Source: an optimization exercise on an open RTL-to-GDS flow (aim: small area). Production flows keep margins and buffers that such runs may drop. At most, simulation tests tie the RTL to the original design; equivalence was not proved. Some runs may be left out. An edit can pass the tests and still lose a function that they never use. Function not checked in runs 2, 3 and 5 to 9: the RTL went through the layout flow alone.

===== design/flow/run.sh =====
#!/bin/bash
# synth_recipe.tcl (not shown) runs the flow's synth.tcl, then flattens the netlist and writes it again
# the make line also repeats each setting of config.mk as NAME=value (left out here)
make -C /OpenROAD-flow-scripts/flow DESIGN_CONFIG=/design/flow/config.mk WORK_HOME=/design/flow/orfs CLKGATE_MAP_FILE= SYNTH_SCRIPT=/design/flow/synth_recipe.tcl finish

===== design/flow/config.mk =====
export PLATFORM = sky130hd
export DESIGN_NAME = build
export DESIGN_NICKNAME = build
export VERILOG_FILES = /design/flow/design.v
export SDC_FILE = /design/flow/constraint.sdc
export NUM_CORES = 4
export LEC_CHECK = 0
export CAP_MARGIN = 20
export CORE_MARGIN = 2
export CORE_UTILIZATION = 45
export PLACE_DENSITY = 0.6
export SLEW_MARGIN = 20

===== design/flow/constraint.sdc =====
create_clock -name core_clock -period 12.0 [get_ports {clk}]
set_input_delay 2.4000 -clock core_clock [delete_from_list [all_inputs] [get_ports {clk}]]
set_output_delay 2.4000 -clock core_clock [all_outputs]
set_load 0.01 [all_outputs]

===== design/flow/design.v =====
module line_buff(rst,clk,sin,sout,x1,x2,x3);
  parameter bitsize = 8,length=480;
  input rst, clk;
  input [bitsize-1:0] sin;
  output [bitsize-1:0] sout;
  output [bitsize-1:0] x1,x2,x3;
  genvar k,i;
  generate
    for(k=0;k<length;k=k+1)
    begin : buff
      reg [bitsize-1:0] b;
    end
  endgenerate
  generate
    for(i=0;i<length-1;i=i+1)
    begin
    always @(posedge clk)
      begin
        buff[i+1].b <= rst?'b0:buff[i].b;
      end
    end
  endgenerate
  always @(posedge clk)
      begin
        buff[0].b <= rst?'b0:sin;
      end
  assign sout = buff[length-1].b;
  assign x1 = buff[0].b;
  assign x2 = buff[1].b;
  assign x3 = buff[2].b;
endmodule
module kernel(x1,y1,z1,x2,y2,z2,x3,y3,z3,sum);
  parameter bitsize = 8;
  input [bitsize-1:0] x1,y1,z1,x2,y2,z2,x3,y3,z3;
  output wire [bitsize:0] sum;
  wire signed [bitsize:0] Sum;
  assign Sum = x1+x2+x2+x3-z1-z2-z2-z3;
  assign sum = Sum[bitsize] ? -Sum : Sum;
endmodule
module CORDIC_VEC(clk,x_in,y_in,r);
  parameter bitsize = 16;
  input [bitsize-1:0] x_in,y_in;
  input clk;
  reg [bitsize-1:0] theta_out;
  output [bitsize-1:0] r;
  wire [2*bitsize-1:0] rbuff;
  genvar k;
  generate
    for(k = 0; k < bitsize; k = k + 1)
    begin : w
      wire [bitsize-1:0] m,n,p,deltheta;
    end
  endgenerate
  genvar i;
  generate
    for(i = 0; i<bitsize;i=i+1)
    begin : PIPES 
      if(i==0)
        PIP_BLOC #(.bitsize(bitsize),.i(i))BLOC(.clk(clk),.theta_in(16'h0000),.x_in(x_in),.y_in(y_in),.theta_out(w[i].p),.x_out(w[i].m),.y_out(w[i].n),.deltheta(w[i].deltheta));
      else if(i==15)
        PIP_BLOC #(.bitsize(bitsize),.i(i))BLOC(.clk(clk),.theta_in(w[i-1].p),.x_in(w[i-1].m),.y_in(w[i-1].n),.theta_out(w[i].p),.x_out(w[i].m),.y_out(w[i].n),.deltheta(w[i].deltheta));
      else  
      PIP_BLOC #(.bitsize(bitsize),.i(i))BLOC(.clk(clk),.theta_in(w[i-1].p),.x_in(w[i-1].m),.y_in(w[i-1].n),.theta_out(w[i].p),.x_out(w[i].m),.y_out(w[i].n),.deltheta(w[i].deltheta));
    end
  endgenerate
    always @ (posedge clk)
    begin
      theta_out <= w[15].p;
    end
    assign w[0].deltheta = 16'b0011001001000100;
    assign w[1].deltheta = 16'b0001110110101100;
    assign w[2].deltheta = 16'b0000111110101110;
    assign w[3].deltheta = 16'b0000011111110101;
    assign w[4].deltheta = 16'b0000001111111111;
    assign w[5].deltheta = 16'b0000001000000000;
    assign w[6].deltheta = 16'b0000000100000000;
    assign w[7].deltheta = 16'b0000000010000000;
    assign w[8].deltheta = 16'b0000000001000000;
    assign w[9].deltheta = 16'b0000000000100000;
    assign w[10].deltheta = 16'b0000000000010000;
    assign w[11].deltheta = 16'b0000000000001000;
    assign w[12].deltheta = 16'b0000000000000100;
    assign w[13].deltheta = 16'b0000000000000010;
    assign w[14].deltheta = 16'b0000000000000001;
    assign w[15].deltheta = 16'b0000000000000000;
    assign r = rbuff[2*bitsize-3:2*bitsize-18];
    assign rbuff = (w[15].m*16'h26dd);
endmodule
module PIP_BLOC(clk,theta_in,x_in,y_in,theta_out,x_out,y_out,deltheta);
  parameter i = 0;
  parameter bitsize = 16;
  input clk;
  input [bitsize-1:0] theta_in,x_in,y_in,deltheta;
  output reg [bitsize-1:0] theta_out,x_out,y_out;
  reg [bitsize-1:0] theta,x,y;
  wire [bitsize-1:0] x_shift,y_shift;
  assign y_sign = y[bitsize-1];
  shifter #(.i(i),.bitsize(bitsize)) s1(x,x_shift);
  shifter #(.i(i),.bitsize(bitsize)) s2(y,y_shift);
  always @ (posedge clk)
  begin
    x <= x_in;
    y <= y_in;
    theta <= theta_in;
  end
  always @ (*)
  begin
    if(~y_sign)
      x_out <= x + y_shift;
    else
      x_out <= x - y_shift;
  end
  always @ (*)
  begin
    if(~y_sign)
      y_out <= y - x_shift;
    else
      y_out <= y + x_shift;
  end
  always @ (*)
  begin
    if(~y_sign)
      theta_out <= theta + deltheta;
    else
      theta_out <= theta - deltheta;
  end
endmodule
module shifter(In,Out);
  parameter i=0;
  parameter bitsize=8;
  input [bitsize-1:0] In;
  output reg [bitsize-1:0] Out;
  integer k;
  always@(*)
  begin
    for(k=0;k<bitsize;k=k+1)
    begin
      if(k+i>bitsize-1)
        Out[k] = In[bitsize-1];
      else
        Out[k] = In[k+i];
    end
  end
endmodule
module build(rst,clk,sin,sout);
  parameter bitsize = 8, length=256;
  input rst,clk;
  input [bitsize-1:0] sin;
  output [bitsize-1:0] sout;
  wire [bitsize-1:0] w1,w2,w3,x1,x2,x3,y1,y2,y3,z1,z2,z3;
  wire [bitsize:0] sumx,sumy;
  wire [15:0] Sumx,Sumy,Sout;
  line_buff #(.bitsize(bitsize),.length(length)) l1(.rst(rst),.clk(clk),.sin(sin),.sout(w1),.x1(x1),.x2(x2),.x3(x3));
  line_buff #(.bitsize(bitsize),.length(length)) l2(.rst(rst),.clk(clk),.sin(w1),.sout(w2),.x1(y1),.x2(y2),.x3(y3));
  line_buff #(.bitsize(bitsize),.length(length)) l3(.rst(rst),.clk(clk),.sin(w2),.sout(w3),.x1(z1),.x2(z2),.x3(z3));
  kernel #(.bitsize(bitsize)) kx(x1,y1,z1,x2,y2,z2,x3,y3,z3,sumx);
  kernel #(.bitsize(bitsize)) ky(x1,x2,x3,y1,y2,y3,z1,z2,z3,sumy);
  assign Sumx={sumx[bitsize],1'b0,sumx[bitsize-1:0],6'd0};
  assign Sumy={sumy[bitsize],1'b0,sumy[bitsize-1:0],6'd0};
  CORDIC_VEC #(.bitsize(16)) grad(clk,Sumx,Sumy,Sout);
  assign sout = Sout[13:6];
  endmodule

==> impl_results.md, run 1 <==
- Initial antenna violation count: 1
- CTS tree: done
- Syn nets: 14000
- Hold_buf cts: 0
- Wire length per cell: 12.8 µm
- Worst EP arrival: 9030 ps
- Vias per cell: 4.44
- Clock tree buffer depth: 4
- Post-route ant nets: 0
- Vias in the first global route: 79800
- Worst rel slew slack: 20.9%
- Setup_tns: 0 ps
- F_max: 87.5 MHz
- Largest fanout on the critical path: 5
- Req. time, crit path: 9600 ps
- CTS clock-pin slew for the worst setup and hold paths: 60 ps
- Layout Nets: 14000
- Most used cell, CP: inv_1
- CP max stage delay: 600 ps
- Final Setup Violations: 0
- Design area: 168000 µm²
- Ys Warns: 50
- First-pass GRT wire length: 393000 µm
- Worst Hold Launch: l1.buff[24].b[0]
- Library cells used by synthesis: 70
- Worst slew pin tran: 1180 ps
- Port buffer count: 17
- RSZ-0062 raised after global routing: no
- Total gr overflow: 0
- Total GRT Usage: 13.7%
- Detailed-route via count: 79400
- Synth top area share: 61.5%
- Synthesized cell area: 149000 µm²
- Top-count cell post-synth: dfxtp_1
- Clock latency on the worst-skew pair: 930 ps
- Synth Register Bits: 4571
- Starting Density: 45.1%
- Placed Area: 153000 µm²
- Post-Route WL: 230000 µm
- Area delta synth->final: 12.9%
- Drt pass-1 iters: 5
- Gp weighted congestion: 0.825
- Layout cell share with drive strength beyond 1: 6.22%
- Crit path launch type: register
- Commonest non-fill, non-tap cells in the layout: dfxtp_1, nor2b_1, ha_1, inv_1, nor2_1
- Critical path launch point: grad.PIPES[15].genblk1.genblk1.BLOC.y[15]
- Worst hold path class: register to register
- Largest net degree at the start of global routing: 275
- Crit Path Class: register to primary output
- Final min period: 11430 ps
- Setup crit end kind: primary output
- Top Registers: l1.buff.b x2048, l2.buff.b x2048, grad.PIPES.genblk1.genblk1.BLOC.x x224
- Max-slew violation count: 0
- Die area: 335000 µm²
- Seq/Total Area, Yosys: 61.5%
- Setup Skew: 69.6 ps
- Commonest cells post-synth: dfxtp_1, nor2b_1, ha_1
- Max Cap Viol: 0
- Commonest non-fill, non-tap cell in the layout: dfxtp_1
- Final Hold Fails: 0
- Cell row count: 211
- Max stage delay cell, worst path: o311ai_0
- Die Ht: 579 µm
- Core footprint: 330000 µm²
- DP HPWL: 138000 µm
- Syn avg cell area: 11.3 µm²
- Fraction of registers with async set/reset: 0%
- Synth Instances: 13200
- Main flop type after synthesis: dfxtp_1
- DRC: 0
- R2R Path Start: l1.buff[0].b[1]
- Synth area leaders: dfxtp_1, nor2b_1, ha_1, xnor2_1, fa_1
- Post-synth EDFFs: 0
- Status: complete, no violations
- DRT iter0 DRCs: 3446
- Die W: 579 µm
- Yosys top cell by area: dfxtp_1
- IO Count: 18
- Period utilization: 95.2%
==> run 1: cell families after synthesis <==
family,share of synthesized area (%)
and+or+nand+nor,20.8
DFF,61.5
buffers and inverters,2.55
AOI/OAI and AO/OA,4.09
adders and majority gates,7.66
xor gates and xnor gates,3.11
muxes,0.306
==> run 1: area by class of cell <==
class	instances	area [µm²]
Sequential cell	4571	91500
Tap cell	4366	5460
Fill cell	28900	162000
Timing Repair inverter	1	7.51
Clock inverter	140	1760
Clock buffer	655	13000
Timing Repair Buffer	58	716
Antenna cell	2	5.00
Multi-Input combinational cell	7589	53700
Inverter	514	1930
==> run 1: metrics by stage <==
stage	setup WS (ps)	std cells	utilization [%]	hold WS (ps)
final	574	17900	51.0	401
after global routing	49.4	17900	51.0	417
after CTS	102	17900	50.9	397
after detailed placement	825	17100	46.4	420
after global placement	598	17100	46.4	415
after floorplan	2520	13200	-	414
==> run 1: layer usage <==
metal	up-vias	GRT usage (%)	share of wire, %
li1	41500	-	-
met3	454	2.50	3.4
met2	807	21.5	43
met1	36700	19.0	50
met5	-	0	0
met4	0	4.12	2.6
==> run 1: final timing paths <==
path | end | depth (start not counted) | slack [ps]
hold reg to reg | l1.buff[25].b[0] | 1 | 400
setup reg to reg | grad.PIPES[0].genblk1.BLOC.y[7] | 14 | 7130
setup / recovery | sout[7] | 28 | 570
hold / removal | l1.buff[25].b[0] | 1 | 400
==> run 1: critical path, delay by kind of cell, from the launching register on <==
kind | cells | cell delay [ps]
AO/OA/AOI/OAI | 10 | 3000
XOR/XNOR | 2 | 320
adder cells (fa/ha/maj) | 8 | 3320
buffers and inverters | 7 | 990
flip-flops | 1 | 420
AND/OR/NAND/NOR | 1 | 80
==> run 1: timing repair <==
action | in CTS | in global routing
setup buffers | 1 | 4
gates cloned | 0 | 1
gates resized for setup | 7 | 9
endpoints found under the setup margin | 4 | 6
pin swaps | 0 | 3
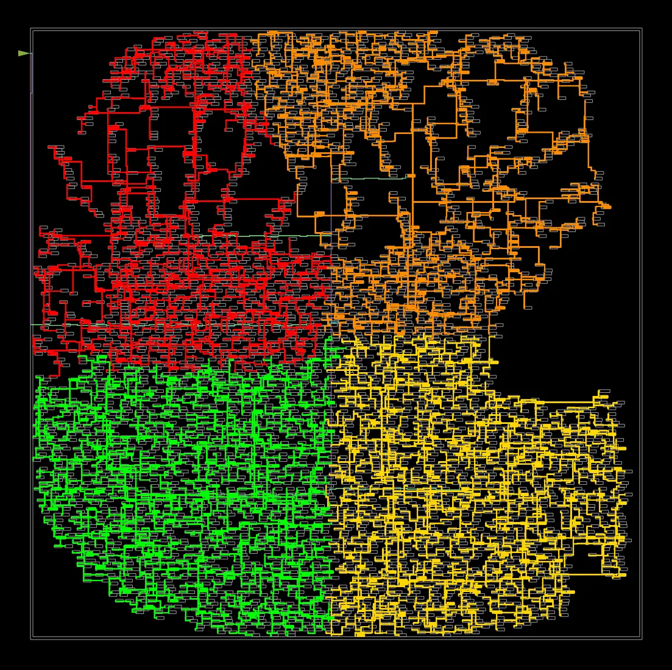
(run_1/cts_layout.png)
clock sink total: 4571
Max H-tree Level: 5
seq_cells: 4571
CTS Buf Count: 438
CTS root buffer: clkbuf_16

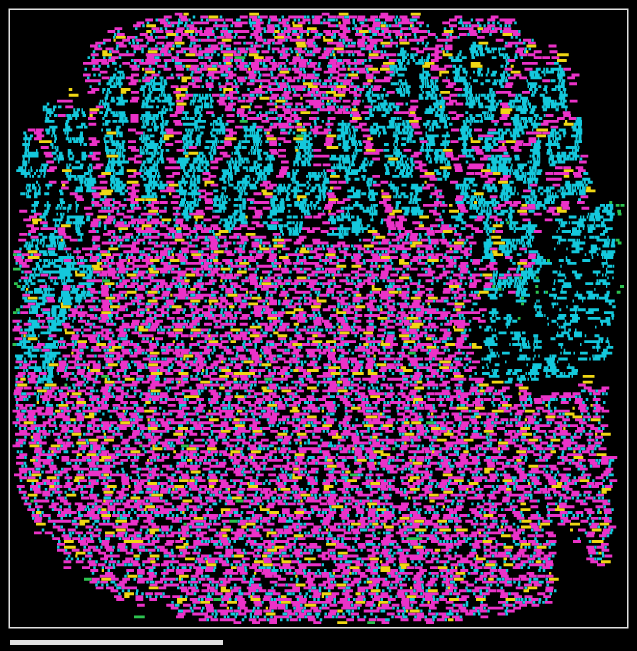
(run_1/cell_classes.png)
Bar = 200 µm.
Key: magenta = flip-flops [cells 4571, share of their area 56%]; cyan = all other logic [cells 8104, share of their area 34%]; green = other buffers and delay cells [cells 58, share of their area 0.44%]; yellow = clock drivers and dummy loads [cells 795, share of their area 9.1%]

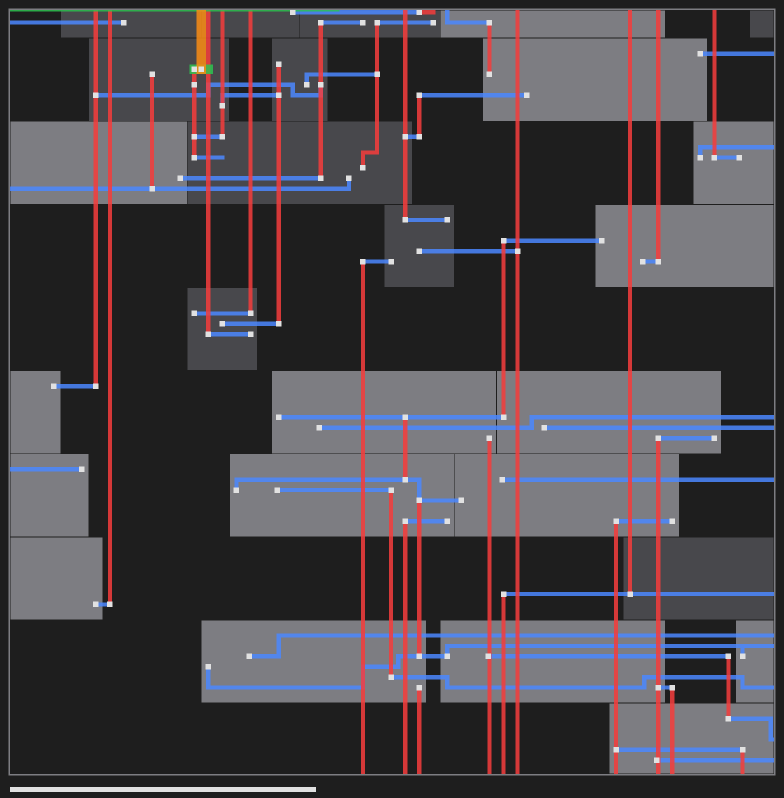
(run_1/zoom.png)
Bar = 10 µm. Window x 422 to 447, y 422 to 447 µm. Cells in grey, sequential cells in the stronger grey; small squares are vias.
Key: orange = met4; red = met2; blue = met1; green = met3
Netlist names of flops here include grad.PIPES.genblk1.genblk1.BLOC.y (10). Most frequent: dfxtp_1 (10), nor2b_1 (2). 16 logic cells have their middle in the window. Sequential cells in the window: 10.

==> run_1/met2.png <==
Cells faint in the background.
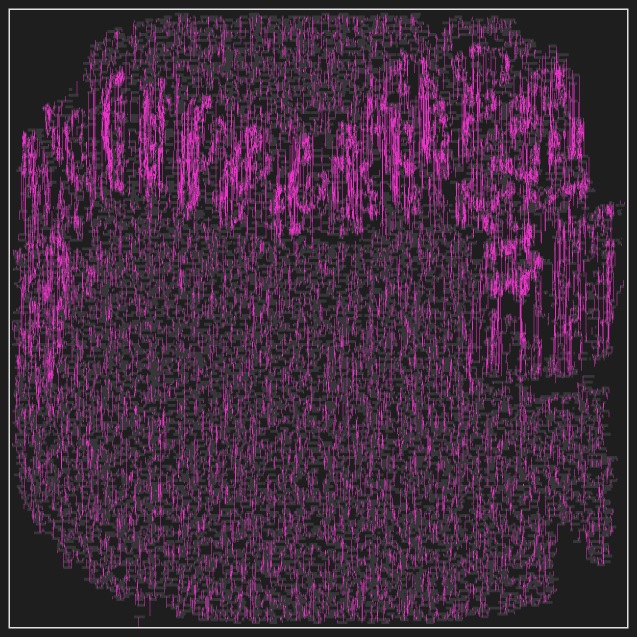

==> inputs of run 2 (changes only) <==
==> design/flow/design.v (replaced) <==
module line_buff(clk, rst, sin, x1, x2, x3, y1, y3, z1, z2, z3);
  input clk, rst;
  input [7:0] sin;
  output [7:0] x1, x2, x3, y1, y3, z1, z2, z3;
  localparam N = 515;
  reg [8*N-1:0] sr;
  reg [9:0] age;
  always @(posedge clk) begin
    sr <= {sr[8*(N-1)-1:0], sin};
    if (rst)
      age <= 10'd0;
    else if (age != 10'd515)
      age <= age + 10'd1;
  end
  wire v0   = (age != 10'd0);
  wire v1   = (age >  10'd1);
  wire v2   = (age >  10'd2);
  wire v256 = (age >  10'd256);
  wire v258 = (age >  10'd258);
  wire v512 = (age >  10'd512);
  wire v513 = (age >  10'd513);
  wire v514 = (age >  10'd514);
  assign x1 = sr[8*0   +: 8] & {8{v0}};
  assign x2 = sr[8*1   +: 8] & {8{v1}};
  assign x3 = sr[8*2   +: 8] & {8{v2}};
  assign y1 = sr[8*256 +: 8] & {8{v256}};
  assign y3 = sr[8*258 +: 8] & {8{v258}};
  assign z1 = sr[8*512 +: 8] & {8{v512}};
  assign z2 = sr[8*513 +: 8] & {8{v513}};
  assign z3 = sr[8*514 +: 8] & {8{v514}};
endmodule
module kernel(x1, x2, x3, y1, y3, z1, z2, z3, ax, ay);
  input [7:0] x1, x2, x3, y1, y3, z1, z2, z3;
  output [8:0] ax, ay;
  wire [8:0] gx = x1 + {x2, 1'b0} + x3 - z1 - {z2, 1'b0} - z3;
  wire [8:0] gy = x1 + {y1, 1'b0} + z1 - x3 - {y3, 1'b0} - z3;
  assign ax = gx[8] ? -gx : gx;
  assign ay = gy[8] ? -gy : gy;
endmodule
module rca(a, b, ci, s);
  parameter W = 16;
  input [W-1:0] a, b;
  input ci;
  output [W-1:0] s;
  wire [W:0] c;
  assign c[0] = ci;
  genvar j;
  generate
    for (j = 0; j < W; j = j + 1) begin : b_
      assign s[j] = a[j] ^ b[j] ^ c[j];
      assign c[j+1] = (a[j] & b[j]) | (a[j] & c[j]) | (b[j] & c[j]);
    end
  endgenerate
endmodule
module cstage(x, y, xo, yo);
  parameter I = 0;
  input [15:0] x, y;
  output [15:0] xo, yo;
  wire [15:0] xsh = $signed(x) >>> I;
  wire [15:0] ysh = $signed(y) >>> I;
  wire n = y[15];
  rca #(16) ax_(.a(x), .b(ysh ^ {16{n}}), .ci(n), .s(xo));
  rca #(16) ay_(.a(y), .b(xsh ^ {16{~n}}), .ci(~n), .s(yo));
endmodule
module cordic_mag(clk, ax, ay, mag);
  input clk;
  input [8:0] ax, ay;
  output reg [7:0] mag;
  wire [15:0] x0 = {ax[8], 1'b0, ax[7:0], 6'b0};
  wire [15:0] y0 = {ay[8], 1'b0, ay[7:0], 6'b0};
  wire [15:0] x1, y1, x2, y2;
  cstage #(0) s0(.x(x0), .y(y0), .xo(x1), .yo(y1));
  cstage #(1) s1(.x(x1), .y(y1), .xo(x2), .yo(y2));
  genvar k;
  generate
    for (k = 0; k <= 12; k = k + 1) begin : it
      reg [15:0] xr, yr;
      if (k == 0) begin : f
        always @(posedge clk) begin
          xr <= x2;
          yr <= y2;
        end
      end else begin : s
        wire [15:0] xn, yn;
        cstage #(k + 1) s(.x(it[k-1].xr), .y(it[k-1].yr), .xo(xn), .yo(yn));
        always @(posedge clk) begin
          xr <= xn;
          yr <= yn;
        end
      end
    end
  endgenerate
  wire [15:0] x15, y15;
  cstage #(14) s14(.x(it[12].xr), .y(it[12].yr), .xo(x15), .yo(y15));
  reg [15:0] x15r;
  reg n15r;
  always @(posedge clk) begin
    x15r <= x15;
    n15r <= y15[15];
  end
  wire [15:0] x16 = x15r + {15'b0, n15r};
  wire [27:0] p = x16 * 28'h26DD;
  always @(posedge clk)
    mag <= p[27:20];
endmodule
module build(rst, clk, sin, sout);
  parameter bitsize = 8, length = 256;
  input rst, clk;
  input [bitsize-1:0] sin;
  output [bitsize-1:0] sout;
  wire [7:0] x1, x2, x3, y1, y3, z1, z2, z3;
  wire [8:0] ax, ay;
  reg [8:0] axr, ayr;
  line_buff lb(.clk(clk), .rst(rst), .sin(sin), .x1(x1), .x2(x2), .x3(x3),
               .y1(y1), .y3(y3), .z1(z1), .z2(z2), .z3(z3));
  kernel k(.x1(x1), .x2(x2), .x3(x3), .y1(y1), .y3(y3), .z1(z1), .z2(z2),
           .z3(z3), .ax(ax), .ay(ay));
  always @(posedge clk) begin
    axr <= ax;
    ayr <= ay;
  end
  cordic_mag c(.clk(clk), .ax(axr), .ay(ayr), .mag(sout));
endmodule
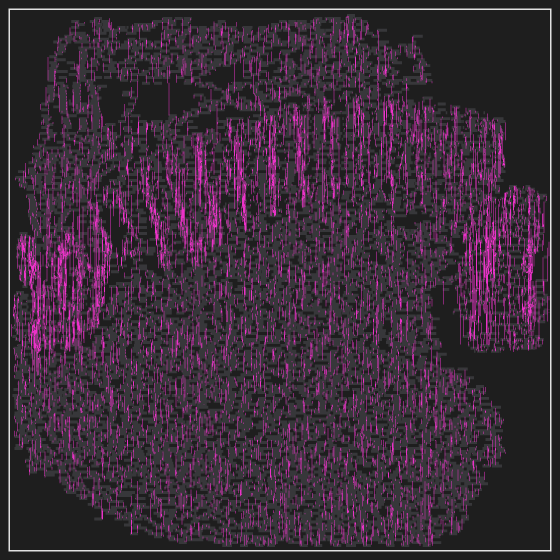
(run_2/met2.png)
Cells faint in the background.
The wires run mostly vertical. The longest straight run is 113 µm. 6434 nets have wire on it.
Post-Route WL: 124000 µm
met2 usage: 14.8%
detailed-route via count: 40500

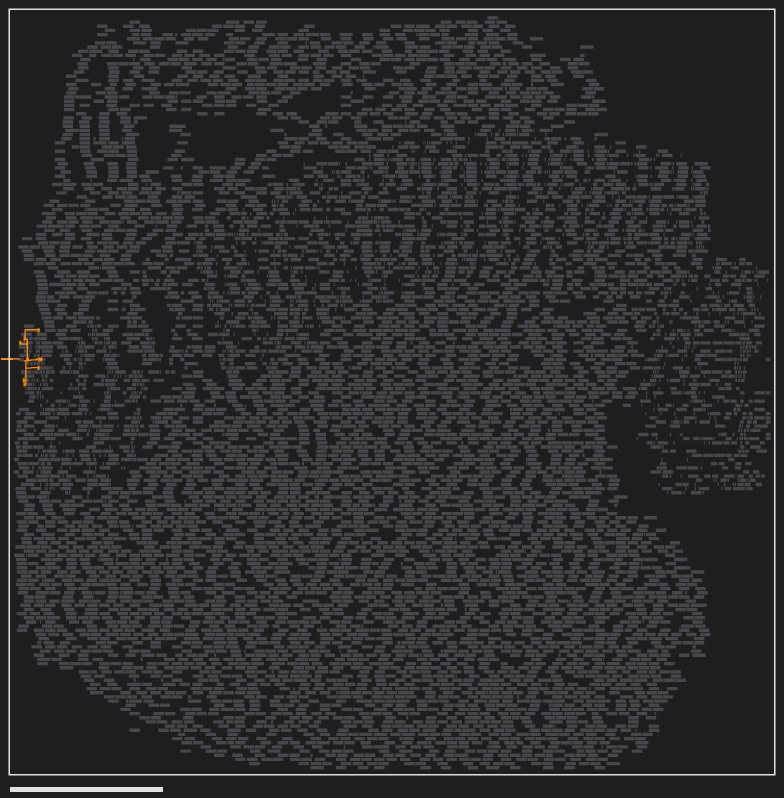
(run_2/port_nets.png)
Bar = 100 µm.
Key: orange = rst [bits 1, direction input, end cells 10, buffers 1, wire 82.2 µm]
port buffer count: 17
IO Count: 18

==> run 2 against run 1 <==
  * Largest cell class unchanged
  * Clock-buffer cell count down 77
  * Flip-flop and latch count increased by 2
  * Worst setup slack improved by 3000 ps
  * Final cell count down 41%
==> impl_results.md, run 2 <==
- Fraction of registers with async set/reset: 0% (unchanged)
- Commonest non-fill, non-tap cells in the layout: dfxtp_1, inv_1, clkbuf_16, fa_1, ha_1 (was dfxtp_1, nor2b_1, ha_1, inv_1, nor2_1)
- Largest fanout on the critical path: 18 (was 5)
- Final std cells w/o fill: 10500 (was 17900)
- Setup Skew: 50.8 ps (was 69.6 ps)
- Gp weighted congestion: 0.788 (was 0.825)
- Top-count cell post-synth: dfxtp_1 (unchanged)
- CTS root buffer: clkbuf_16 (unchanged)
- F_max: 118 MHz (was 87.5 MHz)
- Commonest cells post-synth: dfxtp_1, inv_1, fa_1 (was dfxtp_1, nor2b_1, ha_1)
- Setup_tns: 0 ps (unchanged)
- Cell row count: 181 (was 211)
- CTS clock-pin slew for the worst setup and hold paths: 60 ps (about the same)
- Clock latency on the worst-skew pair: 920 ps (was 930 ps)
- Worst slew pin tran: 997 ps (was 1180 ps)
- DP Cell Count: 9795 (was 17100)
- Seq/Total Area, Yosys: 83.1% (was 61.5%)
- Period utilization: 70.3% (was 95.2%)
- Crit path launch type: register (unchanged)
- Total gr overflow: 0 (unchanged)
- Clock tree buffer depth: 4 (unchanged)
- Vias in the first global route: 43400 (was 79800)
- Max Cap Viol: 0 (unchanged)
- Ys Warns: 3 (was 50)
- Synth area leaders: dfxtp_1, fa_1, ha_1, inv_1, xor2_1 (was dfxtp_1, nor2b_1, ha_1, xnor2_1, fa_1)
- RSZ-0062 raised after global routing: no (unchanged)
- Commonest non-fill, non-tap cell in the layout: dfxtp_1 (unchanged)
- Top Registers: lb.sr x4120, c.it.xr x200, c.it.yr x200 (was l1.buff.b x2048, l2.buff.b x2048, grad.PIPES.genblk1.genblk1.BLOC.x x224)
- Main flop type after synthesis: dfxtp_1 (unchanged)
- Wire length per cell: 11.8 µm (was 12.8 µm)
- Die W: 499 µm (was 579 µm)
- Syn avg cell area: 16.7 µm² (was 11.3 µm²)
- Area delta synth->final: 16.7% (was 12.9%)
- Register with the most flip-flops: lb.sr
- Vias per cell: 3.85 (was 4.44)
- Worst rel slew slack: 33.3% (was 20.9%)
- Setup crit end kind: register (was primary output)
- Synthesized cell area: 110000 µm² (was 149000 µm²)
- Final min period: 8440 ps (was 11430 ps)
- Drt pass-1 iters: 4 (was 5)
- Status: complete, no violations (unchanged)
- Synth Register Bits: 4573 (was 4571)
- Yosys top cell by area: dfxtp_1 (unchanged)
- Max H-tree Level: 5 (unchanged)
- Core footprint: 243000 µm² (was 330000 µm²)
- Synth Instances: 6589 (was 13200)
- Post-synth EDFFs: 0 (unchanged)
- Synth top area share: 83.1% (was 61.5%)
- Initial antenna violation count: 1 (unchanged)
- Die area: 249000 µm² (was 335000 µm²)
- Die Ht: 499 µm (was 579 µm)
- Max-slew violation count: 0 (unchanged)
- Syn nets: 7265 (was 14000)
- Largest net degree at the start of global routing: 28 (was 275)
- Post-CTS setup buffers: 0 (was 1)
- Starting Density: 45.3% (was 45.1%)
- Crit Path Class: register to register (was register to primary output)
- Final Hold Fails: 0 (unchanged)
- Total GRT Usage: 10.3% (was 13.7%)
- Worst hold path class: register to register (unchanged)
- Max reg flops: 4120
- Req. time, crit path: 12780 ps (was 9600 ps)
- Layout Nets: 7688 (was 14000)
- Layout cell share with drive strength beyond 1: 9.64% (was 6.22%)
- Hold_buf cts: 0 (unchanged)
- Library cells used by synthesis: 46 (was 70)
- DRT iter0 DRCs: 1428 (was 3446)
- Post-route ant nets: 0 (unchanged)
- CTS tree: done (unchanged)
- Worst EP arrival: 9220 ps (was 9030 ps)
- First-pass GRT wire length: 215000 µm (was 393000 µm)
- DP HPWL: 69800 µm (was 138000 µm)
- Final Setup Violations: 0 (unchanged)
- DRC: 0 (unchanged)
- Post-CTS sizing: 0 (was 7)
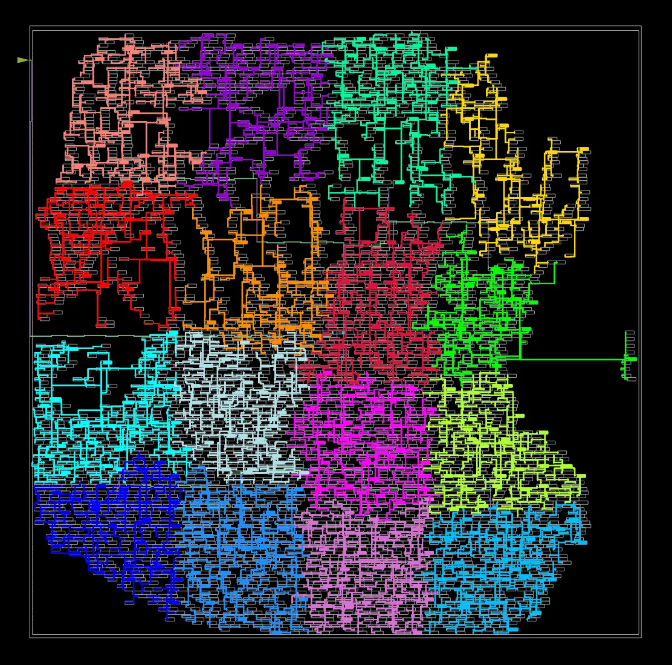
(run_2/cts_layout.png)
seq_cells: 4573
clock sink total: 4573
CTS Buf Count: 417

## run 2: cell count changes after synthesis, sizes merged, moves of 228 or more
cell | before | now
fa | 176 | 411
ha | 630 | 255
clkbuf | 486 | 19
o21ai | 241 | 13
nor2 | 457 | 48
a21oi | 288 | 45
xnor2 | 406 | 121
nor2b | 4121 | 14
## run 2: path summary, 6_finish.rpt
path / cells past startpoint / slack (ps) / to / from
setup / recovery: 23 / 3560 / c.it[0].yr[15] / ayr[8]
hold / removal: 0 / 290 / lb.sr[2909] / lb.sr[2901]
setup reg to reg: 23 / 3560 / c.it[0].yr[15] / ayr[8]
hold reg to reg: 0 / 290 / lb.sr[2909] / lb.sr[2901]
## run 2: stage by stage
stage	worst slack, ps	utilization [%]	hold WS [ps]	area (µm²)
after floorplan	3080	-	310	110000
after global placement	3470	47.0	310	114000
after detailed placement	3550	47.0	312	114000
after CTS	3510	52.8	291	129000
after global routing	3180	52.8	294	129000
final	3560	52.8	289	129000
## run 2: critical path, cell delays in order, from the launching register on
cell and delay, ps:
dfxtp_1 890, xor2_1 250, fa_1 210, inv_1 50, fa_1 380, fa_1 400
fa_1 400, fa_1 400, fa_1 390, fa_1 390, ha_1 260, xnor2_2 120
buf_4 280, xnor2_1 130, fa_1 410, fa_1 400, fa_1 400, fa_1 400
fa_1 390, fa_1 400, fa_1 390, fa_1 380, fa_1 380, xor2_1 170
## run 2: cells by family after synthesis
logic type / after synthesis / synth area share, %
flops: 4573 / 83.1
buf+inv: 730 / 2.49
fa+ha+maj: 666 / 10.4
xor+xnor: 317 / 2.56
simple gates: 197 / 0.846
compound gates: 93 / 0.521
mux: 13 / 0.136
## run 2: final cells by class
class | count | area (µm²)
multi-input cells | 1286 | 15900
diodes | 1 | 2.50
repair buffers | 32 | 283
inverters | 702 | 2640
clock buffers | 578 | 12000
well taps | 3202 | 4010
flip-flops and latches | 4573 | 91500
fillers | 19300 | 115000
clock inverters | 161 | 2210
## run 2: routing by layer
| layer | vias up | global-route usage (%) | part of all wire, % |
|---|---|---|---|
| met5 | - | 0 | 0 |
| met4 | 0 | 4.62 | 3.5 |
| met3 | 363 | 2.41 | 4.0 |
| met2 | 528 | 14.8 | 41 |
| met1 | 18800 | 14.9 | 52 |
| li1 | 20800 | - | - |
==> run_2/cell_classes.png <==
Bar = 100 µm.
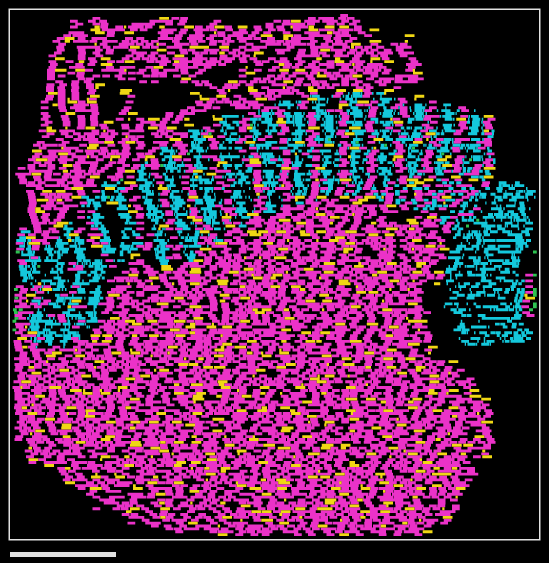

==> inputs of run 3 (changes only) <==
--- a/design/flow/config.mk
+++ b/design/flow/config.mk
@@ -8,5 +8,7 @@
 export CAP_MARGIN = 20
 export CORE_MARGIN = 2
 export CORE_UTILIZATION = 45
+export CTS_CLUSTER_DIAMETER = 150
+export CTS_CLUSTER_SIZE = 30
 export PLACE_DENSITY = 0.6
 export SLEW_MARGIN = 20
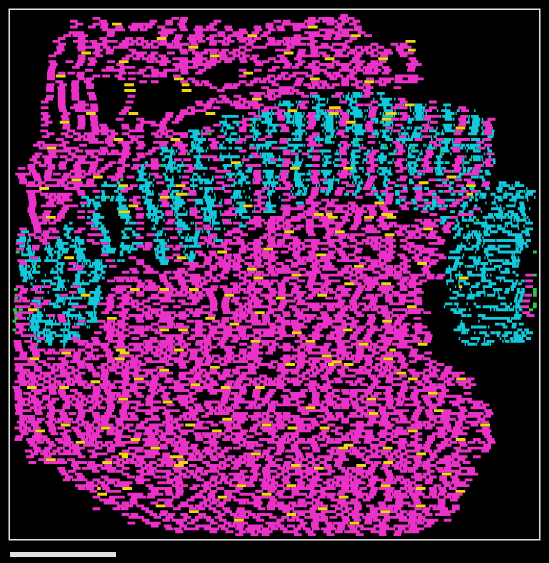
(run_3/cell_classes.png)
Bar = 100 µm.
Key: cyan = all other logic [cells 1988, share of their area 16%]; yellow = clock drivers and dummy loads [cells 188, share of their area 4.0%]; green = other buffers and delay cells [cells 32, share of their area 0.25%]; magenta = flip-flops [cells 4573, share of their area 80%]
core footprint: 243000 µm²
sequential share of cell area: 76.9%
design area: 119000 µm²

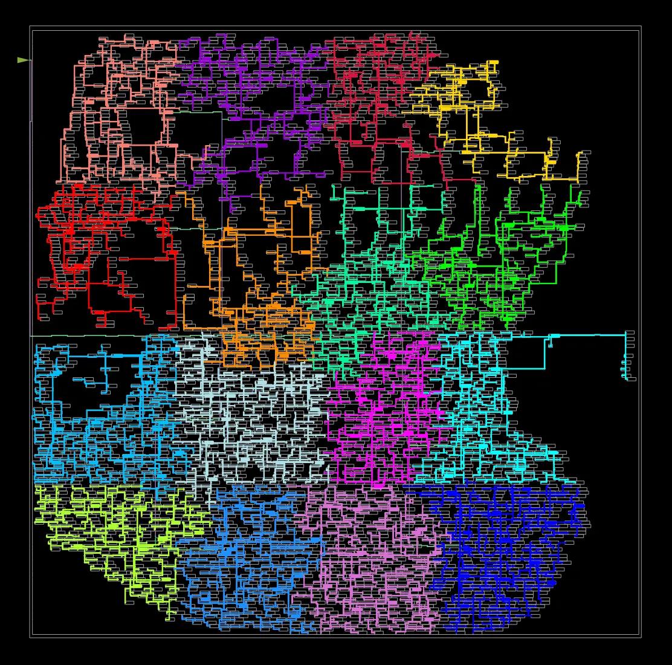
(run_3/cts_layout.png)
Max H-tree Level: 4
CTS Buf Count: 171

==> run 3 against run 2 <==
  * Still clean
  * Die area stayed put
  * Routed wire length shrank 5.6%
  * Final cell count decreased by 5.2%
  * Non-clock buffer count stayed put
==> impl_results.md, run 3 <==
- Setup WS post-layout: 3550 ps (was 3560 ps)
- CTS tree: done (unchanged)
- Post-CTS sizing: 0 (unchanged)
- Post-route ant nets: 0 (unchanged)
- Crit Path Class: register to register (unchanged)
- Synth area leaders: dfxtp_1, fa_1, ha_1, inv_1, xor2_1 (unchanged)
- Synth Instances: 6589 (unchanged)
- Area delta synth->final: 8.04% (was 16.7%)
- Vias in the first global route: 40400 (was 43400)
- Library cells used by synthesis: 46 (unchanged)
- Syn avg cell area: 16.7 µm² (unchanged)
- Status: complete, no violations (unchanged)
- Max Cap Viol: 0 (unchanged)
- Layout Nets: 7442 (was 7688)
- Die area: 249000 µm² (unchanged)
- Top Registers: lb.sr x4120, c.it.xr x200, c.it.yr x200 (unchanged)
- Final Setup Violations: 0 (unchanged)
- Register with the most flip-flops: lb.sr (unchanged)
- Hold_buf cts: 0 (unchanged)
- Clock sink total: 4573 (unchanged)
- Wire length per cell: 11.7 µm (was 11.8 µm)
- CTS root buffer: clkbuf_16 (unchanged)
- Commonest cells post-synth: dfxtp_1, inv_1, fa_1 (unchanged)
- Crit path launch type: register (unchanged)
- DRC: 0 (unchanged)
- Die Ht: 499 µm (unchanged)
- Post-Route WL: 117000 µm (was 124000 µm)
- Main flop type after synthesis: dfxtp_1 (unchanged)
- Seq/Total Area, Yosys: 83.1% (unchanged)
- F_max: 118 MHz (about the same)
- Max-slew violation count: 0 (unchanged)
- Worst EP arrival: 9160 ps (was 9220 ps)
- Largest net degree at the start of global routing: 31 (was 28)
- Setup Skew: 42.1 ps (was 50.8 ps)
- Setup_tns: 0 ps (unchanged)
- Die W: 499 µm (unchanged)
- Setup crit end kind: register (unchanged)
- Commonest non-fill, non-tap cells in the layout: dfxtp_1, inv_1, fa_1, ha_1, xor2_1 (was dfxtp_1, inv_1, clkbuf_16, fa_1, ha_1)
- Largest fanout on the critical path: 18 (unchanged)
- Final std cells w/o fill: 9986 (was 10500)
- Final min period: 8450 ps (was 8440 ps)
- Syn nets: 7265 (unchanged)
- Post-CTS setup buffers: 0 (unchanged)
- Synth top area share: 83.1% (unchanged)
- Worst hold path class: register to register (unchanged)
- Drt pass-1 iters: 4 (unchanged)
- Commonest non-fill, non-tap cell in the layout: dfxtp_1 (unchanged)
- Synthesized cell area: 110000 µm² (unchanged)
- Worst slew pin tran: 1010 ps (was 997 ps)
- DRT iter0 DRCs: 1571 (was 1428)
- Clock tree buffer depth: 3 (was 4)
- Starting Density: 45.3% (unchanged)
- Worst rel slew slack: 32.5% (was 33.3%)
- Gp weighted congestion: 0.788 (unchanged)
- CTS clock-pin slew for the worst setup and hold paths: 110 ps (was 60 ps)
- Placed Area: 114000 µm² (unchanged)
- Detailed-route via count: 38600 (was 40500)
- Port buffer count: 17 (unchanged)
- Vias per cell: 3.86 (was 3.85)
- Ys Warns: 3 (unchanged)
- RSZ-0062 raised after global routing: no (unchanged)
- IO Count: 18 (unchanged)
- Max reg flops: 4120 (unchanged)
- Clock latency on the worst-skew pair: 860 ps (was 920 ps)
- First-pass GRT wire length: 203000 µm (was 215000 µm)
- Place WS: 3550 ps (unchanged)
- Final Hold Fails: 0 (unchanged)
- Total GRT Usage: 9.77% (was 10.3%)
- Cell row count: 181 (unchanged)
- Post-synth EDFFs: 0 (unchanged)
- Synth Register Bits: 4573 (unchanged)
- Period utilization: 70.4% (was 70.3%)
- Total gr overflow: 0 (unchanged)
- Initial antenna violation count: 1 (unchanged)
- Yosys top cell by area: dfxtp_1 (unchanged)
- Top-count cell post-synth: dfxtp_1 (unchanged)
- DP HPWL: 69800 µm (unchanged)
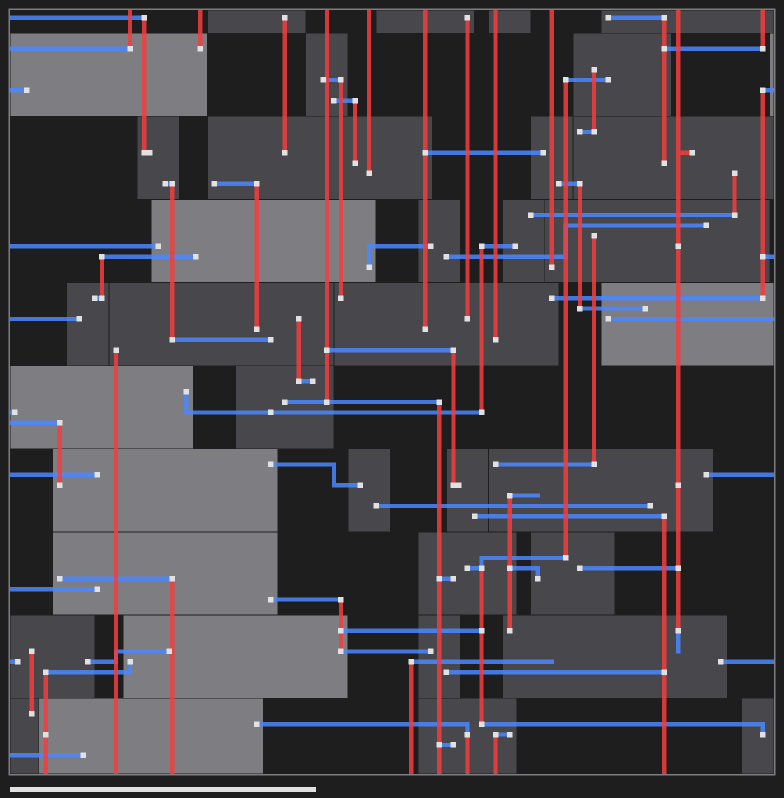
(run_3/zoom.png)
Bar = 10 µm. Window x 362 to 387, y 362 to 387 µm. Cells in grey, sequential cells in the stronger grey; small squares are vias.
Key: red = met2; blue = met1
30 logic cells have their middle in the window. Netlist names of flops here include c.it.yr (5), c.it.xr (3). Most frequent: inv_1 (9), dfxtp_1 (8), fa_1 (7). Sequential cells in the window: 8.

-- run 3: final timing paths --
check,from,endpoint,slack [ps],cells after the start
setup reg to reg,ayr[8],c.it[0].yr[15],3550,23
hold / removal,lb.sr[3115],lb.sr[3123],300,0
setup / recovery,ayr[8],c.it[0].yr[15],3550,23
hold reg to reg,lb.sr[3115],lb.sr[3123],300,0
-- run 3: cell type report --
type | instances | area (µm²)
inverters | 702 | 2640
multi-input cells | 1286 | 15900
diodes | 3 | 7.51
fillers | 20200 | 124000
clock buffers | 172 | 4300
flip-flops and latches | 4573 | 91500
repair buffers | 32 | 283
clock inverters | 16 | 328
well taps | 3202 | 4010
-- run 3: per-stage QoR --
step                      hold slack, ps  utilization (%)
after floorplan                      310                -
after global placement               310             47.0
after detailed placement             312             47.0
after CTS                            307             48.9
after global routing                 312             48.9
final                                305             48.9
-- run 3: kinds of logic (layout without fill, tap and decap cells) --
logic type	Yosys count	after routing	share of synthesized area (%)
DFF	4573	4573	83.1
buffers and inverters	730	922	2.49
adders and majority gates	666	666	10.4
xor gates and xnor gates	317	317	2.56
and+or+nand+nor	197	197	0.846
AOI/OAI and AO/OA	93	93	0.521
muxes	13	13	0.136
other	0	3	0
-- run 3: metal layers --
layer,GRT usage (%),up-vias,wire [µm]
met4,3.46,0,3200
li1,-,20000,-
met3,1.82,204,3450
met1,14.7,18100,63400
met2,14.1,263,47100
met5,0,-,0
-- run 3: critical path, cell delays in order (launching register included) --
cell and delay [ps]:
dfxtp_1 910, xor2_1 250, fa_1 210, inv_1 50, fa_1 380, fa_1 400
fa_1 400, fa_1 400, fa_1 390, fa_1 390, ha_1 260, xnor2_2 120
buf_4 280, xnor2_1 130, fa_1 410, fa_1 400, fa_1 400, fa_1 400
fa_1 390, fa_1 400, fa_1 390, fa_1 380, fa_1 380, xor2_1 170
==> run_3/met2.png <==
Cells faint in the background.
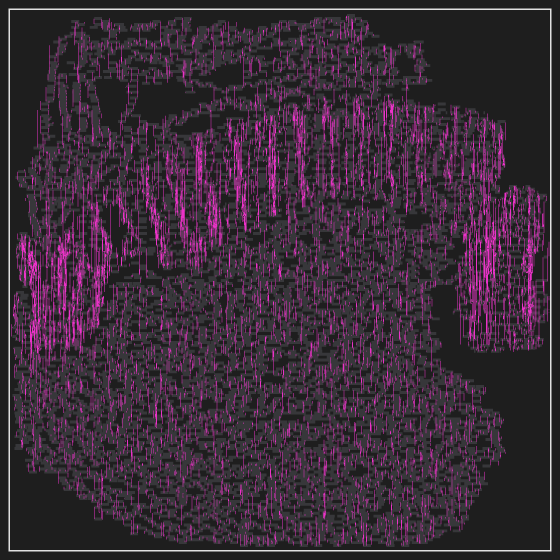

==> inputs of run 4 (changes only) <==
--- a/design/flow/design.v
+++ b/design/flow/design.v
@@ -56,8 +56,14 @@
   parameter I = 0;
   input [15:0] x, y;
   output [15:0] xo, yo;
-  wire [15:0] xsh = $signed(x) >>> I;
-  wire [15:0] ysh = $signed(y) >>> I;
+  wire [15:0] xsh, ysh;
+  genvar j;
+  generate
+    for (j = 0; j < 16; j = j + 1) begin : sh
+      assign xsh[j] = x[(j + I > 15) ? 15 : j + I];
+      assign ysh[j] = y[(j + I > 15) ? 15 : j + I];
+    end
+  endgenerate
   wire n = y[15];
   rca #(16) ax_(.a(x), .b(ysh ^ {16{n}}), .ci(n), .s(xo));
   rca #(16) ay_(.a(y), .b(xsh ^ {16{~n}}), .ci(~n), .s(yo));
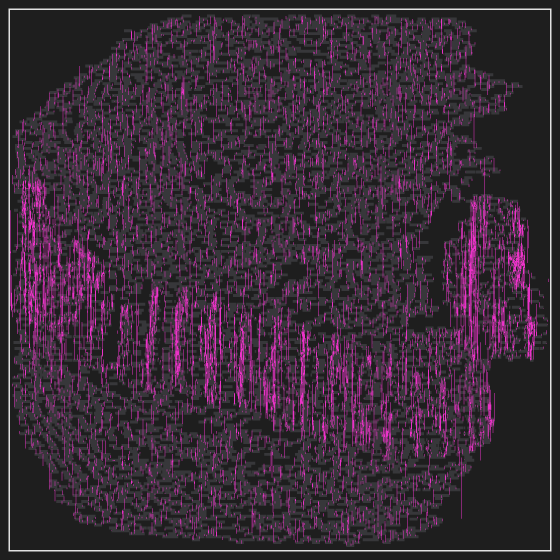
(run_4/met2.png)
Cells faint in the background.
The layer carries 47.3 mm of wire. The wires run mostly vertical.
detailed-route via count: 38800
met2 usage: 14.1%

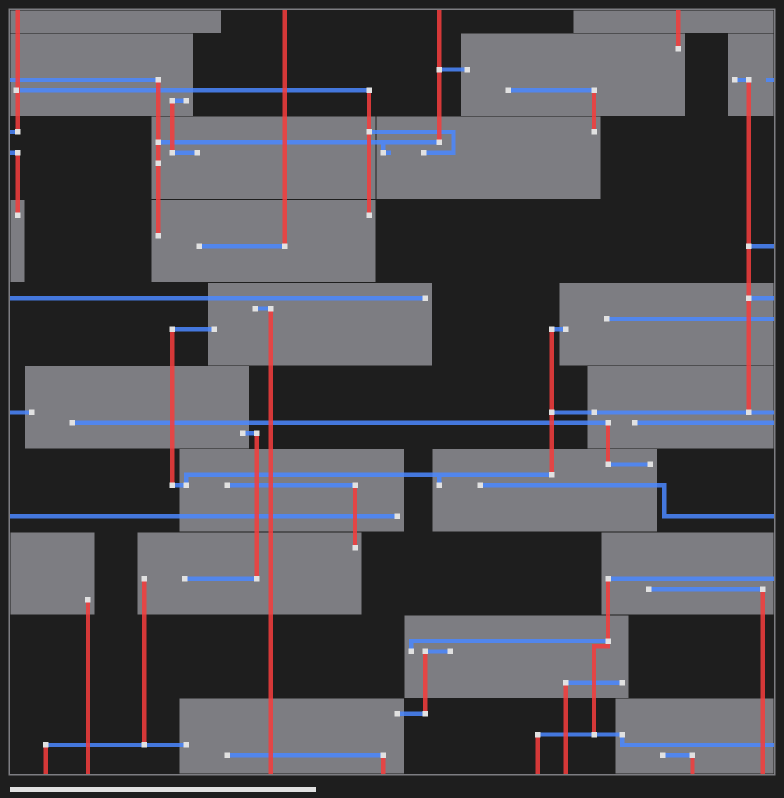
(run_4/zoom.png)
Bar = 10 µm. Window x 362 to 387, y 362 to 387 µm. Cells in grey, sequential cells in the stronger grey; small squares are vias.
Key: red = met2; blue = met1
Sequential cells in the window: 16. 16 logic cells have their middle in the window. Netlist names of flops here include lb.sr (16). Most frequent: dfxtp_1 (16).

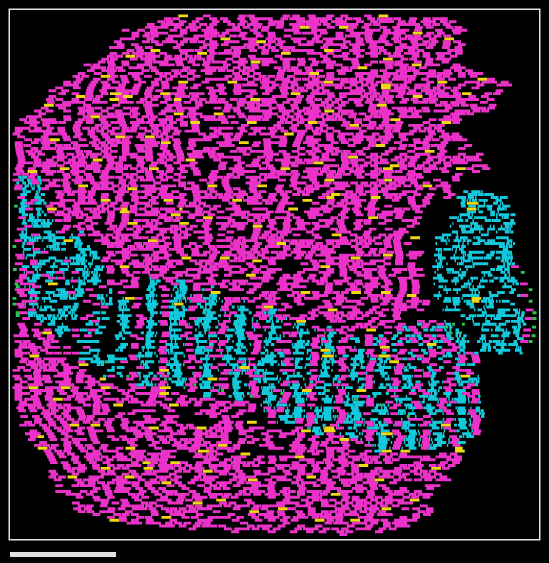
(run_4/cell_classes.png)
Bar = 100 µm.
Key: cyan = all other logic [cells 2009, share of their area 16%]; green = other buffers and delay cells [cells 33, share of their area 0.25%]; magenta = flip-flops [cells 4573, share of their area 79%]; yellow = clock drivers and dummy loads [cells 191, share of their area 4.1%]
Core Util, Final: 49.0%
cell row count: 181
sequential share of cell area: 76.7%
design area: 119000 µm²

==> run 4 against run 3 <==
  * Cell area grew 0.23%
  * Non-clock buffer count is 1 higher
  * Critical path type unchanged
  * Die area up 0.15%
  * Global-route usage increased by 0.060 points
  * Critical endpoint unchanged
==> impl_results.md, run 4 <==
- Req. time, crit path: 12740 ps (was 12710 ps)
- Synth top area share: 83.0% (was 83.1%)
- Die W: 499 µm (about the same)
- Gp weighted congestion: 0.768 (was 0.788)
- Syn avg cell area: 16.7 µm² (about the same)
- Total GRT Usage: 9.83% (was 9.77%)
- Fraction of registers with async set/reset: 0% (unchanged)
- Die area: 249000 µm² (about the same)
- Core footprint: 243000 µm² (unchanged)
- Met1 wire length: 63600 µm (was 63400 µm)
- Commonest non-fill, non-tap cells in the layout: dfxtp_1, inv_1, fa_1, ha_1, xor2_1 (unchanged)
- Initial antenna violation count: 1 (unchanged)
- Layout cell share with drive strength beyond 1: 3.39% (was 3.35%)
- Setup Skew: 41.1 ps (was 42.1 ps)
- Max-slew violation count: 0 (unchanged)
- Die Ht: 499 µm (about the same)
- Syn nets: 7292 (was 7265)
- Status: complete, no violations (unchanged)
- Layout Nets: 7465 (was 7442)
- Largest net degree at the start of global routing: 31 (unchanged)
- Yosys top cell by area: dfxtp_1 (unchanged)
- Post-synth EDFFs: 0 (unchanged)
- Starting Density: 45.3% (about the same)
- DR top layer: met4 (unchanged)
- Post-route ant nets: 0 (unchanged)
- First-pass GRT wire length: 205000 µm (was 203000 µm)
- Clock tree buffer depth: 3 (unchanged)
- F_max: 119 MHz (was 118 MHz)
- Commonest non-fill, non-tap cell in the layout: dfxtp_1 (unchanged)
- Worst EP arrival: 9160 ps (about the same)
- DRC: 0 (unchanged)
- Top Registers: lb.sr x4120, c.it.xr x200, c.it.yr x200 (unchanged)
- IO Count: 18 (unchanged)
- CTS clock-pin slew for the worst setup and hold paths: 110 ps (about the same)
- Worst slew pin tran: 1000 ps (was 1010 ps)
- Vias in the first global route: 40700 (was 40400)
- Period utilization: 70.1% (was 70.4%)
- Synth area leaders: dfxtp_1, fa_1, ha_1, inv_1, xor2_1 (unchanged)
- DP Cell Count: 9817 (was 9795)
- Post-CTS setup buffers: 0 (unchanged)
- Crit Path Class: register to register (unchanged)
- Reg-to-reg slack, setup: 3580 ps (was 3550 ps)
- Max H-tree Level: 4 (unchanged)
- Worst rel slew slack: 32.9% (was 32.5%)
- CTS root buffer: clkbuf_16 (unchanged)
- Area delta synth->final: 8.12% (was 8.04%)
- CP max stage delay: 890 ps (was 910 ps)
- Met2 WL: 47300 µm (was 47100 µm)
- Port buffer count: 17 (unchanged)
- Drt pass-1 iters: 4 (unchanged)
- Worst hold path class: register to register (unchanged)
- Ys Warns: 3 (unchanged)
- Setup_tns: 0 ps (unchanged)
- Synth Instances: 6616 (was 6589)
- Main flop type after synthesis: dfxtp_1 (unchanged)
- Register-to-Register Path Depth: 23 (unchanged)
- DP HPWL: 69500 µm (was 69800 µm)
- Clock sink total: 4573 (unchanged)
- Largest fanout on the critical path: 18 (unchanged)
- CTS Buf Count: 172 (was 171)
- Max Cap Viol: 0 (unchanged)
- Final min period: 8420 ps (was 8450 ps)
- Synthesized cell area: 110000 µm² (about the same)
- Crit-path cells: xor2_1 > fa_1 > inv_1 > fa_1 > fa_1 > fa_1 > fa_1 > fa_1 > fa_1 > ha_1 > xnor2_2 > buf_4 > xnor2_1 > fa_1 > fa_1 > fa_1 > fa_1 > fa_1 > fa_1 > fa_1 > fa_1 > fa_1 > xor2_1 (unchanged)
- Min-Delay Path Depth: 0 (unchanged)
- Setup crit end kind: register (unchanged)
- Seq/Total Area, Yosys: 83.0% (was 83.1%)
- Library cells used by synthesis: 54 (was 46)
- RSZ-0062 raised after global routing: no (unchanged)
- Final Hold Fails: 0 (unchanged)
- Fin Hold WS: 304 ps (was 305 ps)
- Max reg flops: 4120 (unchanged)
- Hold_buf cts: 0 (unchanged)
- Top-count cell post-synth: dfxtp_1 (unchanged)
- Register with the most flip-flops: lb.sr (unchanged)
- Clock latency on the worst-skew pair: 870 ps (was 860 ps)
- Final Setup Violations: 0 (unchanged)
- Total gr overflow: 0 (unchanged)
- Synth Register Bits: 4573 (unchanged)
- Vias per cell: 3.88 (was 3.86)
- Most used cell, CP: fa_1 (unchanged)
- CTS tree: done (unchanged)
- Post-CTS sizing: 0 (unchanged)
- Commonest cells post-synth: dfxtp_1, inv_1, fa_1 (unchanged)
- Max stage delay cell, worst path: dfxtp_1 (unchanged)
- Wire length per cell: 11.8 µm (was 11.7 µm)
- DRT iter0 DRCs: 1503 (was 1571)
- Crit path launch type: register (unchanged)
- Post-Route WL: 118000 µm (was 117000 µm)
- Final std cells w/o fill: 10000 (was 9986)
- Met3 wire length: 3810 µm (was 3450 µm)
-- run 4: cell types whose count changed after synthesis, moves of 4 or more --
cell	previous run	this run
clkbuf_1	19	28
and3_1	8	15
a211oi_1	1	7
o21bai_1	3	9
xnor2_1	120	114
o21ai_0	13	18
buf_1	9	5
xor2_1	194	198
-- run 4: final timing paths --
path | end | start
hold / removal | lb.sr[2201] | lb.sr[2193]
hold reg to reg | lb.sr[2201] | lb.sr[2193]
setup reg to reg | c.it[0].yr[15] | ayr[8]
setup / recovery | c.it[0].yr[15] | ayr[8]
-- run 4: metal layers --
layer,global-route usage (%),up-vias
met2,14.1,288
met1,14.7,18300
met3,2.04,218
met5,0,-
li1,-,20000
met4,3.39,0
-- run 4: through the flow --
stage | instance area (µm²) | setup WS [ps]
after floorplan | 110000 | 3050
after global placement | 115000 | 3480
after detailed placement | 115000 | 3570
after CTS | 119000 | 3540
after global routing | 119000 | 3140
final | 119000 | 3580
-- run 4: worst max-delay path, delay by kind of cell (launching register included) --
kind / cells / cell delay [ps]
buffers and inverters: 2 / 330
adders and majority gates: 17 / 6400
xor gates and xnor gates: 4 / 670
DFF: 1 / 890
-- run 4: area by class of cell --
class                      count  area [µm²]
inverter                     701        2630
multi-input combinational   1308       16100
sequential                  4573       91500
antenna                        3        7.51
clock buffer                 173        4330
tap                         3202        4010
timing repair buffer          33         290
fill                       20200      124000
clock inverter                18         418
-- run 4: logic make-up (layout without fill, tap and decap cells) --
family | Yosys count | count (layout) | share of synthesized area [%]
buffers and inverters | 735 | 925 | 2.51
other | 0 | 3 | 0
muxes | 16 | 16 | 0.163
DFF | 4573 | 4573 | 83.0
xor gates and xnor gates | 314 | 314 | 2.51
AOI/OAI and AO/OA | 108 | 108 | 0.615
and+or+nand+nor | 204 | 204 | 0.893
adders and majority gates | 666 | 666 | 10.3
==> run_4/port_nets.png <==
Bar = 100 µm.
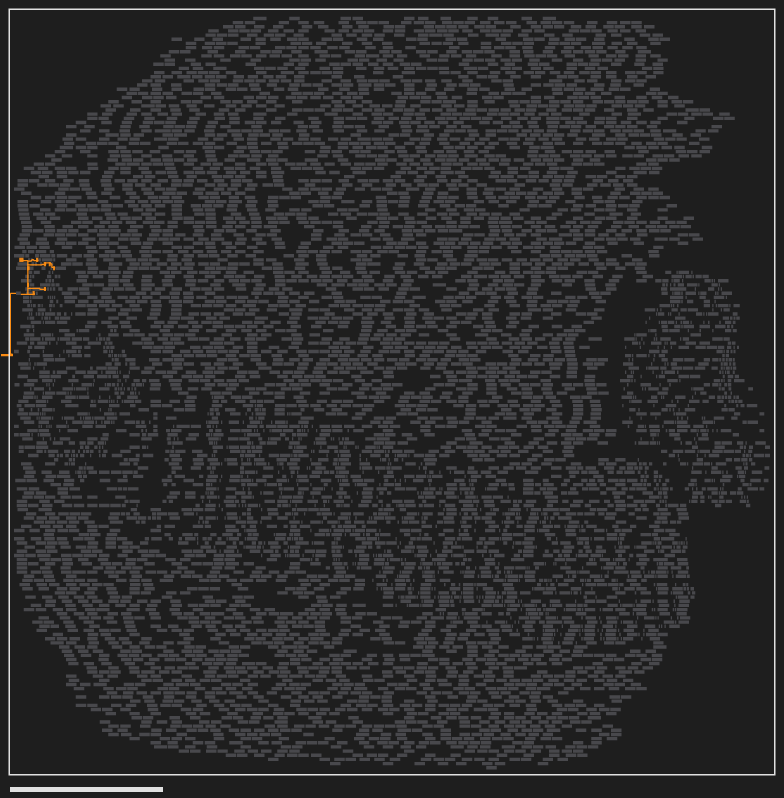

## Run 5: files that changed since run 4, shown whole
==> design/flow/design.v <==
module line_buff(clk, rst, sin, x1, x2, x3, y1, y3, z1, z2, z3);
  input clk, rst;
  input [7:0] sin;
  output [7:0] x1, x2, x3, y1, y3, z1, z2, z3;
  localparam N = 515;
  reg [8*N-1:0] sr;
  reg [9:0] age;
  always @(posedge clk) begin
    sr <= {sr[8*(N-1)-1:0], sin};
    if (rst)
      age <= 10'd0;
    else if (age != 10'd515)
      age <= age + 10'd1;
  end
  wire v0   = (age != 10'd0);
  wire v1   = (age >  10'd1);
  wire v2   = (age >  10'd2);
  wire v256 = (age >  10'd256);
  wire v258 = (age >  10'd258);
  wire v512 = (age >  10'd512);
  wire v513 = (age >  10'd513);
  wire v514 = (age >  10'd514);
  assign x1 = sr[8*0   +: 8] & {8{v0}};
  assign x2 = sr[8*1   +: 8] & {8{v1}};
  assign x3 = sr[8*2   +: 8] & {8{v2}};
  assign y1 = sr[8*256 +: 8] & {8{v256}};
  assign y3 = sr[8*258 +: 8] & {8{v258}};
  assign z1 = sr[8*512 +: 8] & {8{v512}};
  assign z2 = sr[8*513 +: 8] & {8{v513}};
  assign z3 = sr[8*514 +: 8] & {8{v514}};
endmodule
module kernel(x1, x2, x3, y1, y3, z1, z2, z3, ax, ay);
  input [7:0] x1, x2, x3, y1, y3, z1, z2, z3;
  output [8:0] ax, ay;
  wire [8:0] gx = x1 + {x2, 1'b0} + x3 - z1 - {z2, 1'b0} - z3;
  wire [8:0] gy = x1 + {y1, 1'b0} + z1 - x3 - {y3, 1'b0} - z3;
  assign ax = gx[8] ? -gx : gx;
  assign ay = gy[8] ? -gy : gy;
endmodule
module rca(a, b, ci, s);
  parameter W = 16;
  input [W-1:0] a, b;
  input ci;
  output [W-1:0] s;
  wire [W:0] c;
  assign c[0] = ci;
  genvar j;
  generate
    for (j = 0; j < W; j = j + 1) begin : b_
      assign s[j] = a[j] ^ b[j] ^ c[j];
      assign c[j+1] = (a[j] & b[j]) | (a[j] & c[j]) | (b[j] & c[j]);
    end
  endgenerate
endmodule
module cstage(x, t, n, xo, to, no);
  parameter I = 0;
  input [15:0] x;
  input [14:0] t;
  input n;
  output [15:0] xo;
  output [14:0] to;
  output no;
  wire [15:0] tsh, xsh, d;
  genvar j;
  generate
    for (j = 0; j < 16; j = j + 1) begin : sh
      assign xsh[j] = x[(j + I > 15) ? 15 : j + I];
      if (j + I > 14) begin : z
        assign tsh[j] = 1'b0;
      end else begin : v
        assign tsh[j] = t[j + I];
      end
    end
  endgenerate
  rca #(16) ax_(.a(x), .b(tsh), .ci(n), .s(xo));
  rca #(16) ay_(.a({1'b0, t}), .b(~xsh), .ci(1'b1), .s(d));
  assign to = d[14:0] ^ {15{d[15]}};
  assign no = n ^ d[15];
endmodule
module cordic_mag(clk, ax, ay, mag);
  input clk;
  input [8:0] ax, ay;
  output reg [7:0] mag;
  wire [15:0] x0 = {ax[8], 1'b0, ax[7:0], 6'b0};
  wire [14:0] t0 = ay[8] ? 15'h7FFF : {1'b0, ay[7:0], 6'b0};
  wire [15:0] x1, x2;
  wire [14:0] t1, t2;
  wire n1, n2;
  cstage #(0) s0(.x(x0), .t(t0), .n(ay[8]), .xo(x1), .to(t1), .no(n1));
  cstage #(1) s1(.x(x1), .t(t1), .n(n1), .xo(x2), .to(t2), .no(n2));
  genvar k;
  generate
    for (k = 0; k <= 12; k = k + 1) begin : it
      reg [15:0] xr;
      reg [14:0] tr;
      reg nr;
      if (k == 0) begin : f
        always @(posedge clk) begin
          xr <= x2;
          tr <= t2;
          nr <= n2;
        end
      end else begin : s
        wire [15:0] xn;
        wire [14:0] tn;
        wire nn;
        cstage #(k + 1) s(.x(it[k-1].xr), .t(it[k-1].tr), .n(it[k-1].nr),
                          .xo(xn), .to(tn), .no(nn));
        always @(posedge clk) begin
          xr <= xn;
          tr <= tn;
          nr <= nn;
        end
      end
    end
  endgenerate
  wire [15:0] x15;
  wire [14:0] t15;
  wire n15;
  cstage #(14) s14(.x(it[12].xr), .t(it[12].tr), .n(it[12].nr),
                   .xo(x15), .to(t15), .no(n15));
  reg [15:0] x15r;
  reg n15r;
  always @(posedge clk) begin
    x15r <= x15;
    n15r <= n15;
  end
  wire [7:0] m;
  gain_mul g(.x(x15r), .n(n15r), .mag(m));
  always @(posedge clk)
    mag <= m;
endmodule
module gain_mul(x, n, mag);
  input [15:0] x;
  input n;
  output [7:0] mag;
  wire [15:0] nx = ~x;
  wire [27:0] r0 = {x[14:0], 13'b0};
  wire [27:0] r1 = {1'b0, x, 11'b0};
  wire [27:0] r2 = {4'b0, nx, 8'b0};
  wire [27:0] r3 = {7'b0, nx, 5'b0};
  wire [27:0] r4 = {11'b0, nx, 1'b0};
  wire [27:0] r5 = {12'b0, nx};
  wire [27:0] r6 = n ? 28'hEDD2800 : 28'hEDD0123;
  wire [27:0] r7 = 28'd0;
  wire [27:0] s1, c1, s2, c2, s3, c3, s4, c4, s5, c5, s6, c6;
  csa28 a1(r0, r1, r2, s1, c1);
  csa28 a2(r3, r4, r5, s2, c2);
  csa28 a3(s1, c1, s2, s3, c3);
  csa28 a4(c2, r6, r7, s4, c4);
  csa28 a5(s3, c3, s4, s5, c5);
  csa28 a6(s5, c5, c4, s6, c6);
  wire [19:0] g = s6[19:0] & c6[19:0];
  wire [19:0] p = s6[19:0] | c6[19:0];
  wire [5:0] cb;
  assign cb[0] = 1'b0;
  genvar k;
  generate
    for (k = 0; k < 5; k = k + 1) begin : blk
      wire [3:0] gg = g[4*k +: 4];
      wire [3:0] pp = p[4*k +: 4];
      wire bg = gg[3] | (pp[3] & gg[2]) | (pp[3] & pp[2] & gg[1]) |
                (pp[3] & pp[2] & pp[1] & gg[0]);
      wire bp = &pp;
      assign cb[k+1] = bg | (bp & cb[k]);
    end
  endgenerate
  rca #(8) hi(.a(s6[27:20]), .b(c6[27:20]), .ci(cb[5]), .s(mag));
endmodule
module csa28(a, b, c, s, cy);
  input [27:0] a, b, c;
  output [27:0] s, cy;
  assign s = a ^ b ^ c;
  assign cy = {(a[26:0] & b[26:0]) | (a[26:0] & c[26:0]) | (b[26:0] & c[26:0]), 1'b0};
endmodule
module build(rst, clk, sin, sout);
  parameter bitsize = 8, length = 256;
  input rst, clk;
  input [bitsize-1:0] sin;
  output [bitsize-1:0] sout;
  wire [7:0] x1, x2, x3, y1, y3, z1, z2, z3;
  wire [8:0] ax, ay;
  reg [8:0] axr, ayr;
  line_buff lb(.clk(clk), .rst(rst), .sin(sin), .x1(x1), .x2(x2), .x3(x3),
               .y1(y1), .y3(y3), .z1(z1), .z2(z2), .z3(z3));
  kernel k(.x1(x1), .x2(x2), .x3(x3), .y1(y1), .y3(y3), .z1(z1), .z2(z2),
           .z3(z3), .ax(ax), .ay(ay));
  always @(posedge clk) begin
    axr <= ax;
    ayr <= ay;
  end
  cordic_mag c(.clk(clk), .ax(axr), .ay(ayr), .mag(sout));
endmodule
==> design/flow/config.mk <==
export PLATFORM = sky130hd
export DESIGN_NAME = build
export DESIGN_NICKNAME = build
export VERILOG_FILES = /design/flow/design.v
export SDC_FILE = /design/flow/constraint.sdc
export NUM_CORES = 4
export LEC_CHECK = 0
export ABC_AREA = 1
export CAP_MARGIN = 20
export CORE_MARGIN = 2
export CORE_UTILIZATION = 45
export CTS_CLUSTER_DIAMETER = 150
export CTS_CLUSTER_SIZE = 30
export PLACE_DENSITY = 0.6
export SLEW_MARGIN = 20
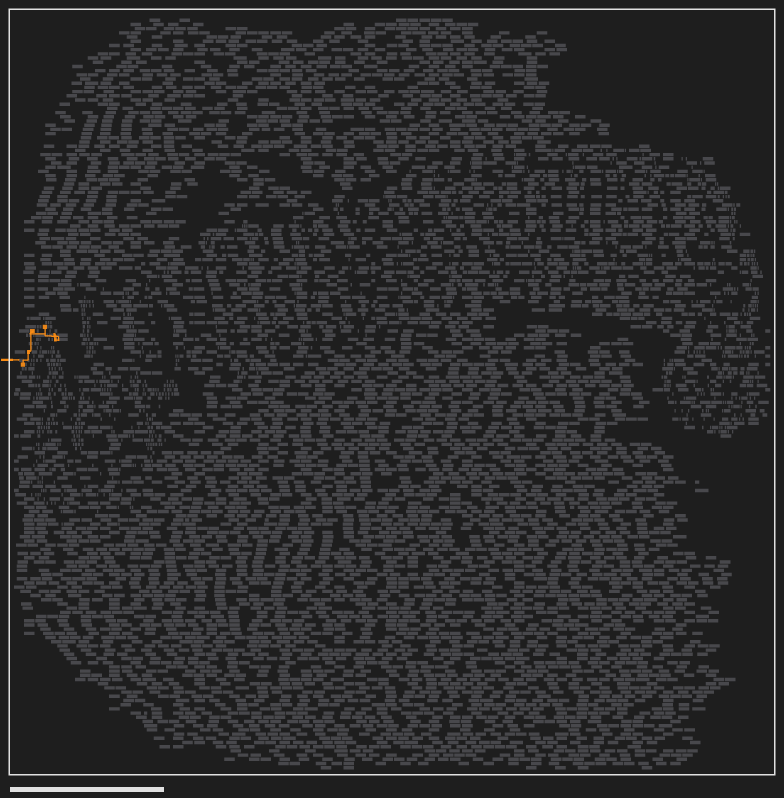
(run_5/port_nets.png)
Bar = 100 µm.
Key: orange = rst [bits 1, direction input, end cells 7, buffers 1, wire 64.6 µm]

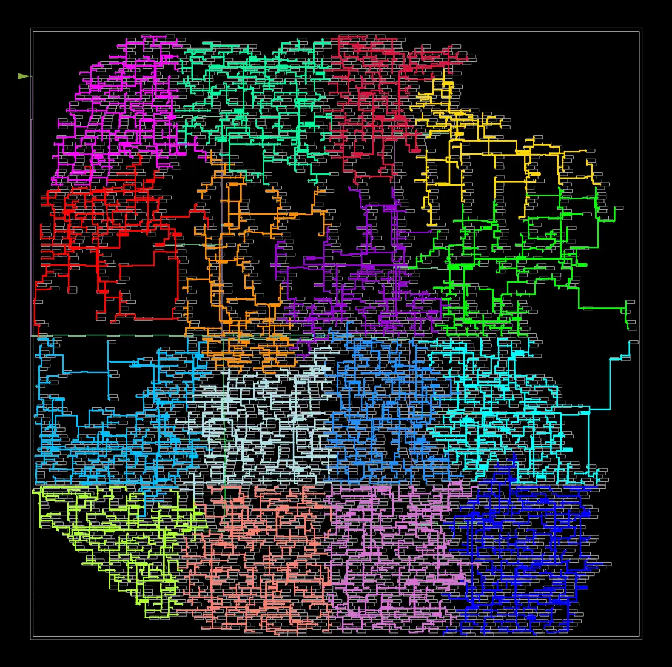
(run_5/cts_layout.png)
CTS Buf Count: 170
seq_cells: 4577

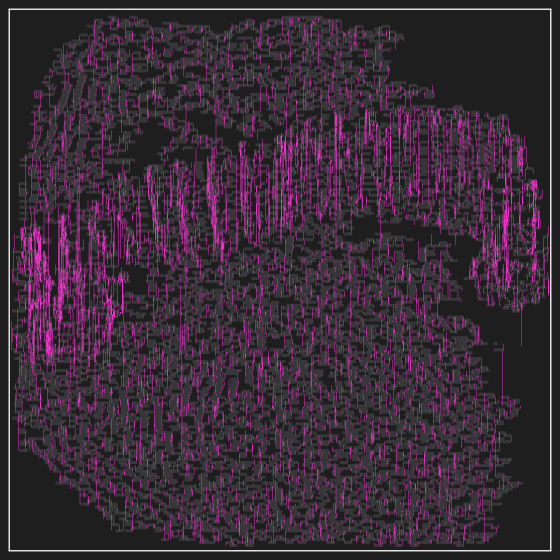
(run_5/met2.png)
Cells faint in the background.
The wires run mostly vertical. The layer carries 45.9 mm of wire. 5890 nets have wire on it. The layer holds 40% of the routed length. The longest straight run is 102 µm.
detailed-route via count: 37300
Post-Route WL: 115000 µm
met2 usage: 14.1%

==> run 5 against run 4 <==
  * Hold slack lost 1.6 ps
  * Core utilization shrank 0.21 points
  * Maximum frequency fell by 4.9%
  * Routed wire length decreased by 2.8%
  * Critical path depth is 6 higher
  * Via count down 3.9%
==> impl_results.md, run 5 <==
- Setup Skew: 47.6 ps (was 41.1 ps)
- Gp weighted congestion: 0.757 (was 0.768)
- Synth area leaders: dfxtp_1, fa_1, ha_1, inv_1, xnor2_1 (was dfxtp_1, fa_1, ha_1, inv_1, xor2_1)
- Max stage delay cell, worst path: dfxtp_1 (unchanged)
- Library cells used by synthesis: 42 (was 54)
- CTS root buffer: clkbuf_16 (unchanged)
- Die Ht: 495 µm (was 499 µm)
- Vias per cell: 3.84 (was 3.88)
- DRC: 0 (unchanged)
- Place WS: 3090 ps (was 3570 ps)
- Crit Path Class: register to register (unchanged)
- Post-synth EDFFs: 0 (unchanged)
- Max H-tree Level: 4 (unchanged)
- Post-CTS sizing: 0 (unchanged)
- Clock sink total: 4577 (was 4573)
- Register with the most flip-flops: lb.sr (unchanged)
- CTS tree: done (unchanged)
- Total GRT Usage: 9.81% (was 9.83%)
- Commonest non-fill, non-tap cell in the layout: dfxtp_1 (unchanged)
- Cell row count: 180 (was 181)
- Final Hold Fails: 0 (unchanged)
- Hold_buf cts: 0 (unchanged)
- CP Depth: 29 (was 23)
- Setup crit end kind: register (unchanged)
- Final Setup Violations: 0 (unchanged)
- Die W: 495 µm (was 499 µm)
- Clock latency on the worst-skew pair: 840 ps (was 870 ps)
- R2R Path Start: ayr[8] (unchanged)
- Commonest cells post-synth: dfxtp_1, inv_1, fa_1 (unchanged)
- Die area: 245000 µm² (was 249000 µm²)
- Final min period: 8850 ps (was 8420 ps)
- Syn nets: 6949 (was 7292)
- Vias in the first global route: 39700 (was 40700)
- Post-route ant nets: 0 (unchanged)
- Critical path launch point: ayr[8] (unchanged)
- DP HPWL: 67500 µm (was 69500 µm)
- RSZ-0062 raised after global routing: no (unchanged)
- Setup crit end: c.it[0].tr[6] (was c.it[0].yr[15])
- Core footprint: 240000 µm² (was 243000 µm²)
- Syn avg cell area: 17.2 µm² (was 16.7 µm²)
- CTS clock-pin slew for the worst setup and hold paths: 120 ps (was 110 ps)
- Synthesized cell area: 108000 µm² (was 110000 µm²)
- Layout Nets: 7135 (was 7465)
- Total gr overflow: 0 (unchanged)
- Post-CTS setup buffers: 0 (unchanged)
- Fin Hold WS: 303 ps (was 304 ps)
- Crit path max-delay family: adder cells (unchanged)
- Fraction of registers with async set/reset: 0% (unchanged)
- Largest fanout on the critical path: 11 (was 18)
- F_max: 113 MHz (was 119 MHz)
- Layout cell share with drive strength beyond 1: 3.61% (was 3.39%)
- CP max stage delay: 570 ps (was 890 ps)
- Status: complete, no violations (unchanged)
- Port buffer count: 17 (unchanged)
- Req. time, crit path: 12750 ps (was 12740 ps)
- Area delta synth->final: 8.04% (was 8.12%)
- Max-slew violation count: 0 (unchanged)
- Worst hold path class: register to register (unchanged)
- Register-to-Register Path Depth: 29 (was 23)
- Wire length per cell: 11.8 µm (about the same)
- DRT iter0 DRCs: 1469 (was 1503)
- Commonest non-fill, non-tap cells in the layout: dfxtp_1, inv_1, fa_1, ha_1, xnor2_1 (was dfxtp_1, inv_1, fa_1, ha_1, xor2_1)
- Most used cell, CP: fa_1 (unchanged)
- Synth top area share: 84.5% (was 83.0%)
- Worst slew pin tran: 614 ps (was 1000 ps)
- Yosys top cell by area: dfxtp_1 (unchanged)
- Max reg flops: 4120 (unchanged)
- IO Count: 18 (unchanged)
- Synth Instances: 6315 (was 6616)
- Hold Path Sink: lb.sr[3184] (was lb.sr[2201])
- Top Registers: lb.sr x4120, c.it.xr x202, c.it.tr x191 (was lb.sr x4120, c.it.xr x200, c.it.yr x200)
- Clock tree buffer depth: 3 (unchanged)
- First-pass GRT wire length: 200000 µm (was 205000 µm)
- Setup WS post-layout: 3150 ps (was 3580 ps)
- RR Endpoint: c.it[0].tr[6] (was c.it[0].yr[15])
- Top-count cell post-synth: dfxtp_1 (unchanged)
- Initial antenna violation count: 2 (was 1)
- Main flop type after synthesis: dfxtp_1 (unchanged)
- Synth Register Bits: 4577 (was 4573)
- Worst Hold Launch: lb.sr[3176] (was lb.sr[2193])
- Min-Delay Path Depth: 0 (unchanged)
- Ys Warns: 3 (unchanged)
- Largest net degree at the start of global routing: 31 (unchanged)
- Setup_tns: 0 ps (unchanged)
- Reg-to-reg slack, setup: 3150 ps (was 3580 ps)
- Fillcell total: 20200 (about the same)
- Max Cap Viol: 0 (unchanged)
- Starting Density: 45.2% (was 45.3%)
- Drt pass-1 iters: 5 (was 4)
- Worst rel slew slack: 59.0% (was 32.9%)
- Period utilization: 73.7% (was 70.1%)
- Seq/Total Area, Yosys: 84.5% (was 83.0%)
- Storage cell area: 91600 µm² (was 91500 µm²)
- Worst Path Buf+Inv: 4 (was 2)
- Crit path launch type: register (unchanged)
- Worst EP arrival: 9600 ps (was 9160 ps)
- Multi-input gate area: 14900 µm² (was 16100 µm²)
run 5: cell count changes after synthesis, sizes merged, moves of 21 or more:
| cell | before | now |
|---|---|---|
| xnor2 | 115 | 181 |
| nand2 | 70 | 148 |
| xor2 | 198 | 76 |
| a21oi | 44 | 23 |
| clkbuf | 28 | 2 |
| inv | 701 | 481 |
| ha | 255 | 219 |
| nand3 | 14 | 52 |
run 5: worst reg2reg max path: cells and delay by family (launching register included):
kind / cells / cell delay [ps]
DFF: 1 / 570
AOI/OAI and AO/OA: 1 / 160
buffers and inverters: 4 / 280
xor gates and xnor gates: 4 / 1230
and+or+nand+nor: 2 / 190
adders and majority gates: 18 / 6340
run 5: cells by family after synthesis:
| kind of cell | Yosys count | share of synthesized area [%] |
|---|---|---|
| and+or+nand+nor | 304 | 1.33 |
| AOI/OAI and AO/OA | 54 | 0.292 |
| DFF | 4577 | 84.5 |
| buffers and inverters | 497 | 1.74 |
| other | 2 | 0.00693 |
| adders and majority gates | 624 | 10.0 |
| xor gates and xnor gates | 257 | 2.12 |
run 5: final cells by class:
class	instances	share of cell area [%]
well taps	3185	3.40
repair buffers	30	0.229
diodes	1	0.00214
clock buffers	172	3.64
clock inverters	15	0.246
inverters	481	1.54
multi-input cells	1241	12.7
flip-flops and latches	4577	78.2
run 5: through the flow:
stage / instances / area (µm²) / util [%]
after CTS: 9701 / 117000 / 48.8
after global placement: 9514 / 113000 / 46.9
after detailed placement: 9514 / 113000 / 46.9
after floorplan: 6315 / 108000 / -
final: 9702 / 117000 / 48.8
after global routing: 9702 / 117000 / 48.8
run 5: per-layer routing:
metal / vias to the layer above / wire [µm] / global-route usage (%)
met5: - / 0 / 0
met4: 0 / 2950 / 3.43
met3: 206 / 3530 / 1.95
met2: 298 / 45900 / 14.1
met1: 17500 / 62300 / 14.7
li1: 19300 / - / -
==> run_5/zoom.png <==
Bar = 10 µm. Window x 359 to 384, y 359 to 384 µm. Cells in grey, sequential cells in the stronger grey; small squares are vias.
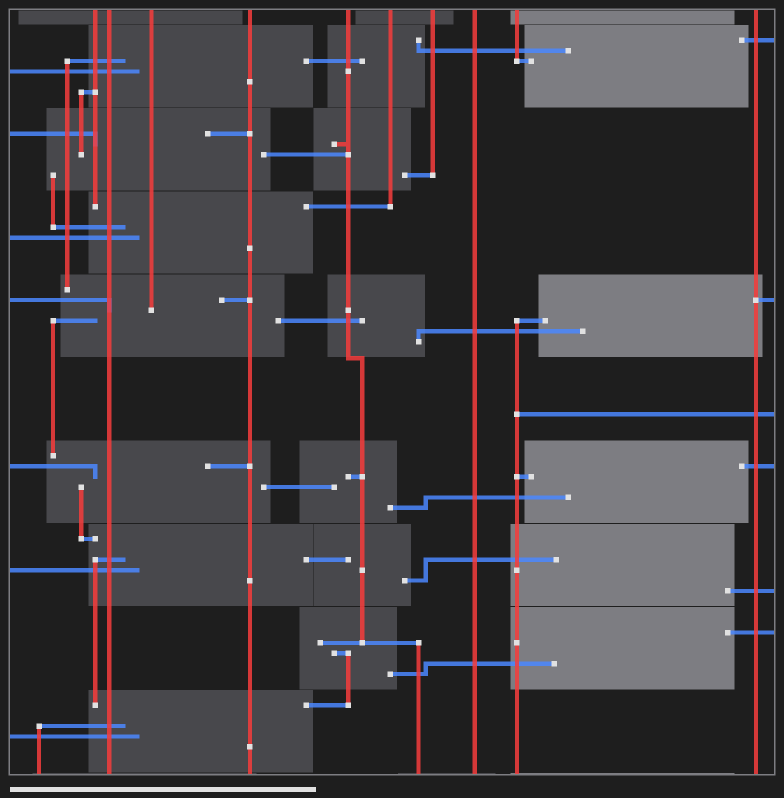

==> inputs of run 6 (changes only) <==
--- a/design/flow/config.mk
+++ b/design/flow/config.mk
@@ -5,7 +5,6 @@
 export SDC_FILE = /design/flow/constraint.sdc
 export NUM_CORES = 4
 export LEC_CHECK = 0
-export ABC_AREA = 1
 export CAP_MARGIN = 20
 export CORE_MARGIN = 2
 export CORE_UTILIZATION = 45
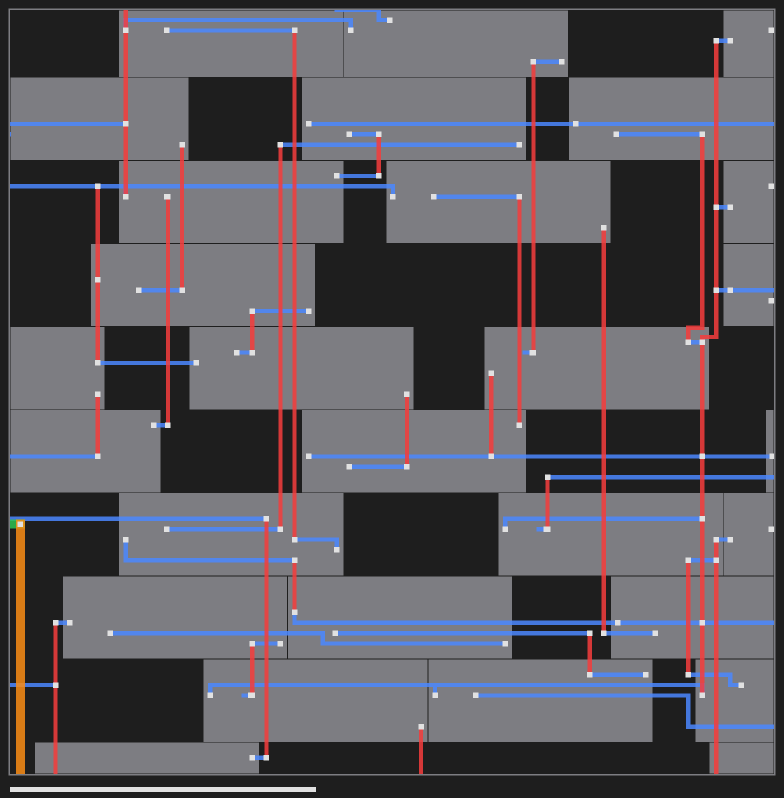
(run_6/zoom.png)
Bar = 10 µm. Window x 358 to 383, y 358 to 383 µm. Cells in grey, sequential cells in the stronger grey; small squares are vias.
Key: orange = met4; red = met2; green = met3; blue = met1
19 logic cells have their middle in the window. Sequential cells in the window: 19. Netlist names of flops here include lb.sr (19). Most frequent: dfxtp_1 (19).

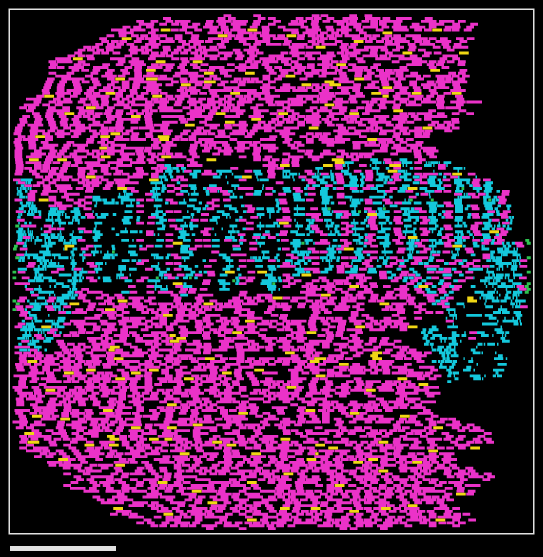
(run_6/cell_classes.png)
Bar = 100 µm.
Key: green = other buffers and delay cells [cells 30, share of their area 0.24%]; cyan = all other logic [cells 1538, share of their area 14%]; magenta = flip-flops [cells 4577, share of their area 81%]; yellow = clock drivers and dummy loads [cells 189, share of their area 4.2%]

==> run 6 against run 5 <==
  * Die area down 0.55%
  * Still clean on timing, DRC and antenna
  * Hold slack worse by 0.94 ps
  * Non-clock buffer count unchanged
  * Flip-flop and latch count unchanged
  * Critical path type unchanged
  * Highest routed layer unchanged
==> impl_results.md, run 6 <==
- Top Registers: lb.sr x4120, c.it.xr x202, c.it.tr x191 (unchanged)
- F_max: 109 MHz (was 113 MHz)
- Largest fanout on the critical path: 12 (was 11)
- Clock sink total: 4577 (unchanged)
- Port buffer count: 17 (unchanged)
- Die area: 244000 µm² (was 245000 µm²)
- Req. time, crit path: 12730 ps (was 12750 ps)
- Total GRT Usage: 9.63% (was 9.81%)
- Main flop type after synthesis: dfxtp_1 (unchanged)
- Initial antenna violation count: 1 (was 2)
- Layout cell share with drive strength beyond 1: 3.44% (was 3.61%)
- Post-route ant nets: 0 (unchanged)
- Most used cell, CP: fa_1 (unchanged)
- Status: complete, no violations (unchanged)
- DRC: 0 (unchanged)
- Design area: 117000 µm² (about the same)
- Layout Nets: 6952 (was 7135)
- Post-CTS sizing: 0 (unchanged)
- Core footprint: 238000 µm² (was 240000 µm²)
- Fillcell total: 19600 (was 20200)
- Max H-tree Level: 4 (unchanged)
- Max-slew violation count: 0 (unchanged)
- Vias per cell: 3.82 (was 3.84)
- CTS Buf Count: 171 (was 170)
- Die W: 493 µm (was 495 µm)
- Worst hold path class: register to register (unchanged)
- CP max stage delay: 600 ps (was 570 ps)
- Clock tree buffer depth: 3 (unchanged)
- Worst rel slew slack: 34.0% (was 59.0%)
- Core Util, Final: 49.0% (was 48.8%)
- Period utilization: 76.7% (was 73.7%)
- Setup crit end kind: register (unchanged)
- Final Hold Fails: 0 (unchanged)
- Commonest cells post-synth: dfxtp_1, fa_1, inv_1 (was dfxtp_1, inv_1, fa_1)
- Crit path max-delay family: adder cells (unchanged)
- Synth area leaders: dfxtp_1, fa_1, ha_1, xnor2_1, inv_1 (was dfxtp_1, fa_1, ha_1, inv_1, xnor2_1)
- Setup_tns: 0 ps (unchanged)
- Post-synth EDFFs: 0 (unchanged)
- CTS tree: done (unchanged)
- Fraction of registers with async set/reset: 0% (unchanged)
- Worst Path Buf+Inv: 4 (unchanged)
- Vias in the first global route: 38200 (was 39700)
- Starting Density: 45.3% (was 45.2%)
- Seq/Total Area, Yosys: 85.0% (was 84.5%)
- Crit Path Class: register to register (unchanged)
- Gp weighted congestion: 0.737 (was 0.757)
- Post-CTS setup buffers: 0 (unchanged)
- Placed Area: 112000 µm² (was 113000 µm²)
- Ys Warns: 3 (unchanged)
- Cell row count: 179 (was 180)
- Max reg flops: 4120 (unchanged)
- Largest net degree at the start of global routing: 31 (unchanged)
- IO Count: 18 (unchanged)
- DRT iter0 DRCs: 1443 (was 1469)
- Final Setup Violations: 0 (unchanged)
- Multi-input gate area: 14600 µm² (was 14900 µm²)
- Commonest non-fill, non-tap cell in the layout: dfxtp_1 (unchanged)
- Clock latency on the worst-skew pair: 850 ps (was 840 ps)
- Syn avg cell area: 17.6 µm² (was 17.2 µm²)
- RSZ-0062 raised after global routing: no (unchanged)
- Synthesized cell area: 108000 µm² (about the same)
- Library cells used by synthesis: 50 (was 42)
- Yosys top cell by area: dfxtp_1 (unchanged)
- CTS clock-pin slew for the worst setup and hold paths: 100 ps (was 120 ps)
- DP HPWL: 66100 µm (was 67500 µm)
- Crit path launch type: register (unchanged)
- Hold_buf cts: 0 (unchanged)
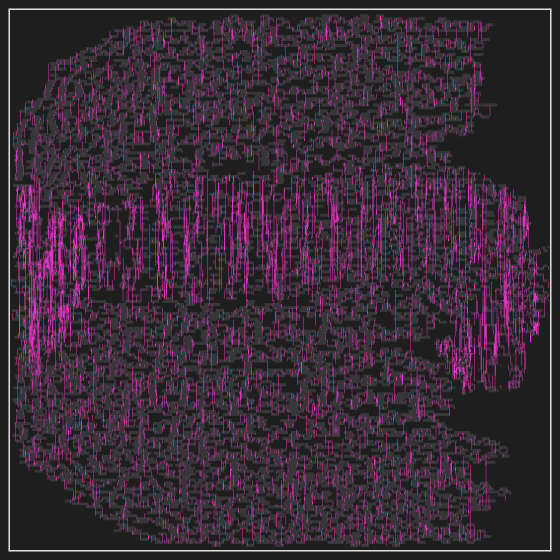
(run_6/met2.png)
Cells faint in the background.
5752 nets have wire on it. The layer carries 46.1 mm of wire. The wires run mostly vertical. The longest straight run is 116 µm.
Post-Route WL: 114000 µm
detailed-route via count: 36300
met2 usage: 13.9%

-- run 6: worst paths after layout --
kind,startpoint,endpoint,slack [ps],depth (start not counted)
max,ayr[8],c.it[0].tr[6],2790,30
min,lb.sr[1258],lb.sr[1266],300,0
max reg2reg,ayr[8],c.it[0].tr[6],2790,30
min reg2reg,lb.sr[1258],lb.sr[1266],300,0
-- run 6: routing by layer --
metal  part of all wire (%)  track usage, %  up-vias
met5                      0               0        -
met3                    3.1            2.06      184
met4                    2.6            3.22        0
li1                       -               -    18800
met1                     54            14.3    17100
met2                     41            13.9      243
-- run 6: logic make-up (layout without fill, tap and decap cells) --
kind of cell               Yosys count  count (layout)  synth area share (%)
adders and majority gates          631             631                  10.1
buffers and inverters              417             616                  1.46
xor gates and xnor gates           273             273                  2.24
other                                2               3               0.00697
DFF                               4577            4577                  85.0
AOI/OAI and AO/OA                   54              54                 0.323
and+or+nand+nor                    177             177                 0.827
muxes                                4               4                0.0395
-- run 6: layout make-up --
cell class | instances | area share, %
antenna | 1 | 0.00215
clock buffer | 171 | 3.67
clock inverter | 18 | 0.344
inverter | 397 | 1.28
multi-input combinational | 1141 | 12.5
sequential | 4577 | 78.5
tap | 3167 | 3.40
timing repair buffer | 30 | 0.230
-- run 6: per-stage QoR --
stage / setup WS, ps / instances / hold slack, ps
CTS: 2660 / 9501 / 292
global placement: 2680 / 9312 / 310
global route: 2180 / 9502 / 303
finish: 2790 / 9502 / 302
detailed placement: 2660 / 9312 / 312
floorplan: 3030 / 6135 / 310
==> run_6/cts_layout.png <==
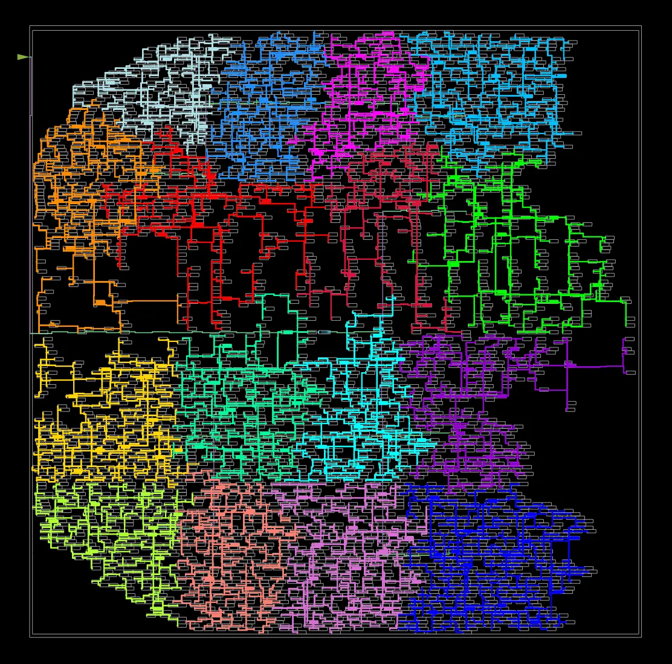

==> inputs of run 7 (changes only) <==
--- a/design/flow/design.v
+++ b/design/flow/design.v
@@ -32,10 +32,45 @@
 module kernel(x1, x2, x3, y1, y3, z1, z2, z3, ax, ay);
   input [7:0] x1, x2, x3, y1, y3, z1, z2, z3;
   output [8:0] ax, ay;
-  wire [8:0] gx = x1 + {x2, 1'b0} + x3 - z1 - {z2, 1'b0} - z3;
-  wire [8:0] gy = x1 + {y1, 1'b0} + z1 - x3 - {y3, 1'b0} - z3;
-  assign ax = gx[8] ? -gx : gx;
-  assign ay = gy[8] ? -gy : gy;
+  wire [8:0] gx, gy;
+  sum6 sx(.a({1'b0, x1}), .b({x2, 1'b1}), .c({1'b0, x3}),
+          .d({1'b0, ~z1}), .e({~z2, 1'b1}), .f({1'b0, ~z3}), .s(gx));
+  sum6 sy(.a({1'b0, x1}), .b({y1, 1'b1}), .c({1'b0, z1}),
+          .d({1'b0, ~x3}), .e({~y3, 1'b1}), .f({1'b0, ~z3}), .s(gy));
+  absv abx(.g(gx), .a(ax));
+  absv aby(.g(gy), .a(ay));
+endmodule
+module sum6(a, b, c, d, e, f, s);
+  input [8:0] a, b, c, d, e, f;
+  output [8:0] s;
+  wire [8:0] s1, c1, s2, c2, s3, c3, s4, c4;
+  csa9 k1(a, b, c, s1, c1);
+  csa9 k2(d, e, f, s2, c2);
+  csa9 k3(s1, c1, s2, s3, c3);
+  csa9 k4(s3, c3, c2, s4, c4);
+  rca #(9) r(.a(s4), .b({c4[8:1], 1'b1}), .ci(1'b1), .s(s));
+endmodule
+module csa9(a, b, c, s, cy);
+  input [8:0] a, b, c;
+  output [8:0] s, cy;
+  assign s = a ^ b ^ c;
+  assign cy = {(a[7:0] & b[7:0]) | (a[7:0] & c[7:0]) | (b[7:0] & c[7:0]), 1'b0};
+endmodule
+module absv(g, a);
+  input [8:0] g;
+  output [8:0] a;
+  wire [8:0] c;
+  assign c[0] = g[8];
+  genvar j;
+  generate
+    for (j = 0; j < 9; j = j + 1) begin : b_
+      wire v = g[j] ^ g[8];
+      assign a[j] = v ^ c[j];
+      if (j < 8) begin : n
+        assign c[j+1] = v & c[j];
+      end
+    end
+  endgenerate
 endmodule
 module rca(a, b, ci, s);
   parameter W = 16;
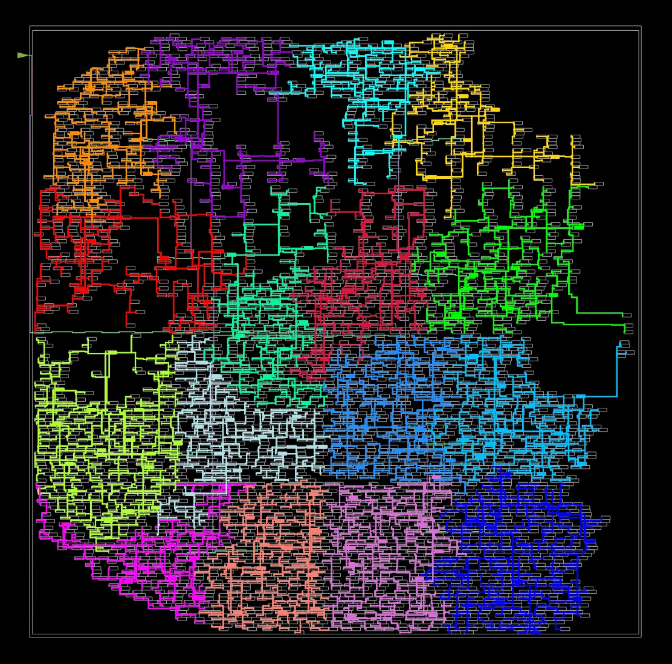
(run_7/cts_layout.png)
clock sink total: 4577

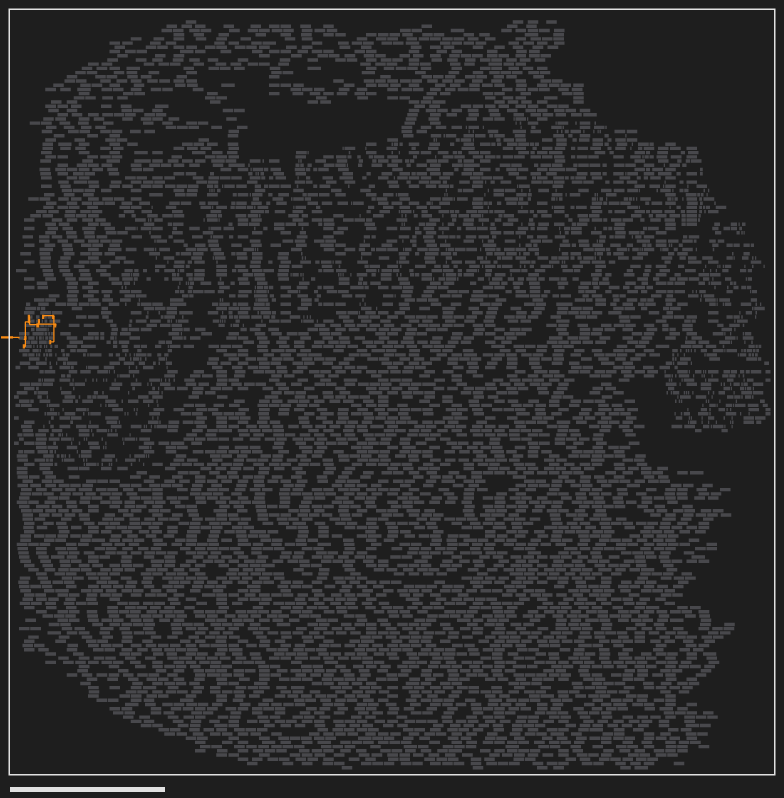
(run_7/port_nets.png)
Bar = 100 µm.
Key: orange = rst [bits 1, direction input, end cells 10, buffers 1, wire 78.7 µm]

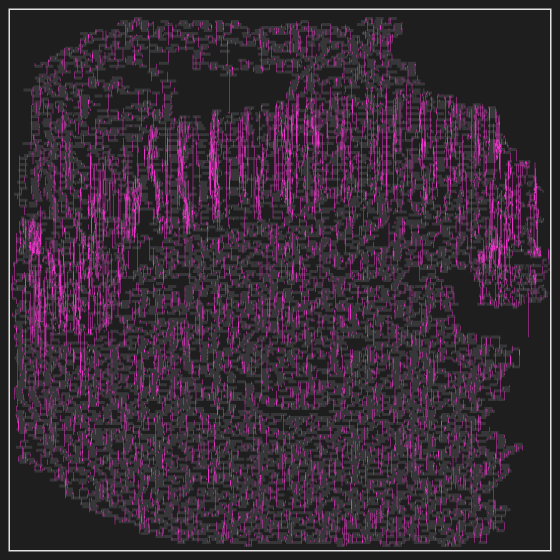
(run_7/met2.png)
Cells faint in the background.
The layer carries 45.1 mm of wire. The wires run mostly vertical.

==> run 7 against run 6 <==
  * Hold slack lost 0.60 ps
  * Cell area is essentially flat
  * Register-to-register slack worse by 70 ps
  * Clock skew up 22 ps
  * Synthesized cell count down 0.55%
  * Synthesized area about the same
  * Final cell count decreased by 0.34%
  * Largest cell class unchanged
  * Highest routed layer unchanged
==> impl_results.md, run 7 <==
- Status: complete, no violations (unchanged)
- Clock tree buffer depth: 3 (unchanged)
- Hold Path Sink: lb.sr[227] (was lb.sr[1266])
- Reg-to-reg slack, setup: 2720 ps (was 2790 ps)
- Crit Path Class: register to register (unchanged)
- Min-Delay Path Depth: 0 (unchanged)
- RSZ-0062 raised after global routing: no (unchanged)
- Worst Hold Launch: lb.sr[219] (was lb.sr[1258])
- Synthesized cell area: 108000 µm² (about the same)
- CTS root buffer: clkbuf_16 (unchanged)
- Syn nets: 6743 (was 6769)
- Ys Warns: 3 (unchanged)
- Most used cell, CP: fa_1 (unchanged)
- Commonest non-fill, non-tap cells in the layout: dfxtp_1, inv_1, fa_1, ha_1, xnor2_1 (was dfxtp_1, fa_1, inv_1, ha_1, xnor2_1)
- Period utilization: 77.4% (was 76.7%)
- Vias in the first global route: 38400 (was 38200)
- Layout Nets: 6929 (was 6952)
- Req. time, crit path: 12710 ps (was 12730 ps)
- Setup_tns: 0 ps (unchanged)
- Worst Path Buf+Inv: 3 (was 4)
- F_max: 108 MHz (was 109 MHz)
- Layout cell share with drive strength beyond 1: 3.52% (was 3.44%)
- CTS Buf Count: 170 (was 171)
- Top-count cell post-synth: dfxtp_1 (unchanged)
- Die area: 243000 µm² (was 244000 µm²)
- Total gr overflow: 0 (unchanged)
- Synth Instances: 6101 (was 6135)
- Register with the most flip-flops: lb.sr (unchanged)
- Largest net degree at the start of global routing: 31 (unchanged)
- Worst rel slew slack: 54.3% (was 34.0%)
- Synth area leaders: dfxtp_1, fa_1, ha_1, xnor2_1, inv_1 (unchanged)
- Yosys top cell by area: dfxtp_1 (unchanged)
- Clock latency on the worst-skew pair: 880 ps (was 850 ps)
- Max H-tree Level: 4 (unchanged)
- Main flop type after synthesis: dfxtp_1 (unchanged)
- Final Setup Violations: 0 (unchanged)
- First-pass GRT wire length: 195000 µm (about the same)
- Area delta synth->final: 8.20% (was 8.19%)
- Wire length per cell: 11.9 µm (was 12.0 µm)
- Crit path launch type: register (unchanged)
- Core footprint: 238000 µm² (unchanged)
- Starting Density: 45.3% (about the same)
- DP HPWL: 65600 µm (was 66100 µm)
- Detailed-route via count: 36100 (was 36300)
- Core Util, Final: 49.0% (about the same)
- Commonest non-fill, non-tap cell in the layout: dfxtp_1 (unchanged)
- Crit path max-delay family: adder cells (unchanged)
- Worst EP arrival: 9990 ps (was 9940 ps)
- DRC: 0 (unchanged)
- Max stage delay cell, worst path: dfxtp_1 (was xor2_2)
- Post-synth EDFFs: 0 (unchanged)
- CP max stage delay: 600 ps (about the same)
- IO Count: 18 (unchanged)
- Vias per cell: 3.81 (was 3.82)
- R2R Path Start: ayr[8] (unchanged)
- Final min period: 9280 ps (was 9210 ps)
- Commonest cells post-synth: dfxtp_1, inv_1, fa_1 (was dfxtp_1, fa_1, inv_1)
- Initial antenna violation count: 3 (was 1)
- Die Ht: 493 µm (about the same)
- Post-Route WL: 112000 µm (was 114000 µm)
- Max Cap Viol: 0 (unchanged)
- Final Hold Fails: 0 (unchanged)
- Worst slew pin tran: 685 ps (was 983 ps)
- Seq/Total Area, Yosys: 85.1% (was 85.0%)
- Synth Register Bits: 4577 (unchanged)
- Gp weighted congestion: 0.736 (was 0.737)
- DRT iter0 DRCs: 1377 (was 1443)
- Hold_buf cts: 0 (unchanged)
- Largest fanout on the critical path: 12 (unchanged)
- Worst hold path class: register to register (unchanged)
- Syn avg cell area: 17.7 µm² (was 17.6 µm²)
- CTS tree: done (unchanged)
- Max reg flops: 4120 (unchanged)
- Post-CTS setup buffers: 0 (unchanged)
- Setup crit end kind: register (unchanged)
- Port buffer count: 17 (unchanged)
- Total GRT Usage: 9.66% (was 9.63%)
- Top Registers: lb.sr x4120, c.it.xr x202, c.it.tr x191 (unchanged)
- CTS clock-pin slew for the worst setup and hold paths: 110 ps (was 100 ps)
- Drt pass-1 iters: 4 (unchanged)
- Register-to-Register Path Depth: 29 (was 30)
- RR Endpoint: c.it[0].tr[6] (unchanged)
- Fraction of registers with async set/reset: 0% (unchanged)
- Synth top area share: 85.1% (was 85.0%)
- Cell row count: 179 (unchanged)
- Max-slew violation count: 0 (unchanged)
- Library cells used by synthesis: 53 (was 50)
- Setup Skew: 63.3 ps (was 41.2 ps)
- Fillcell total: 19700 (was 19600)
- Post-route ant nets: 0 (unchanged)
- Post-CTS sizing: 0 (unchanged)
- Die W: 493 µm (about the same)
run 7: cell count changes after synthesis, sizes merged, moves of 5 or more:
cell | previous run | this run
a21o | 6 | 1
a21oi | 19 | 6
and2 | 15 | 24
buf | 3 | 14
clkbuf | 17 | 3
fa | 405 | 415
inv | 397 | 435
maj3 | 7 | 2
nor2 | 35 | 26
nor2b | 22 | 4
nor3 | 11 | 3
o21ai | 8 | 3
xor2 | 68 | 60
run 7: how the worst max path moves through the flow:
stage / endpoint / cells after the start / slack [ps] / from
after detailed placement: c.it[0].tr[6] / 29 / 2690 / ayr[8]
final: c.it[0].tr[6] / 29 / 2720 / ayr[8]
after global placement: c.it[0].tr[6] / 29 / 2650 / ayr[8]
after floorplan: c.it[0].tr[6] / 30 / 3300 / ayr[8]
after CTS: c.it[0].tr[6] / 29 / 2640 / ayr[8]
after global routing: c.it[0].tr[6] / 29 / 2230 / ayr[8]
run 7: final cells by class:
class / count / area (µm²) / share of cell area (%)
multi-input cells: 1072 / 14400 / 12.3
clock buffers: 172 / 4280 / 3.67
diodes: 1 / 2.50 / 0.00215
clock inverters: 15 / 393 / 0.337
repair buffers: 31 / 275 / 0.236
flip-flops and latches: 4577 / 91600 / 78.6
inverters: 435 / 1630 / 1.40
well taps: 3167 / 3960 / 3.40
run 7: metal layers:
metal | part of all wire, % | GRT usage [%] | routed length [µm]
met1 | 54 | 14.3 | 60500
met2 | 40 | 14.0 | 45100
met3 | 3.2 | 1.93 | 3630
met4 | 2.8 | 3.50 | 3200
met5 | 0 | 0 | 0
run 7: kinds of logic after synthesis:
| family | after synthesis | share of synthesized area, % |
|---|---|---|
| buf+inv | 452 | 1.59 |
| flops | 4577 | 85.1 |
| mux | 1 | 0.00929 |
| fa+ha+maj | 634 | 10.3 |
| other cells | 2 | 0.00697 |
| compound gates | 26 | 0.170 |
| simple gates | 140 | 0.675 |
| xor+xnor | 269 | 2.24 |
run 7: per-stage QoR:
step	std cells	hold slack (ps)	setup WS, ps	area (µm²)
3_3_place_gp	9282	310	2650	112000
2_1_floorplan	6101	310	3300	108000
3_5_place_dp	9282	312	2690	112000
6_report	9470	301	2720	117000
5_1_grt	9470	310	2230	117000
4_1_cts	9469	296	2640	117000
==> run_7/cell_classes.png <==
Bar = 100 µm.
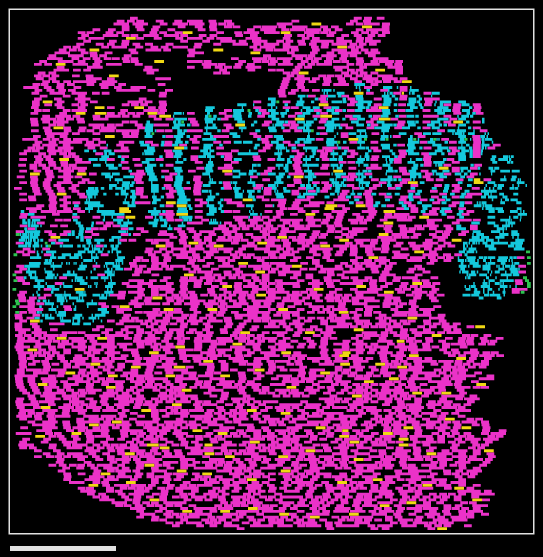

==> inputs of run 8 (changes only) <==
--- a/design/flow/config.mk
+++ b/design/flow/config.mk
@@ -7,8 +7,8 @@
 export LEC_CHECK = 0
 export CAP_MARGIN = 20
 export CORE_MARGIN = 2
-export CORE_UTILIZATION = 45
+export CORE_UTILIZATION = 65
 export CTS_CLUSTER_DIAMETER = 150
 export CTS_CLUSTER_SIZE = 30
-export PLACE_DENSITY = 0.6
+export PLACE_DENSITY = 0.75
 export SLEW_MARGIN = 20
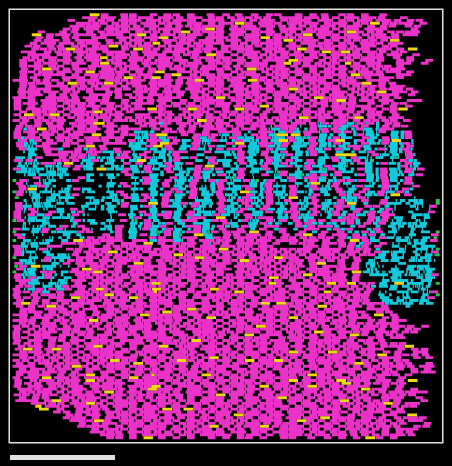
(run_8/cell_classes.png)
Bar = 100 µm.
Key: green = other buffers and delay cells [cells 29, share of their area 0.23%]; yellow = clock drivers and dummy loads [cells 186, share of their area 4.1%]; magenta = flip-flops [cells 4577, share of their area 81%]; cyan = all other logic [cells 1507, share of their area 14%]

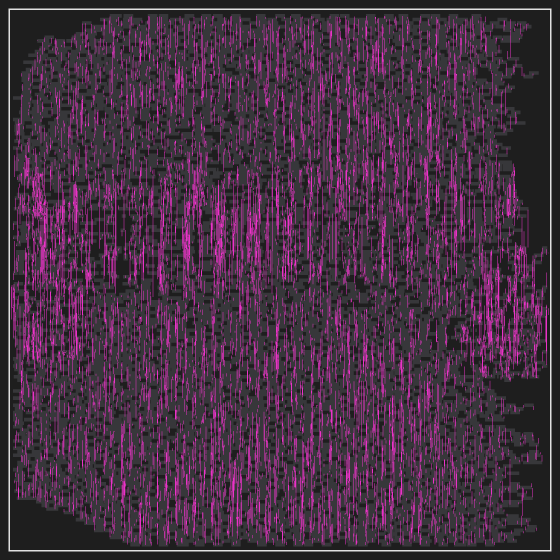
(run_8/met2.png)
Cells faint in the background.
5932 nets have wire on it. The longest straight run is 91.8 µm. The wires run mostly vertical.
detailed-route via count: 36300
met2 usage: 24.8%

==> run 8 against run 7 <==
  * Critical path depth is the same
  * First-iteration DRC count grew 12%
  * Largest cell class unchanged
  * Maximum frequency is essentially flat
  * Cell area shrank 1.1%
  * Routed wire length grew 8.7%
  * Clock-buffer cell count is the same
  * Worst setup slack lost 6.2 ps
  * Synthesized area is the same
==> impl_results.md, run 8 <==
- Post-synth EDFFs: 0 (unchanged)
- Period utilization: 77.4% (about the same)
- Final Hold Fails: 0 (unchanged)
- Layout Nets: 6927 (was 6929)
- Setup_tns: 0 ps (unchanged)
- Post-CTS sizing: 0 (unchanged)
- Final min period: 9290 ps (was 9280 ps)
- Wire length per cell: 14.4 µm (was 11.9 µm)
- Register with the most flip-flops: lb.sr (unchanged)
- Commonest non-fill, non-tap cells in the layout: dfxtp_1, inv_1, fa_1, ha_1, xnor2_1 (unchanged)
- Synth Instances: 6101 (unchanged)
- Synth Area in XOR/XNOR: 2.24% (unchanged)
- Synth area leaders: dfxtp_1, fa_1, ha_1, xnor2_1, inv_1 (unchanged)
- Req. time, crit path: 12730 ps (was 12710 ps)
- Storage cell area: 91600 µm² (unchanged)
- Synth Register Bits: 4577 (unchanged)
- Yosys top cell by area: dfxtp_1 (unchanged)
- Worst rel slew slack: 38.3% (was 54.3%)
- Main flop type after synthesis: dfxtp_1 (unchanged)
- Max Cap Viol: 0 (unchanged)
- Worst slew pin tran: 921 ps (was 685 ps)
- Top Registers: lb.sr x4120, c.it.xr x202, c.it.tr x191 (unchanged)
- Vias in the first global route: 40100 (was 38400)
- Largest fanout on the critical path: 12 (unchanged)
- Commonest non-fill, non-tap cell in the layout: dfxtp_1 (unchanged)
- Worst EP arrival: 10020 ps (was 9990 ps)
- Fillcell total: 10400 (was 19700)
- Fraction of registers with async set/reset: 0% (unchanged)
- Most used cell, CP: fa_1 (unchanged)
- CTS clock-pin slew for the worst setup and hold paths: 120 ps (was 110 ps)
- Clock tree buffer depth: 3 (unchanged)
- Post-Route WL: 122000 µm (was 112000 µm)
- Seq/Total Area, Yosys: 85.1% (unchanged)
- Drt pass-1 iters: 4 (unchanged)
- CP max stage delay: 600 ps (about the same)
- Status: complete, no violations (unchanged)
- Die W: 411 µm (was 493 µm)
- Post-synthesis mux area share: 0.00929% (unchanged)
- Port buffer count: 17 (unchanged)
- F_max: 108 MHz (about the same)
- Largest net degree at the start of global routing: 31 (unchanged)
- CTS root buffer: clkbuf_16 (unchanged)
- First-pass GRT wire length: 206000 µm (was 195000 µm)
- Setup Skew: 21.0 ps (was 63.3 ps)
- Design area: 115000 µm² (was 117000 µm²)
- Multi-input gate area: 14400 µm² (unchanged)
- DRT iter0 DRCs: 1539 (was 1377)
- Final Setup Violations: 0 (unchanged)
- Synth Area in Compound Gates: 0.170% (unchanged)
- Initial antenna violation count: 0 (was 3)
- Top-count cell post-synth: dfxtp_1 (unchanged)
- Max-slew violation count: 0 (unchanged)
- Hold_buf cts: 0 (unchanged)
- Post-route ant nets: 0 (unchanged)
- Max reg flops: 4120 (unchanged)
- Commonest cells post-synth: dfxtp_1, inv_1, fa_1 (unchanged)
- Synthesized cell area: 108000 µm² (unchanged)
- Placed Area: 111000 µm² (was 112000 µm²)
- Crit Path Class: register to register (unchanged)
- Max stage delay cell, worst path: dfxtp_1 (unchanged)
- Library cells used by synthesis: 53 (unchanged)
- Cell row count: 149 (was 179)
- Gp weighted congestion: 0.802 (was 0.736)
- Simple-gate area share of the yosys netlist: 0.675% (unchanged)
- Total gr overflow: 0 (unchanged)
- Vias per cell: 4.28 (was 3.81)
- Ys Warns: 3 (unchanged)
- Layout cell share with drive strength beyond 1: 3.49% (was 3.52%)
- Core footprint: 165000 µm² (was 238000 µm²)
- RSZ-0062 raised after global routing: no (unchanged)
- Clock latency on the worst-skew pair: 840 ps (was 880 ps)
- Largest family of logic cells by synthesized area: adder cells (unchanged)
- Max H-tree Level: 4 (unchanged)
- CTS Buf Count: 170 (unchanged)
- Post-CTS setup buffers: 0 (unchanged)
- Die area: 169000 µm² (was 243000 µm²)
- Crit path launch type: register (unchanged)
- Die Ht: 411 µm (was 493 µm)
- DP HPWL: 67300 µm (was 65600 µm)
- IO Count: 18 (unchanged)
- Total GRT Usage: 15.2% (was 9.66%)
- Setup crit end kind: register (unchanged)
- Fin Hold WS: 316 ps (was 301 ps)
- Area share of fa/ha/maj cells after synthesis: 10.3% (unchanged)
- Starting Density: 65.4% (was 45.3%)
- DRC: 0 (unchanged)
- Area delta synth->final: 6.97% (was 8.20%)
- Synth top area share: 85.1% (unchanged)
- Clock sink total: 4577 (unchanged)
- Worst hold path class: register to register (unchanged)
- Syn nets: 6743 (unchanged)
- CTS tree: done (unchanged)
- Syn avg cell area: 17.7 µm² (unchanged)
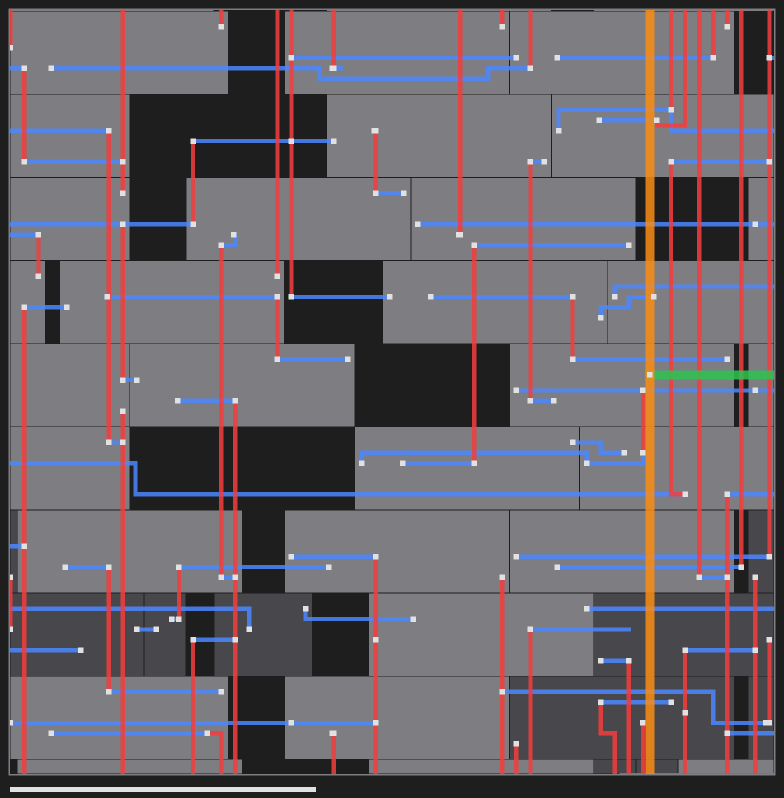
(run_8/zoom.png)
Bar = 10 µm. Window x 296 to 321, y 296 to 321 µm. Cells in grey, sequential cells in the stronger grey; small squares are vias.
Key: orange = met4; red = met2; blue = met1; green = met3
Sequential cells in the window: 24. Netlist names of flops here include lb.sr (21). Most frequent: dfxtp_1 (24), fa_1 (3), inv_1 (2). 30 logic cells have their middle in the window.

run 8: cell type report:
type / count / area share (%)
Sequential cell: 4577 / 79.5
Multi-Input combinational cell: 1072 / 12.5
Clock buffer: 172 / 3.73
Tap cell: 2189 / 2.38
Inverter: 435 / 1.42
Clock inverter: 14 / 0.252
Timing Repair Buffer: 29 / 0.226
Antenna cell: 1 / 0.00217
run 8: worst max-delay path, delay by kind of cell, from the launching register on:
| kind | cells | cell delay [ps] |
|---|---|---|
| fa+ha+maj | 18 | 6400 |
| xor+xnor | 5 | 1690 |
| flops | 1 | 600 |
| simple gates | 2 | 220 |
| buf+inv | 3 | 180 |
| compound gates | 1 | 60 |
run 8: worst paths after layout:
kind          startpoint       endpoint  slack (ps)  depth (start not counted)
max               ayr[8]  c.it[0].tr[6]        2710                         29
max reg2reg       ayr[8]  c.it[0].tr[6]        2710                         29
min          lb.sr[3187]    lb.sr[3195]         320                          0
min reg2reg  lb.sr[3187]    lb.sr[3195]         320                          0
run 8: metrics by stage:
stage	worst slack (ps)	utilization [%]	std cells
2_1_floorplan	3300	-	6101
3_3_place_gp	2660	67.1	8302
3_5_place_dp	2600	67.1	8302
4_1_cts	2600	69.9	8488
5_1_grt	2070	69.9	8488
6_report	2710	69.9	8489
run 8: cells by family (layout without fill, tap and decap cells):
| group | count (synthesis) | count (layout) |
|---|---|---|
| AOI/OAI and AO/OA | 26 | 26 |
| xor gates and xnor gates | 269 | 269 |
| adders and majority gates | 634 | 634 |
| buffers and inverters | 452 | 650 |
| DFF | 4577 | 4577 |
| muxes | 1 | 1 |
| other | 2 | 3 |
| and+or+nand+nor | 140 | 140 |
run 8: routing by layer:
layer  global-route usage (%)  routed length, µm  vias to the layer above
met5                        0                  0                        -
met4                     4.77               2810                        0
met3                     2.46               3050                      204
met2                     24.8              56800                      264
met1                     21.2              59600                    17200
li1                         -                  -                    18600
==> run_8/cts_layout.png <==
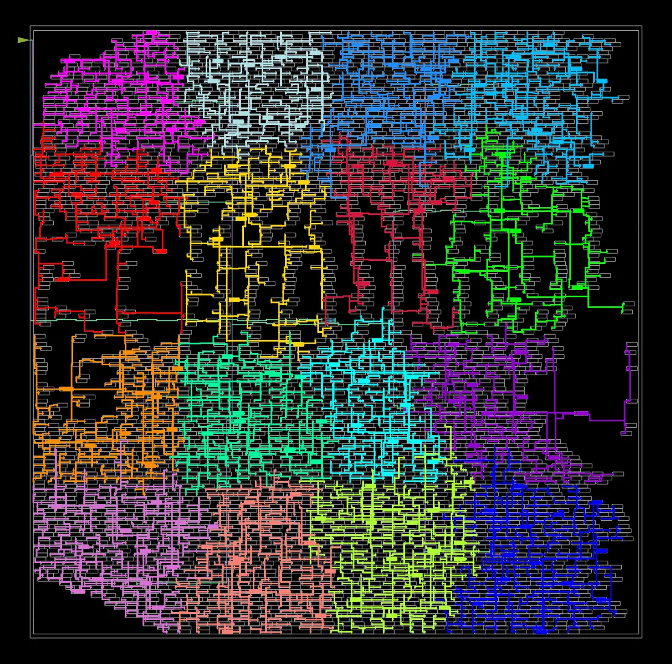

==> inputs of run 9 (changes only) <==
==> design/flow/config.mk (replaced) <==
export PLATFORM = sky130hd
export DESIGN_NAME = build
export DESIGN_NICKNAME = build
export VERILOG_FILES = /design/flow/design.v
export SDC_FILE = /design/flow/constraint.sdc
export NUM_CORES = 4
export LEC_CHECK = 0
export CAP_MARGIN = 20
export CORE_MARGIN = 2
export CORE_UTILIZATION = 45
export CTS_CLUSTER_DIAMETER = 100
export CTS_CLUSTER_SIZE = 35
export PLACE_DENSITY = 0.6
export SLEW_MARGIN = 20
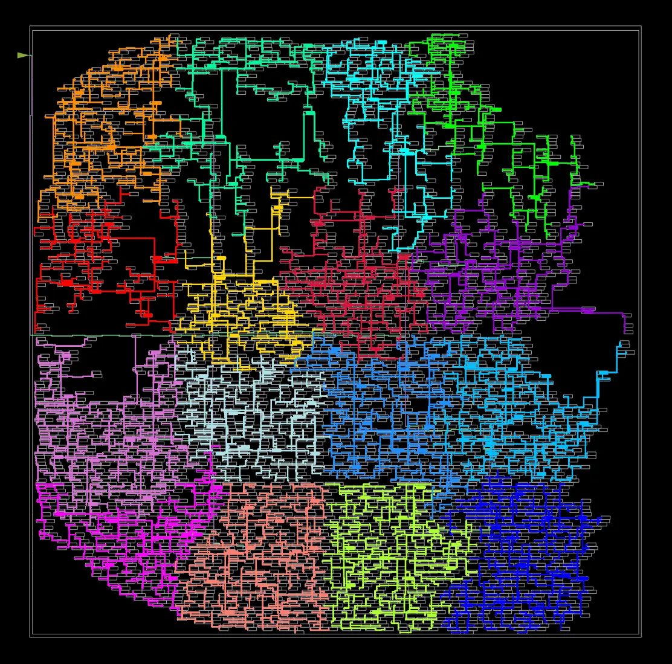
(run_9/cts_layout.png)
CTS Buf Count: 157

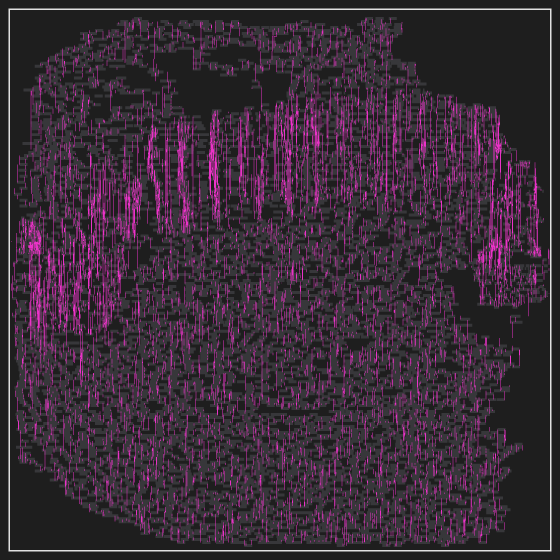
(run_9/met2.png)
Cells faint in the background.
The layer holds 40% of the routed length. 5729 nets have wire on it. The longest straight run is 98.1 µm. The wires run mostly vertical. The layer carries 44.9 mm of wire.

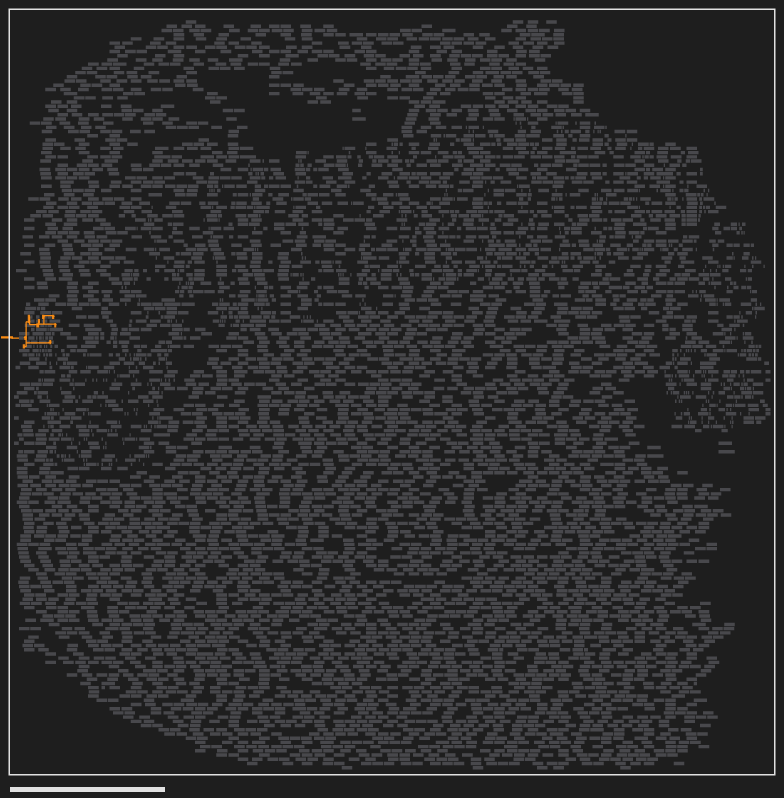
(run_9/port_nets.png)
Bar = 100 µm.
Key: orange = rst [bits 1, direction input, end cells 10, buffers 1, wire 81.7 µm]

==> run 9 against run 8 <==
  * Maximum frequency rose by 0.62%
  * Critical endpoint unchanged
  * Critical path depth unchanged
  * Synthesized cell count unchanged
  * Cell area increased by 1.2%
  * Hold slack worse by 6.9 ps
  * Routed wire length decreased by 8.3%
  * Worst setup slack improved by 58 ps
  * Register-to-register slack better by 60 ps
  * First-iteration DRC count fell by 4.5%
  * Highest routed layer unchanged
  * Final cell count rose by 12%
==> impl_results.md, run 9 <==
- Hold_buf cts: 0 (unchanged)
- Detailed-route via count: 35900 (was 36300)
- Setup Skew: 62.4 ps (was 21.0 ps)
- Seq/Total Area, Yosys: 85.1% (unchanged)
- Syn nets: 6743 (unchanged)
- Final min period: 9230 ps (was 9290 ps)
- Fraction of registers with async set/reset: 0% (unchanged)
- Clock tree buffer depth: 3 (unchanged)
- Post-CTS setup buffers: 0 (unchanged)
- Worst Path Buf+Inv: 3 (unchanged)
- Final std cells w/o fill: 9478 (was 8489)
- Post-Route WL: 112000 µm (was 122000 µm)
- Final Hold Fails: 0 (unchanged)
- Max Cap Viol: 0 (unchanged)
- Main flop type after synthesis: dfxtp_1 (unchanged)
- Worst rel slew slack: 54.3% (was 38.3%)
- Total GRT Usage: 9.55% (was 15.2%)
- Vias in the first global route: 38200 (was 40100)
- Library cells used by synthesis: 53 (unchanged)
- Gp weighted congestion: 0.736 (was 0.802)
- DP HPWL: 65600 µm (was 67300 µm)
- DP Cell Count: 9282 (was 8302)
- Max reg flops: 4120 (unchanged)
- F_max: 108 MHz (about the same)
- Drt pass-1 iters: 4 (unchanged)
- CTS root buffer: clkbuf_16 (unchanged)
- Synth top area share: 85.1% (unchanged)
- Most used cell, CP: fa_1 (unchanged)
- Status: complete, no violations (unchanged)
- Vias per cell: 3.79 (was 4.28)
- CP max stage delay: 590 ps (was 600 ps)
- Yosys top cell by area: dfxtp_1 (unchanged)
- Setup_tns: 0 ps (unchanged)
- Req. time, crit path: 12700 ps (was 12730 ps)
- RSZ-0062 raised after global routing: no (unchanged)
- Commonest cells post-synth: dfxtp_1, inv_1, fa_1 (unchanged)
- Top-count cell post-synth: dfxtp_1 (unchanged)
- Synth Register Bits: 4577 (unchanged)
- Die area: 243000 µm² (was 169000 µm²)
- Post-CTS sizing: 0 (unchanged)
- DRT iter0 DRCs: 1469 (was 1539)
- Syn avg cell area: 17.7 µm² (unchanged)
- Max-slew violation count: 0 (unchanged)
- Largest fanout on the critical path: 12 (unchanged)
- Worst slew pin tran: 685 ps (was 921 ps)
- First-pass GRT wire length: 193000 µm (was 206000 µm)
- Worst hold path class: register to register (unchanged)
- Synth Instances: 6101 (unchanged)
- Cell row count: 179 (was 149)
- Clock sink total: 4577 (unchanged)
- Total gr overflow: 0 (unchanged)
- Synth area leaders: dfxtp_1, fa_1, ha_1, xnor2_1, inv_1 (unchanged)
- Area delta synth->final: 8.23% (was 6.97%)
- Crit path launch type: register (unchanged)
- Synthesized cell area: 108000 µm² (unchanged)
- Die W: 493 µm (was 411 µm)
- Final Setup Violations: 0 (unchanged)
- Port buffer count: 17 (unchanged)
[run 9: cell counts after synthesis]
Identical to the previous run, type by type.
[run 9: logic make-up (layout without fill, tap and decap cells)]
kind of cell,count (synthesis),count (layout),share of synthesized area [%]
AO/OA/AOI/OAI,26,26,0.170
XOR/XNOR,269,269,2.24
adder cells (fa/ha/maj),634,634,10.3
buffers and inverters,452,661,1.59
flip-flops,4577,4577,85.1
multiplexers,1,1,0.00929
other,2,3,0.00697
AND/OR/NAND/NOR,140,140,0.675
[run 9: worst paths after layout]
kind,start,end,slack [ps],cells after the start
hold reg to reg,lb.sr[1128],lb.sr[1136],310,0
hold / removal,lb.sr[1128],lb.sr[1136],310,0
setup reg to reg,ayr[8],c.it[0].tr[6],2770,29
setup / recovery,ayr[8],c.it[0].tr[6],2770,29
[run 9: area by class of cell]
type / count / area [µm²]
Sequential cell: 4577 / 91600
Antenna cell: 1 / 2.50
Fill cell: 19700 / 121000
Clock inverter: 37 / 766
Multi-Input combinational cell: 1072 / 14400
Timing Repair Buffer: 31 / 275
Clock buffer: 158 / 3940
Inverter: 435 / 1630
Tap cell: 3167 / 3960
[run 9: layer usage]
metal	part of all wire, %	vias up	global-route usage, %
met3	3.1	194	1.88
met5	0	-	0
li1	-	18600	-
met4	2.7	0	3.30
met2	40	257	13.9
met1	54	16900	14.2
[run 9: through the flow]
step	util [%]	setup WS, ps	area [µm²]
after floorplan	-	3300	108000
after global placement	47.0	2650	112000
after detailed placement	47.0	2690	112000
after CTS	49.0	2680	117000
after global routing	49.0	2280	117000
final	49.0	2770	117000

-- afterwards: timing with drivers on the ports --
In the flow no input, the clock included, has a driving cell. The finished layouts below were timed again as built, in two steps. Step 1: set_driving_cell puts a clkbuf_16 on clk and a buf_2 on each other input, an assumption about the parent block. Step 2 also shifts input and output timing later by t, the mid clock arrival at the registers, as if the neighbouring blocks saw the same clock. a / b / c = no drivers / after step 1 / after step 2; a / b = the first two.
| run | t (ns) | setup WS [ns] | worst hold slack (ns) | latest minus earliest clock arrival (ns) | worst register clock-pin slew, ns |
|---|---|---|---|---|---|
| run 1 | 0.996 | 0.574 / 0.483 / 1.479 | 0.401 / 0.401 / 0.401 | 0.080 / 0.080 | 0.07 / 0.07 |
| run 2 | 0.985 | 3.559 / 3.559 / 3.559 | 0.289 / 0.289 / 0.289 | 0.083 / 0.083 | 0.07 / 0.07 |
| run 3 | 0.902 | 3.550 / 3.550 / 3.550 | 0.305 / 0.305 / 0.305 | 0.073 / 0.073 | 0.11 / 0.11 |
| run 4 | 0.930 | 3.584 / 3.584 / 3.584 | 0.304 / 0.304 / 0.304 | 0.050 / 0.050 | 0.11 / 0.11 |
| run 5 | 0.904 | 3.151 / 3.151 / 3.151 | 0.303 / 0.303 / 0.303 | 0.079 / 0.080 | 0.12 / 0.12 |
| run 6 | 0.921 | 2.791 / 2.791 / 2.791 | 0.302 / 0.302 / 0.302 | 0.067 / 0.067 | 0.12 / 0.12 |
| run 7 | 0.922 | 2.717 / 2.717 / 2.717 | 0.301 / 0.301 / 0.301 | 0.082 / 0.083 | 0.12 / 0.12 |
| run 8 | 0.904 | 2.711 / 2.711 / 2.711 | 0.316 / 0.316 / 0.316 | 0.032 / 0.032 | 0.12 / 0.12 |
| run 9 | 0.905 | 2.769 / 2.769 / 2.769 | 0.309 / 0.309 / 0.309 | 0.063 / 0.063 | 0.12 / 0.12 |
After both steps setup and hold are still met in every run listed.
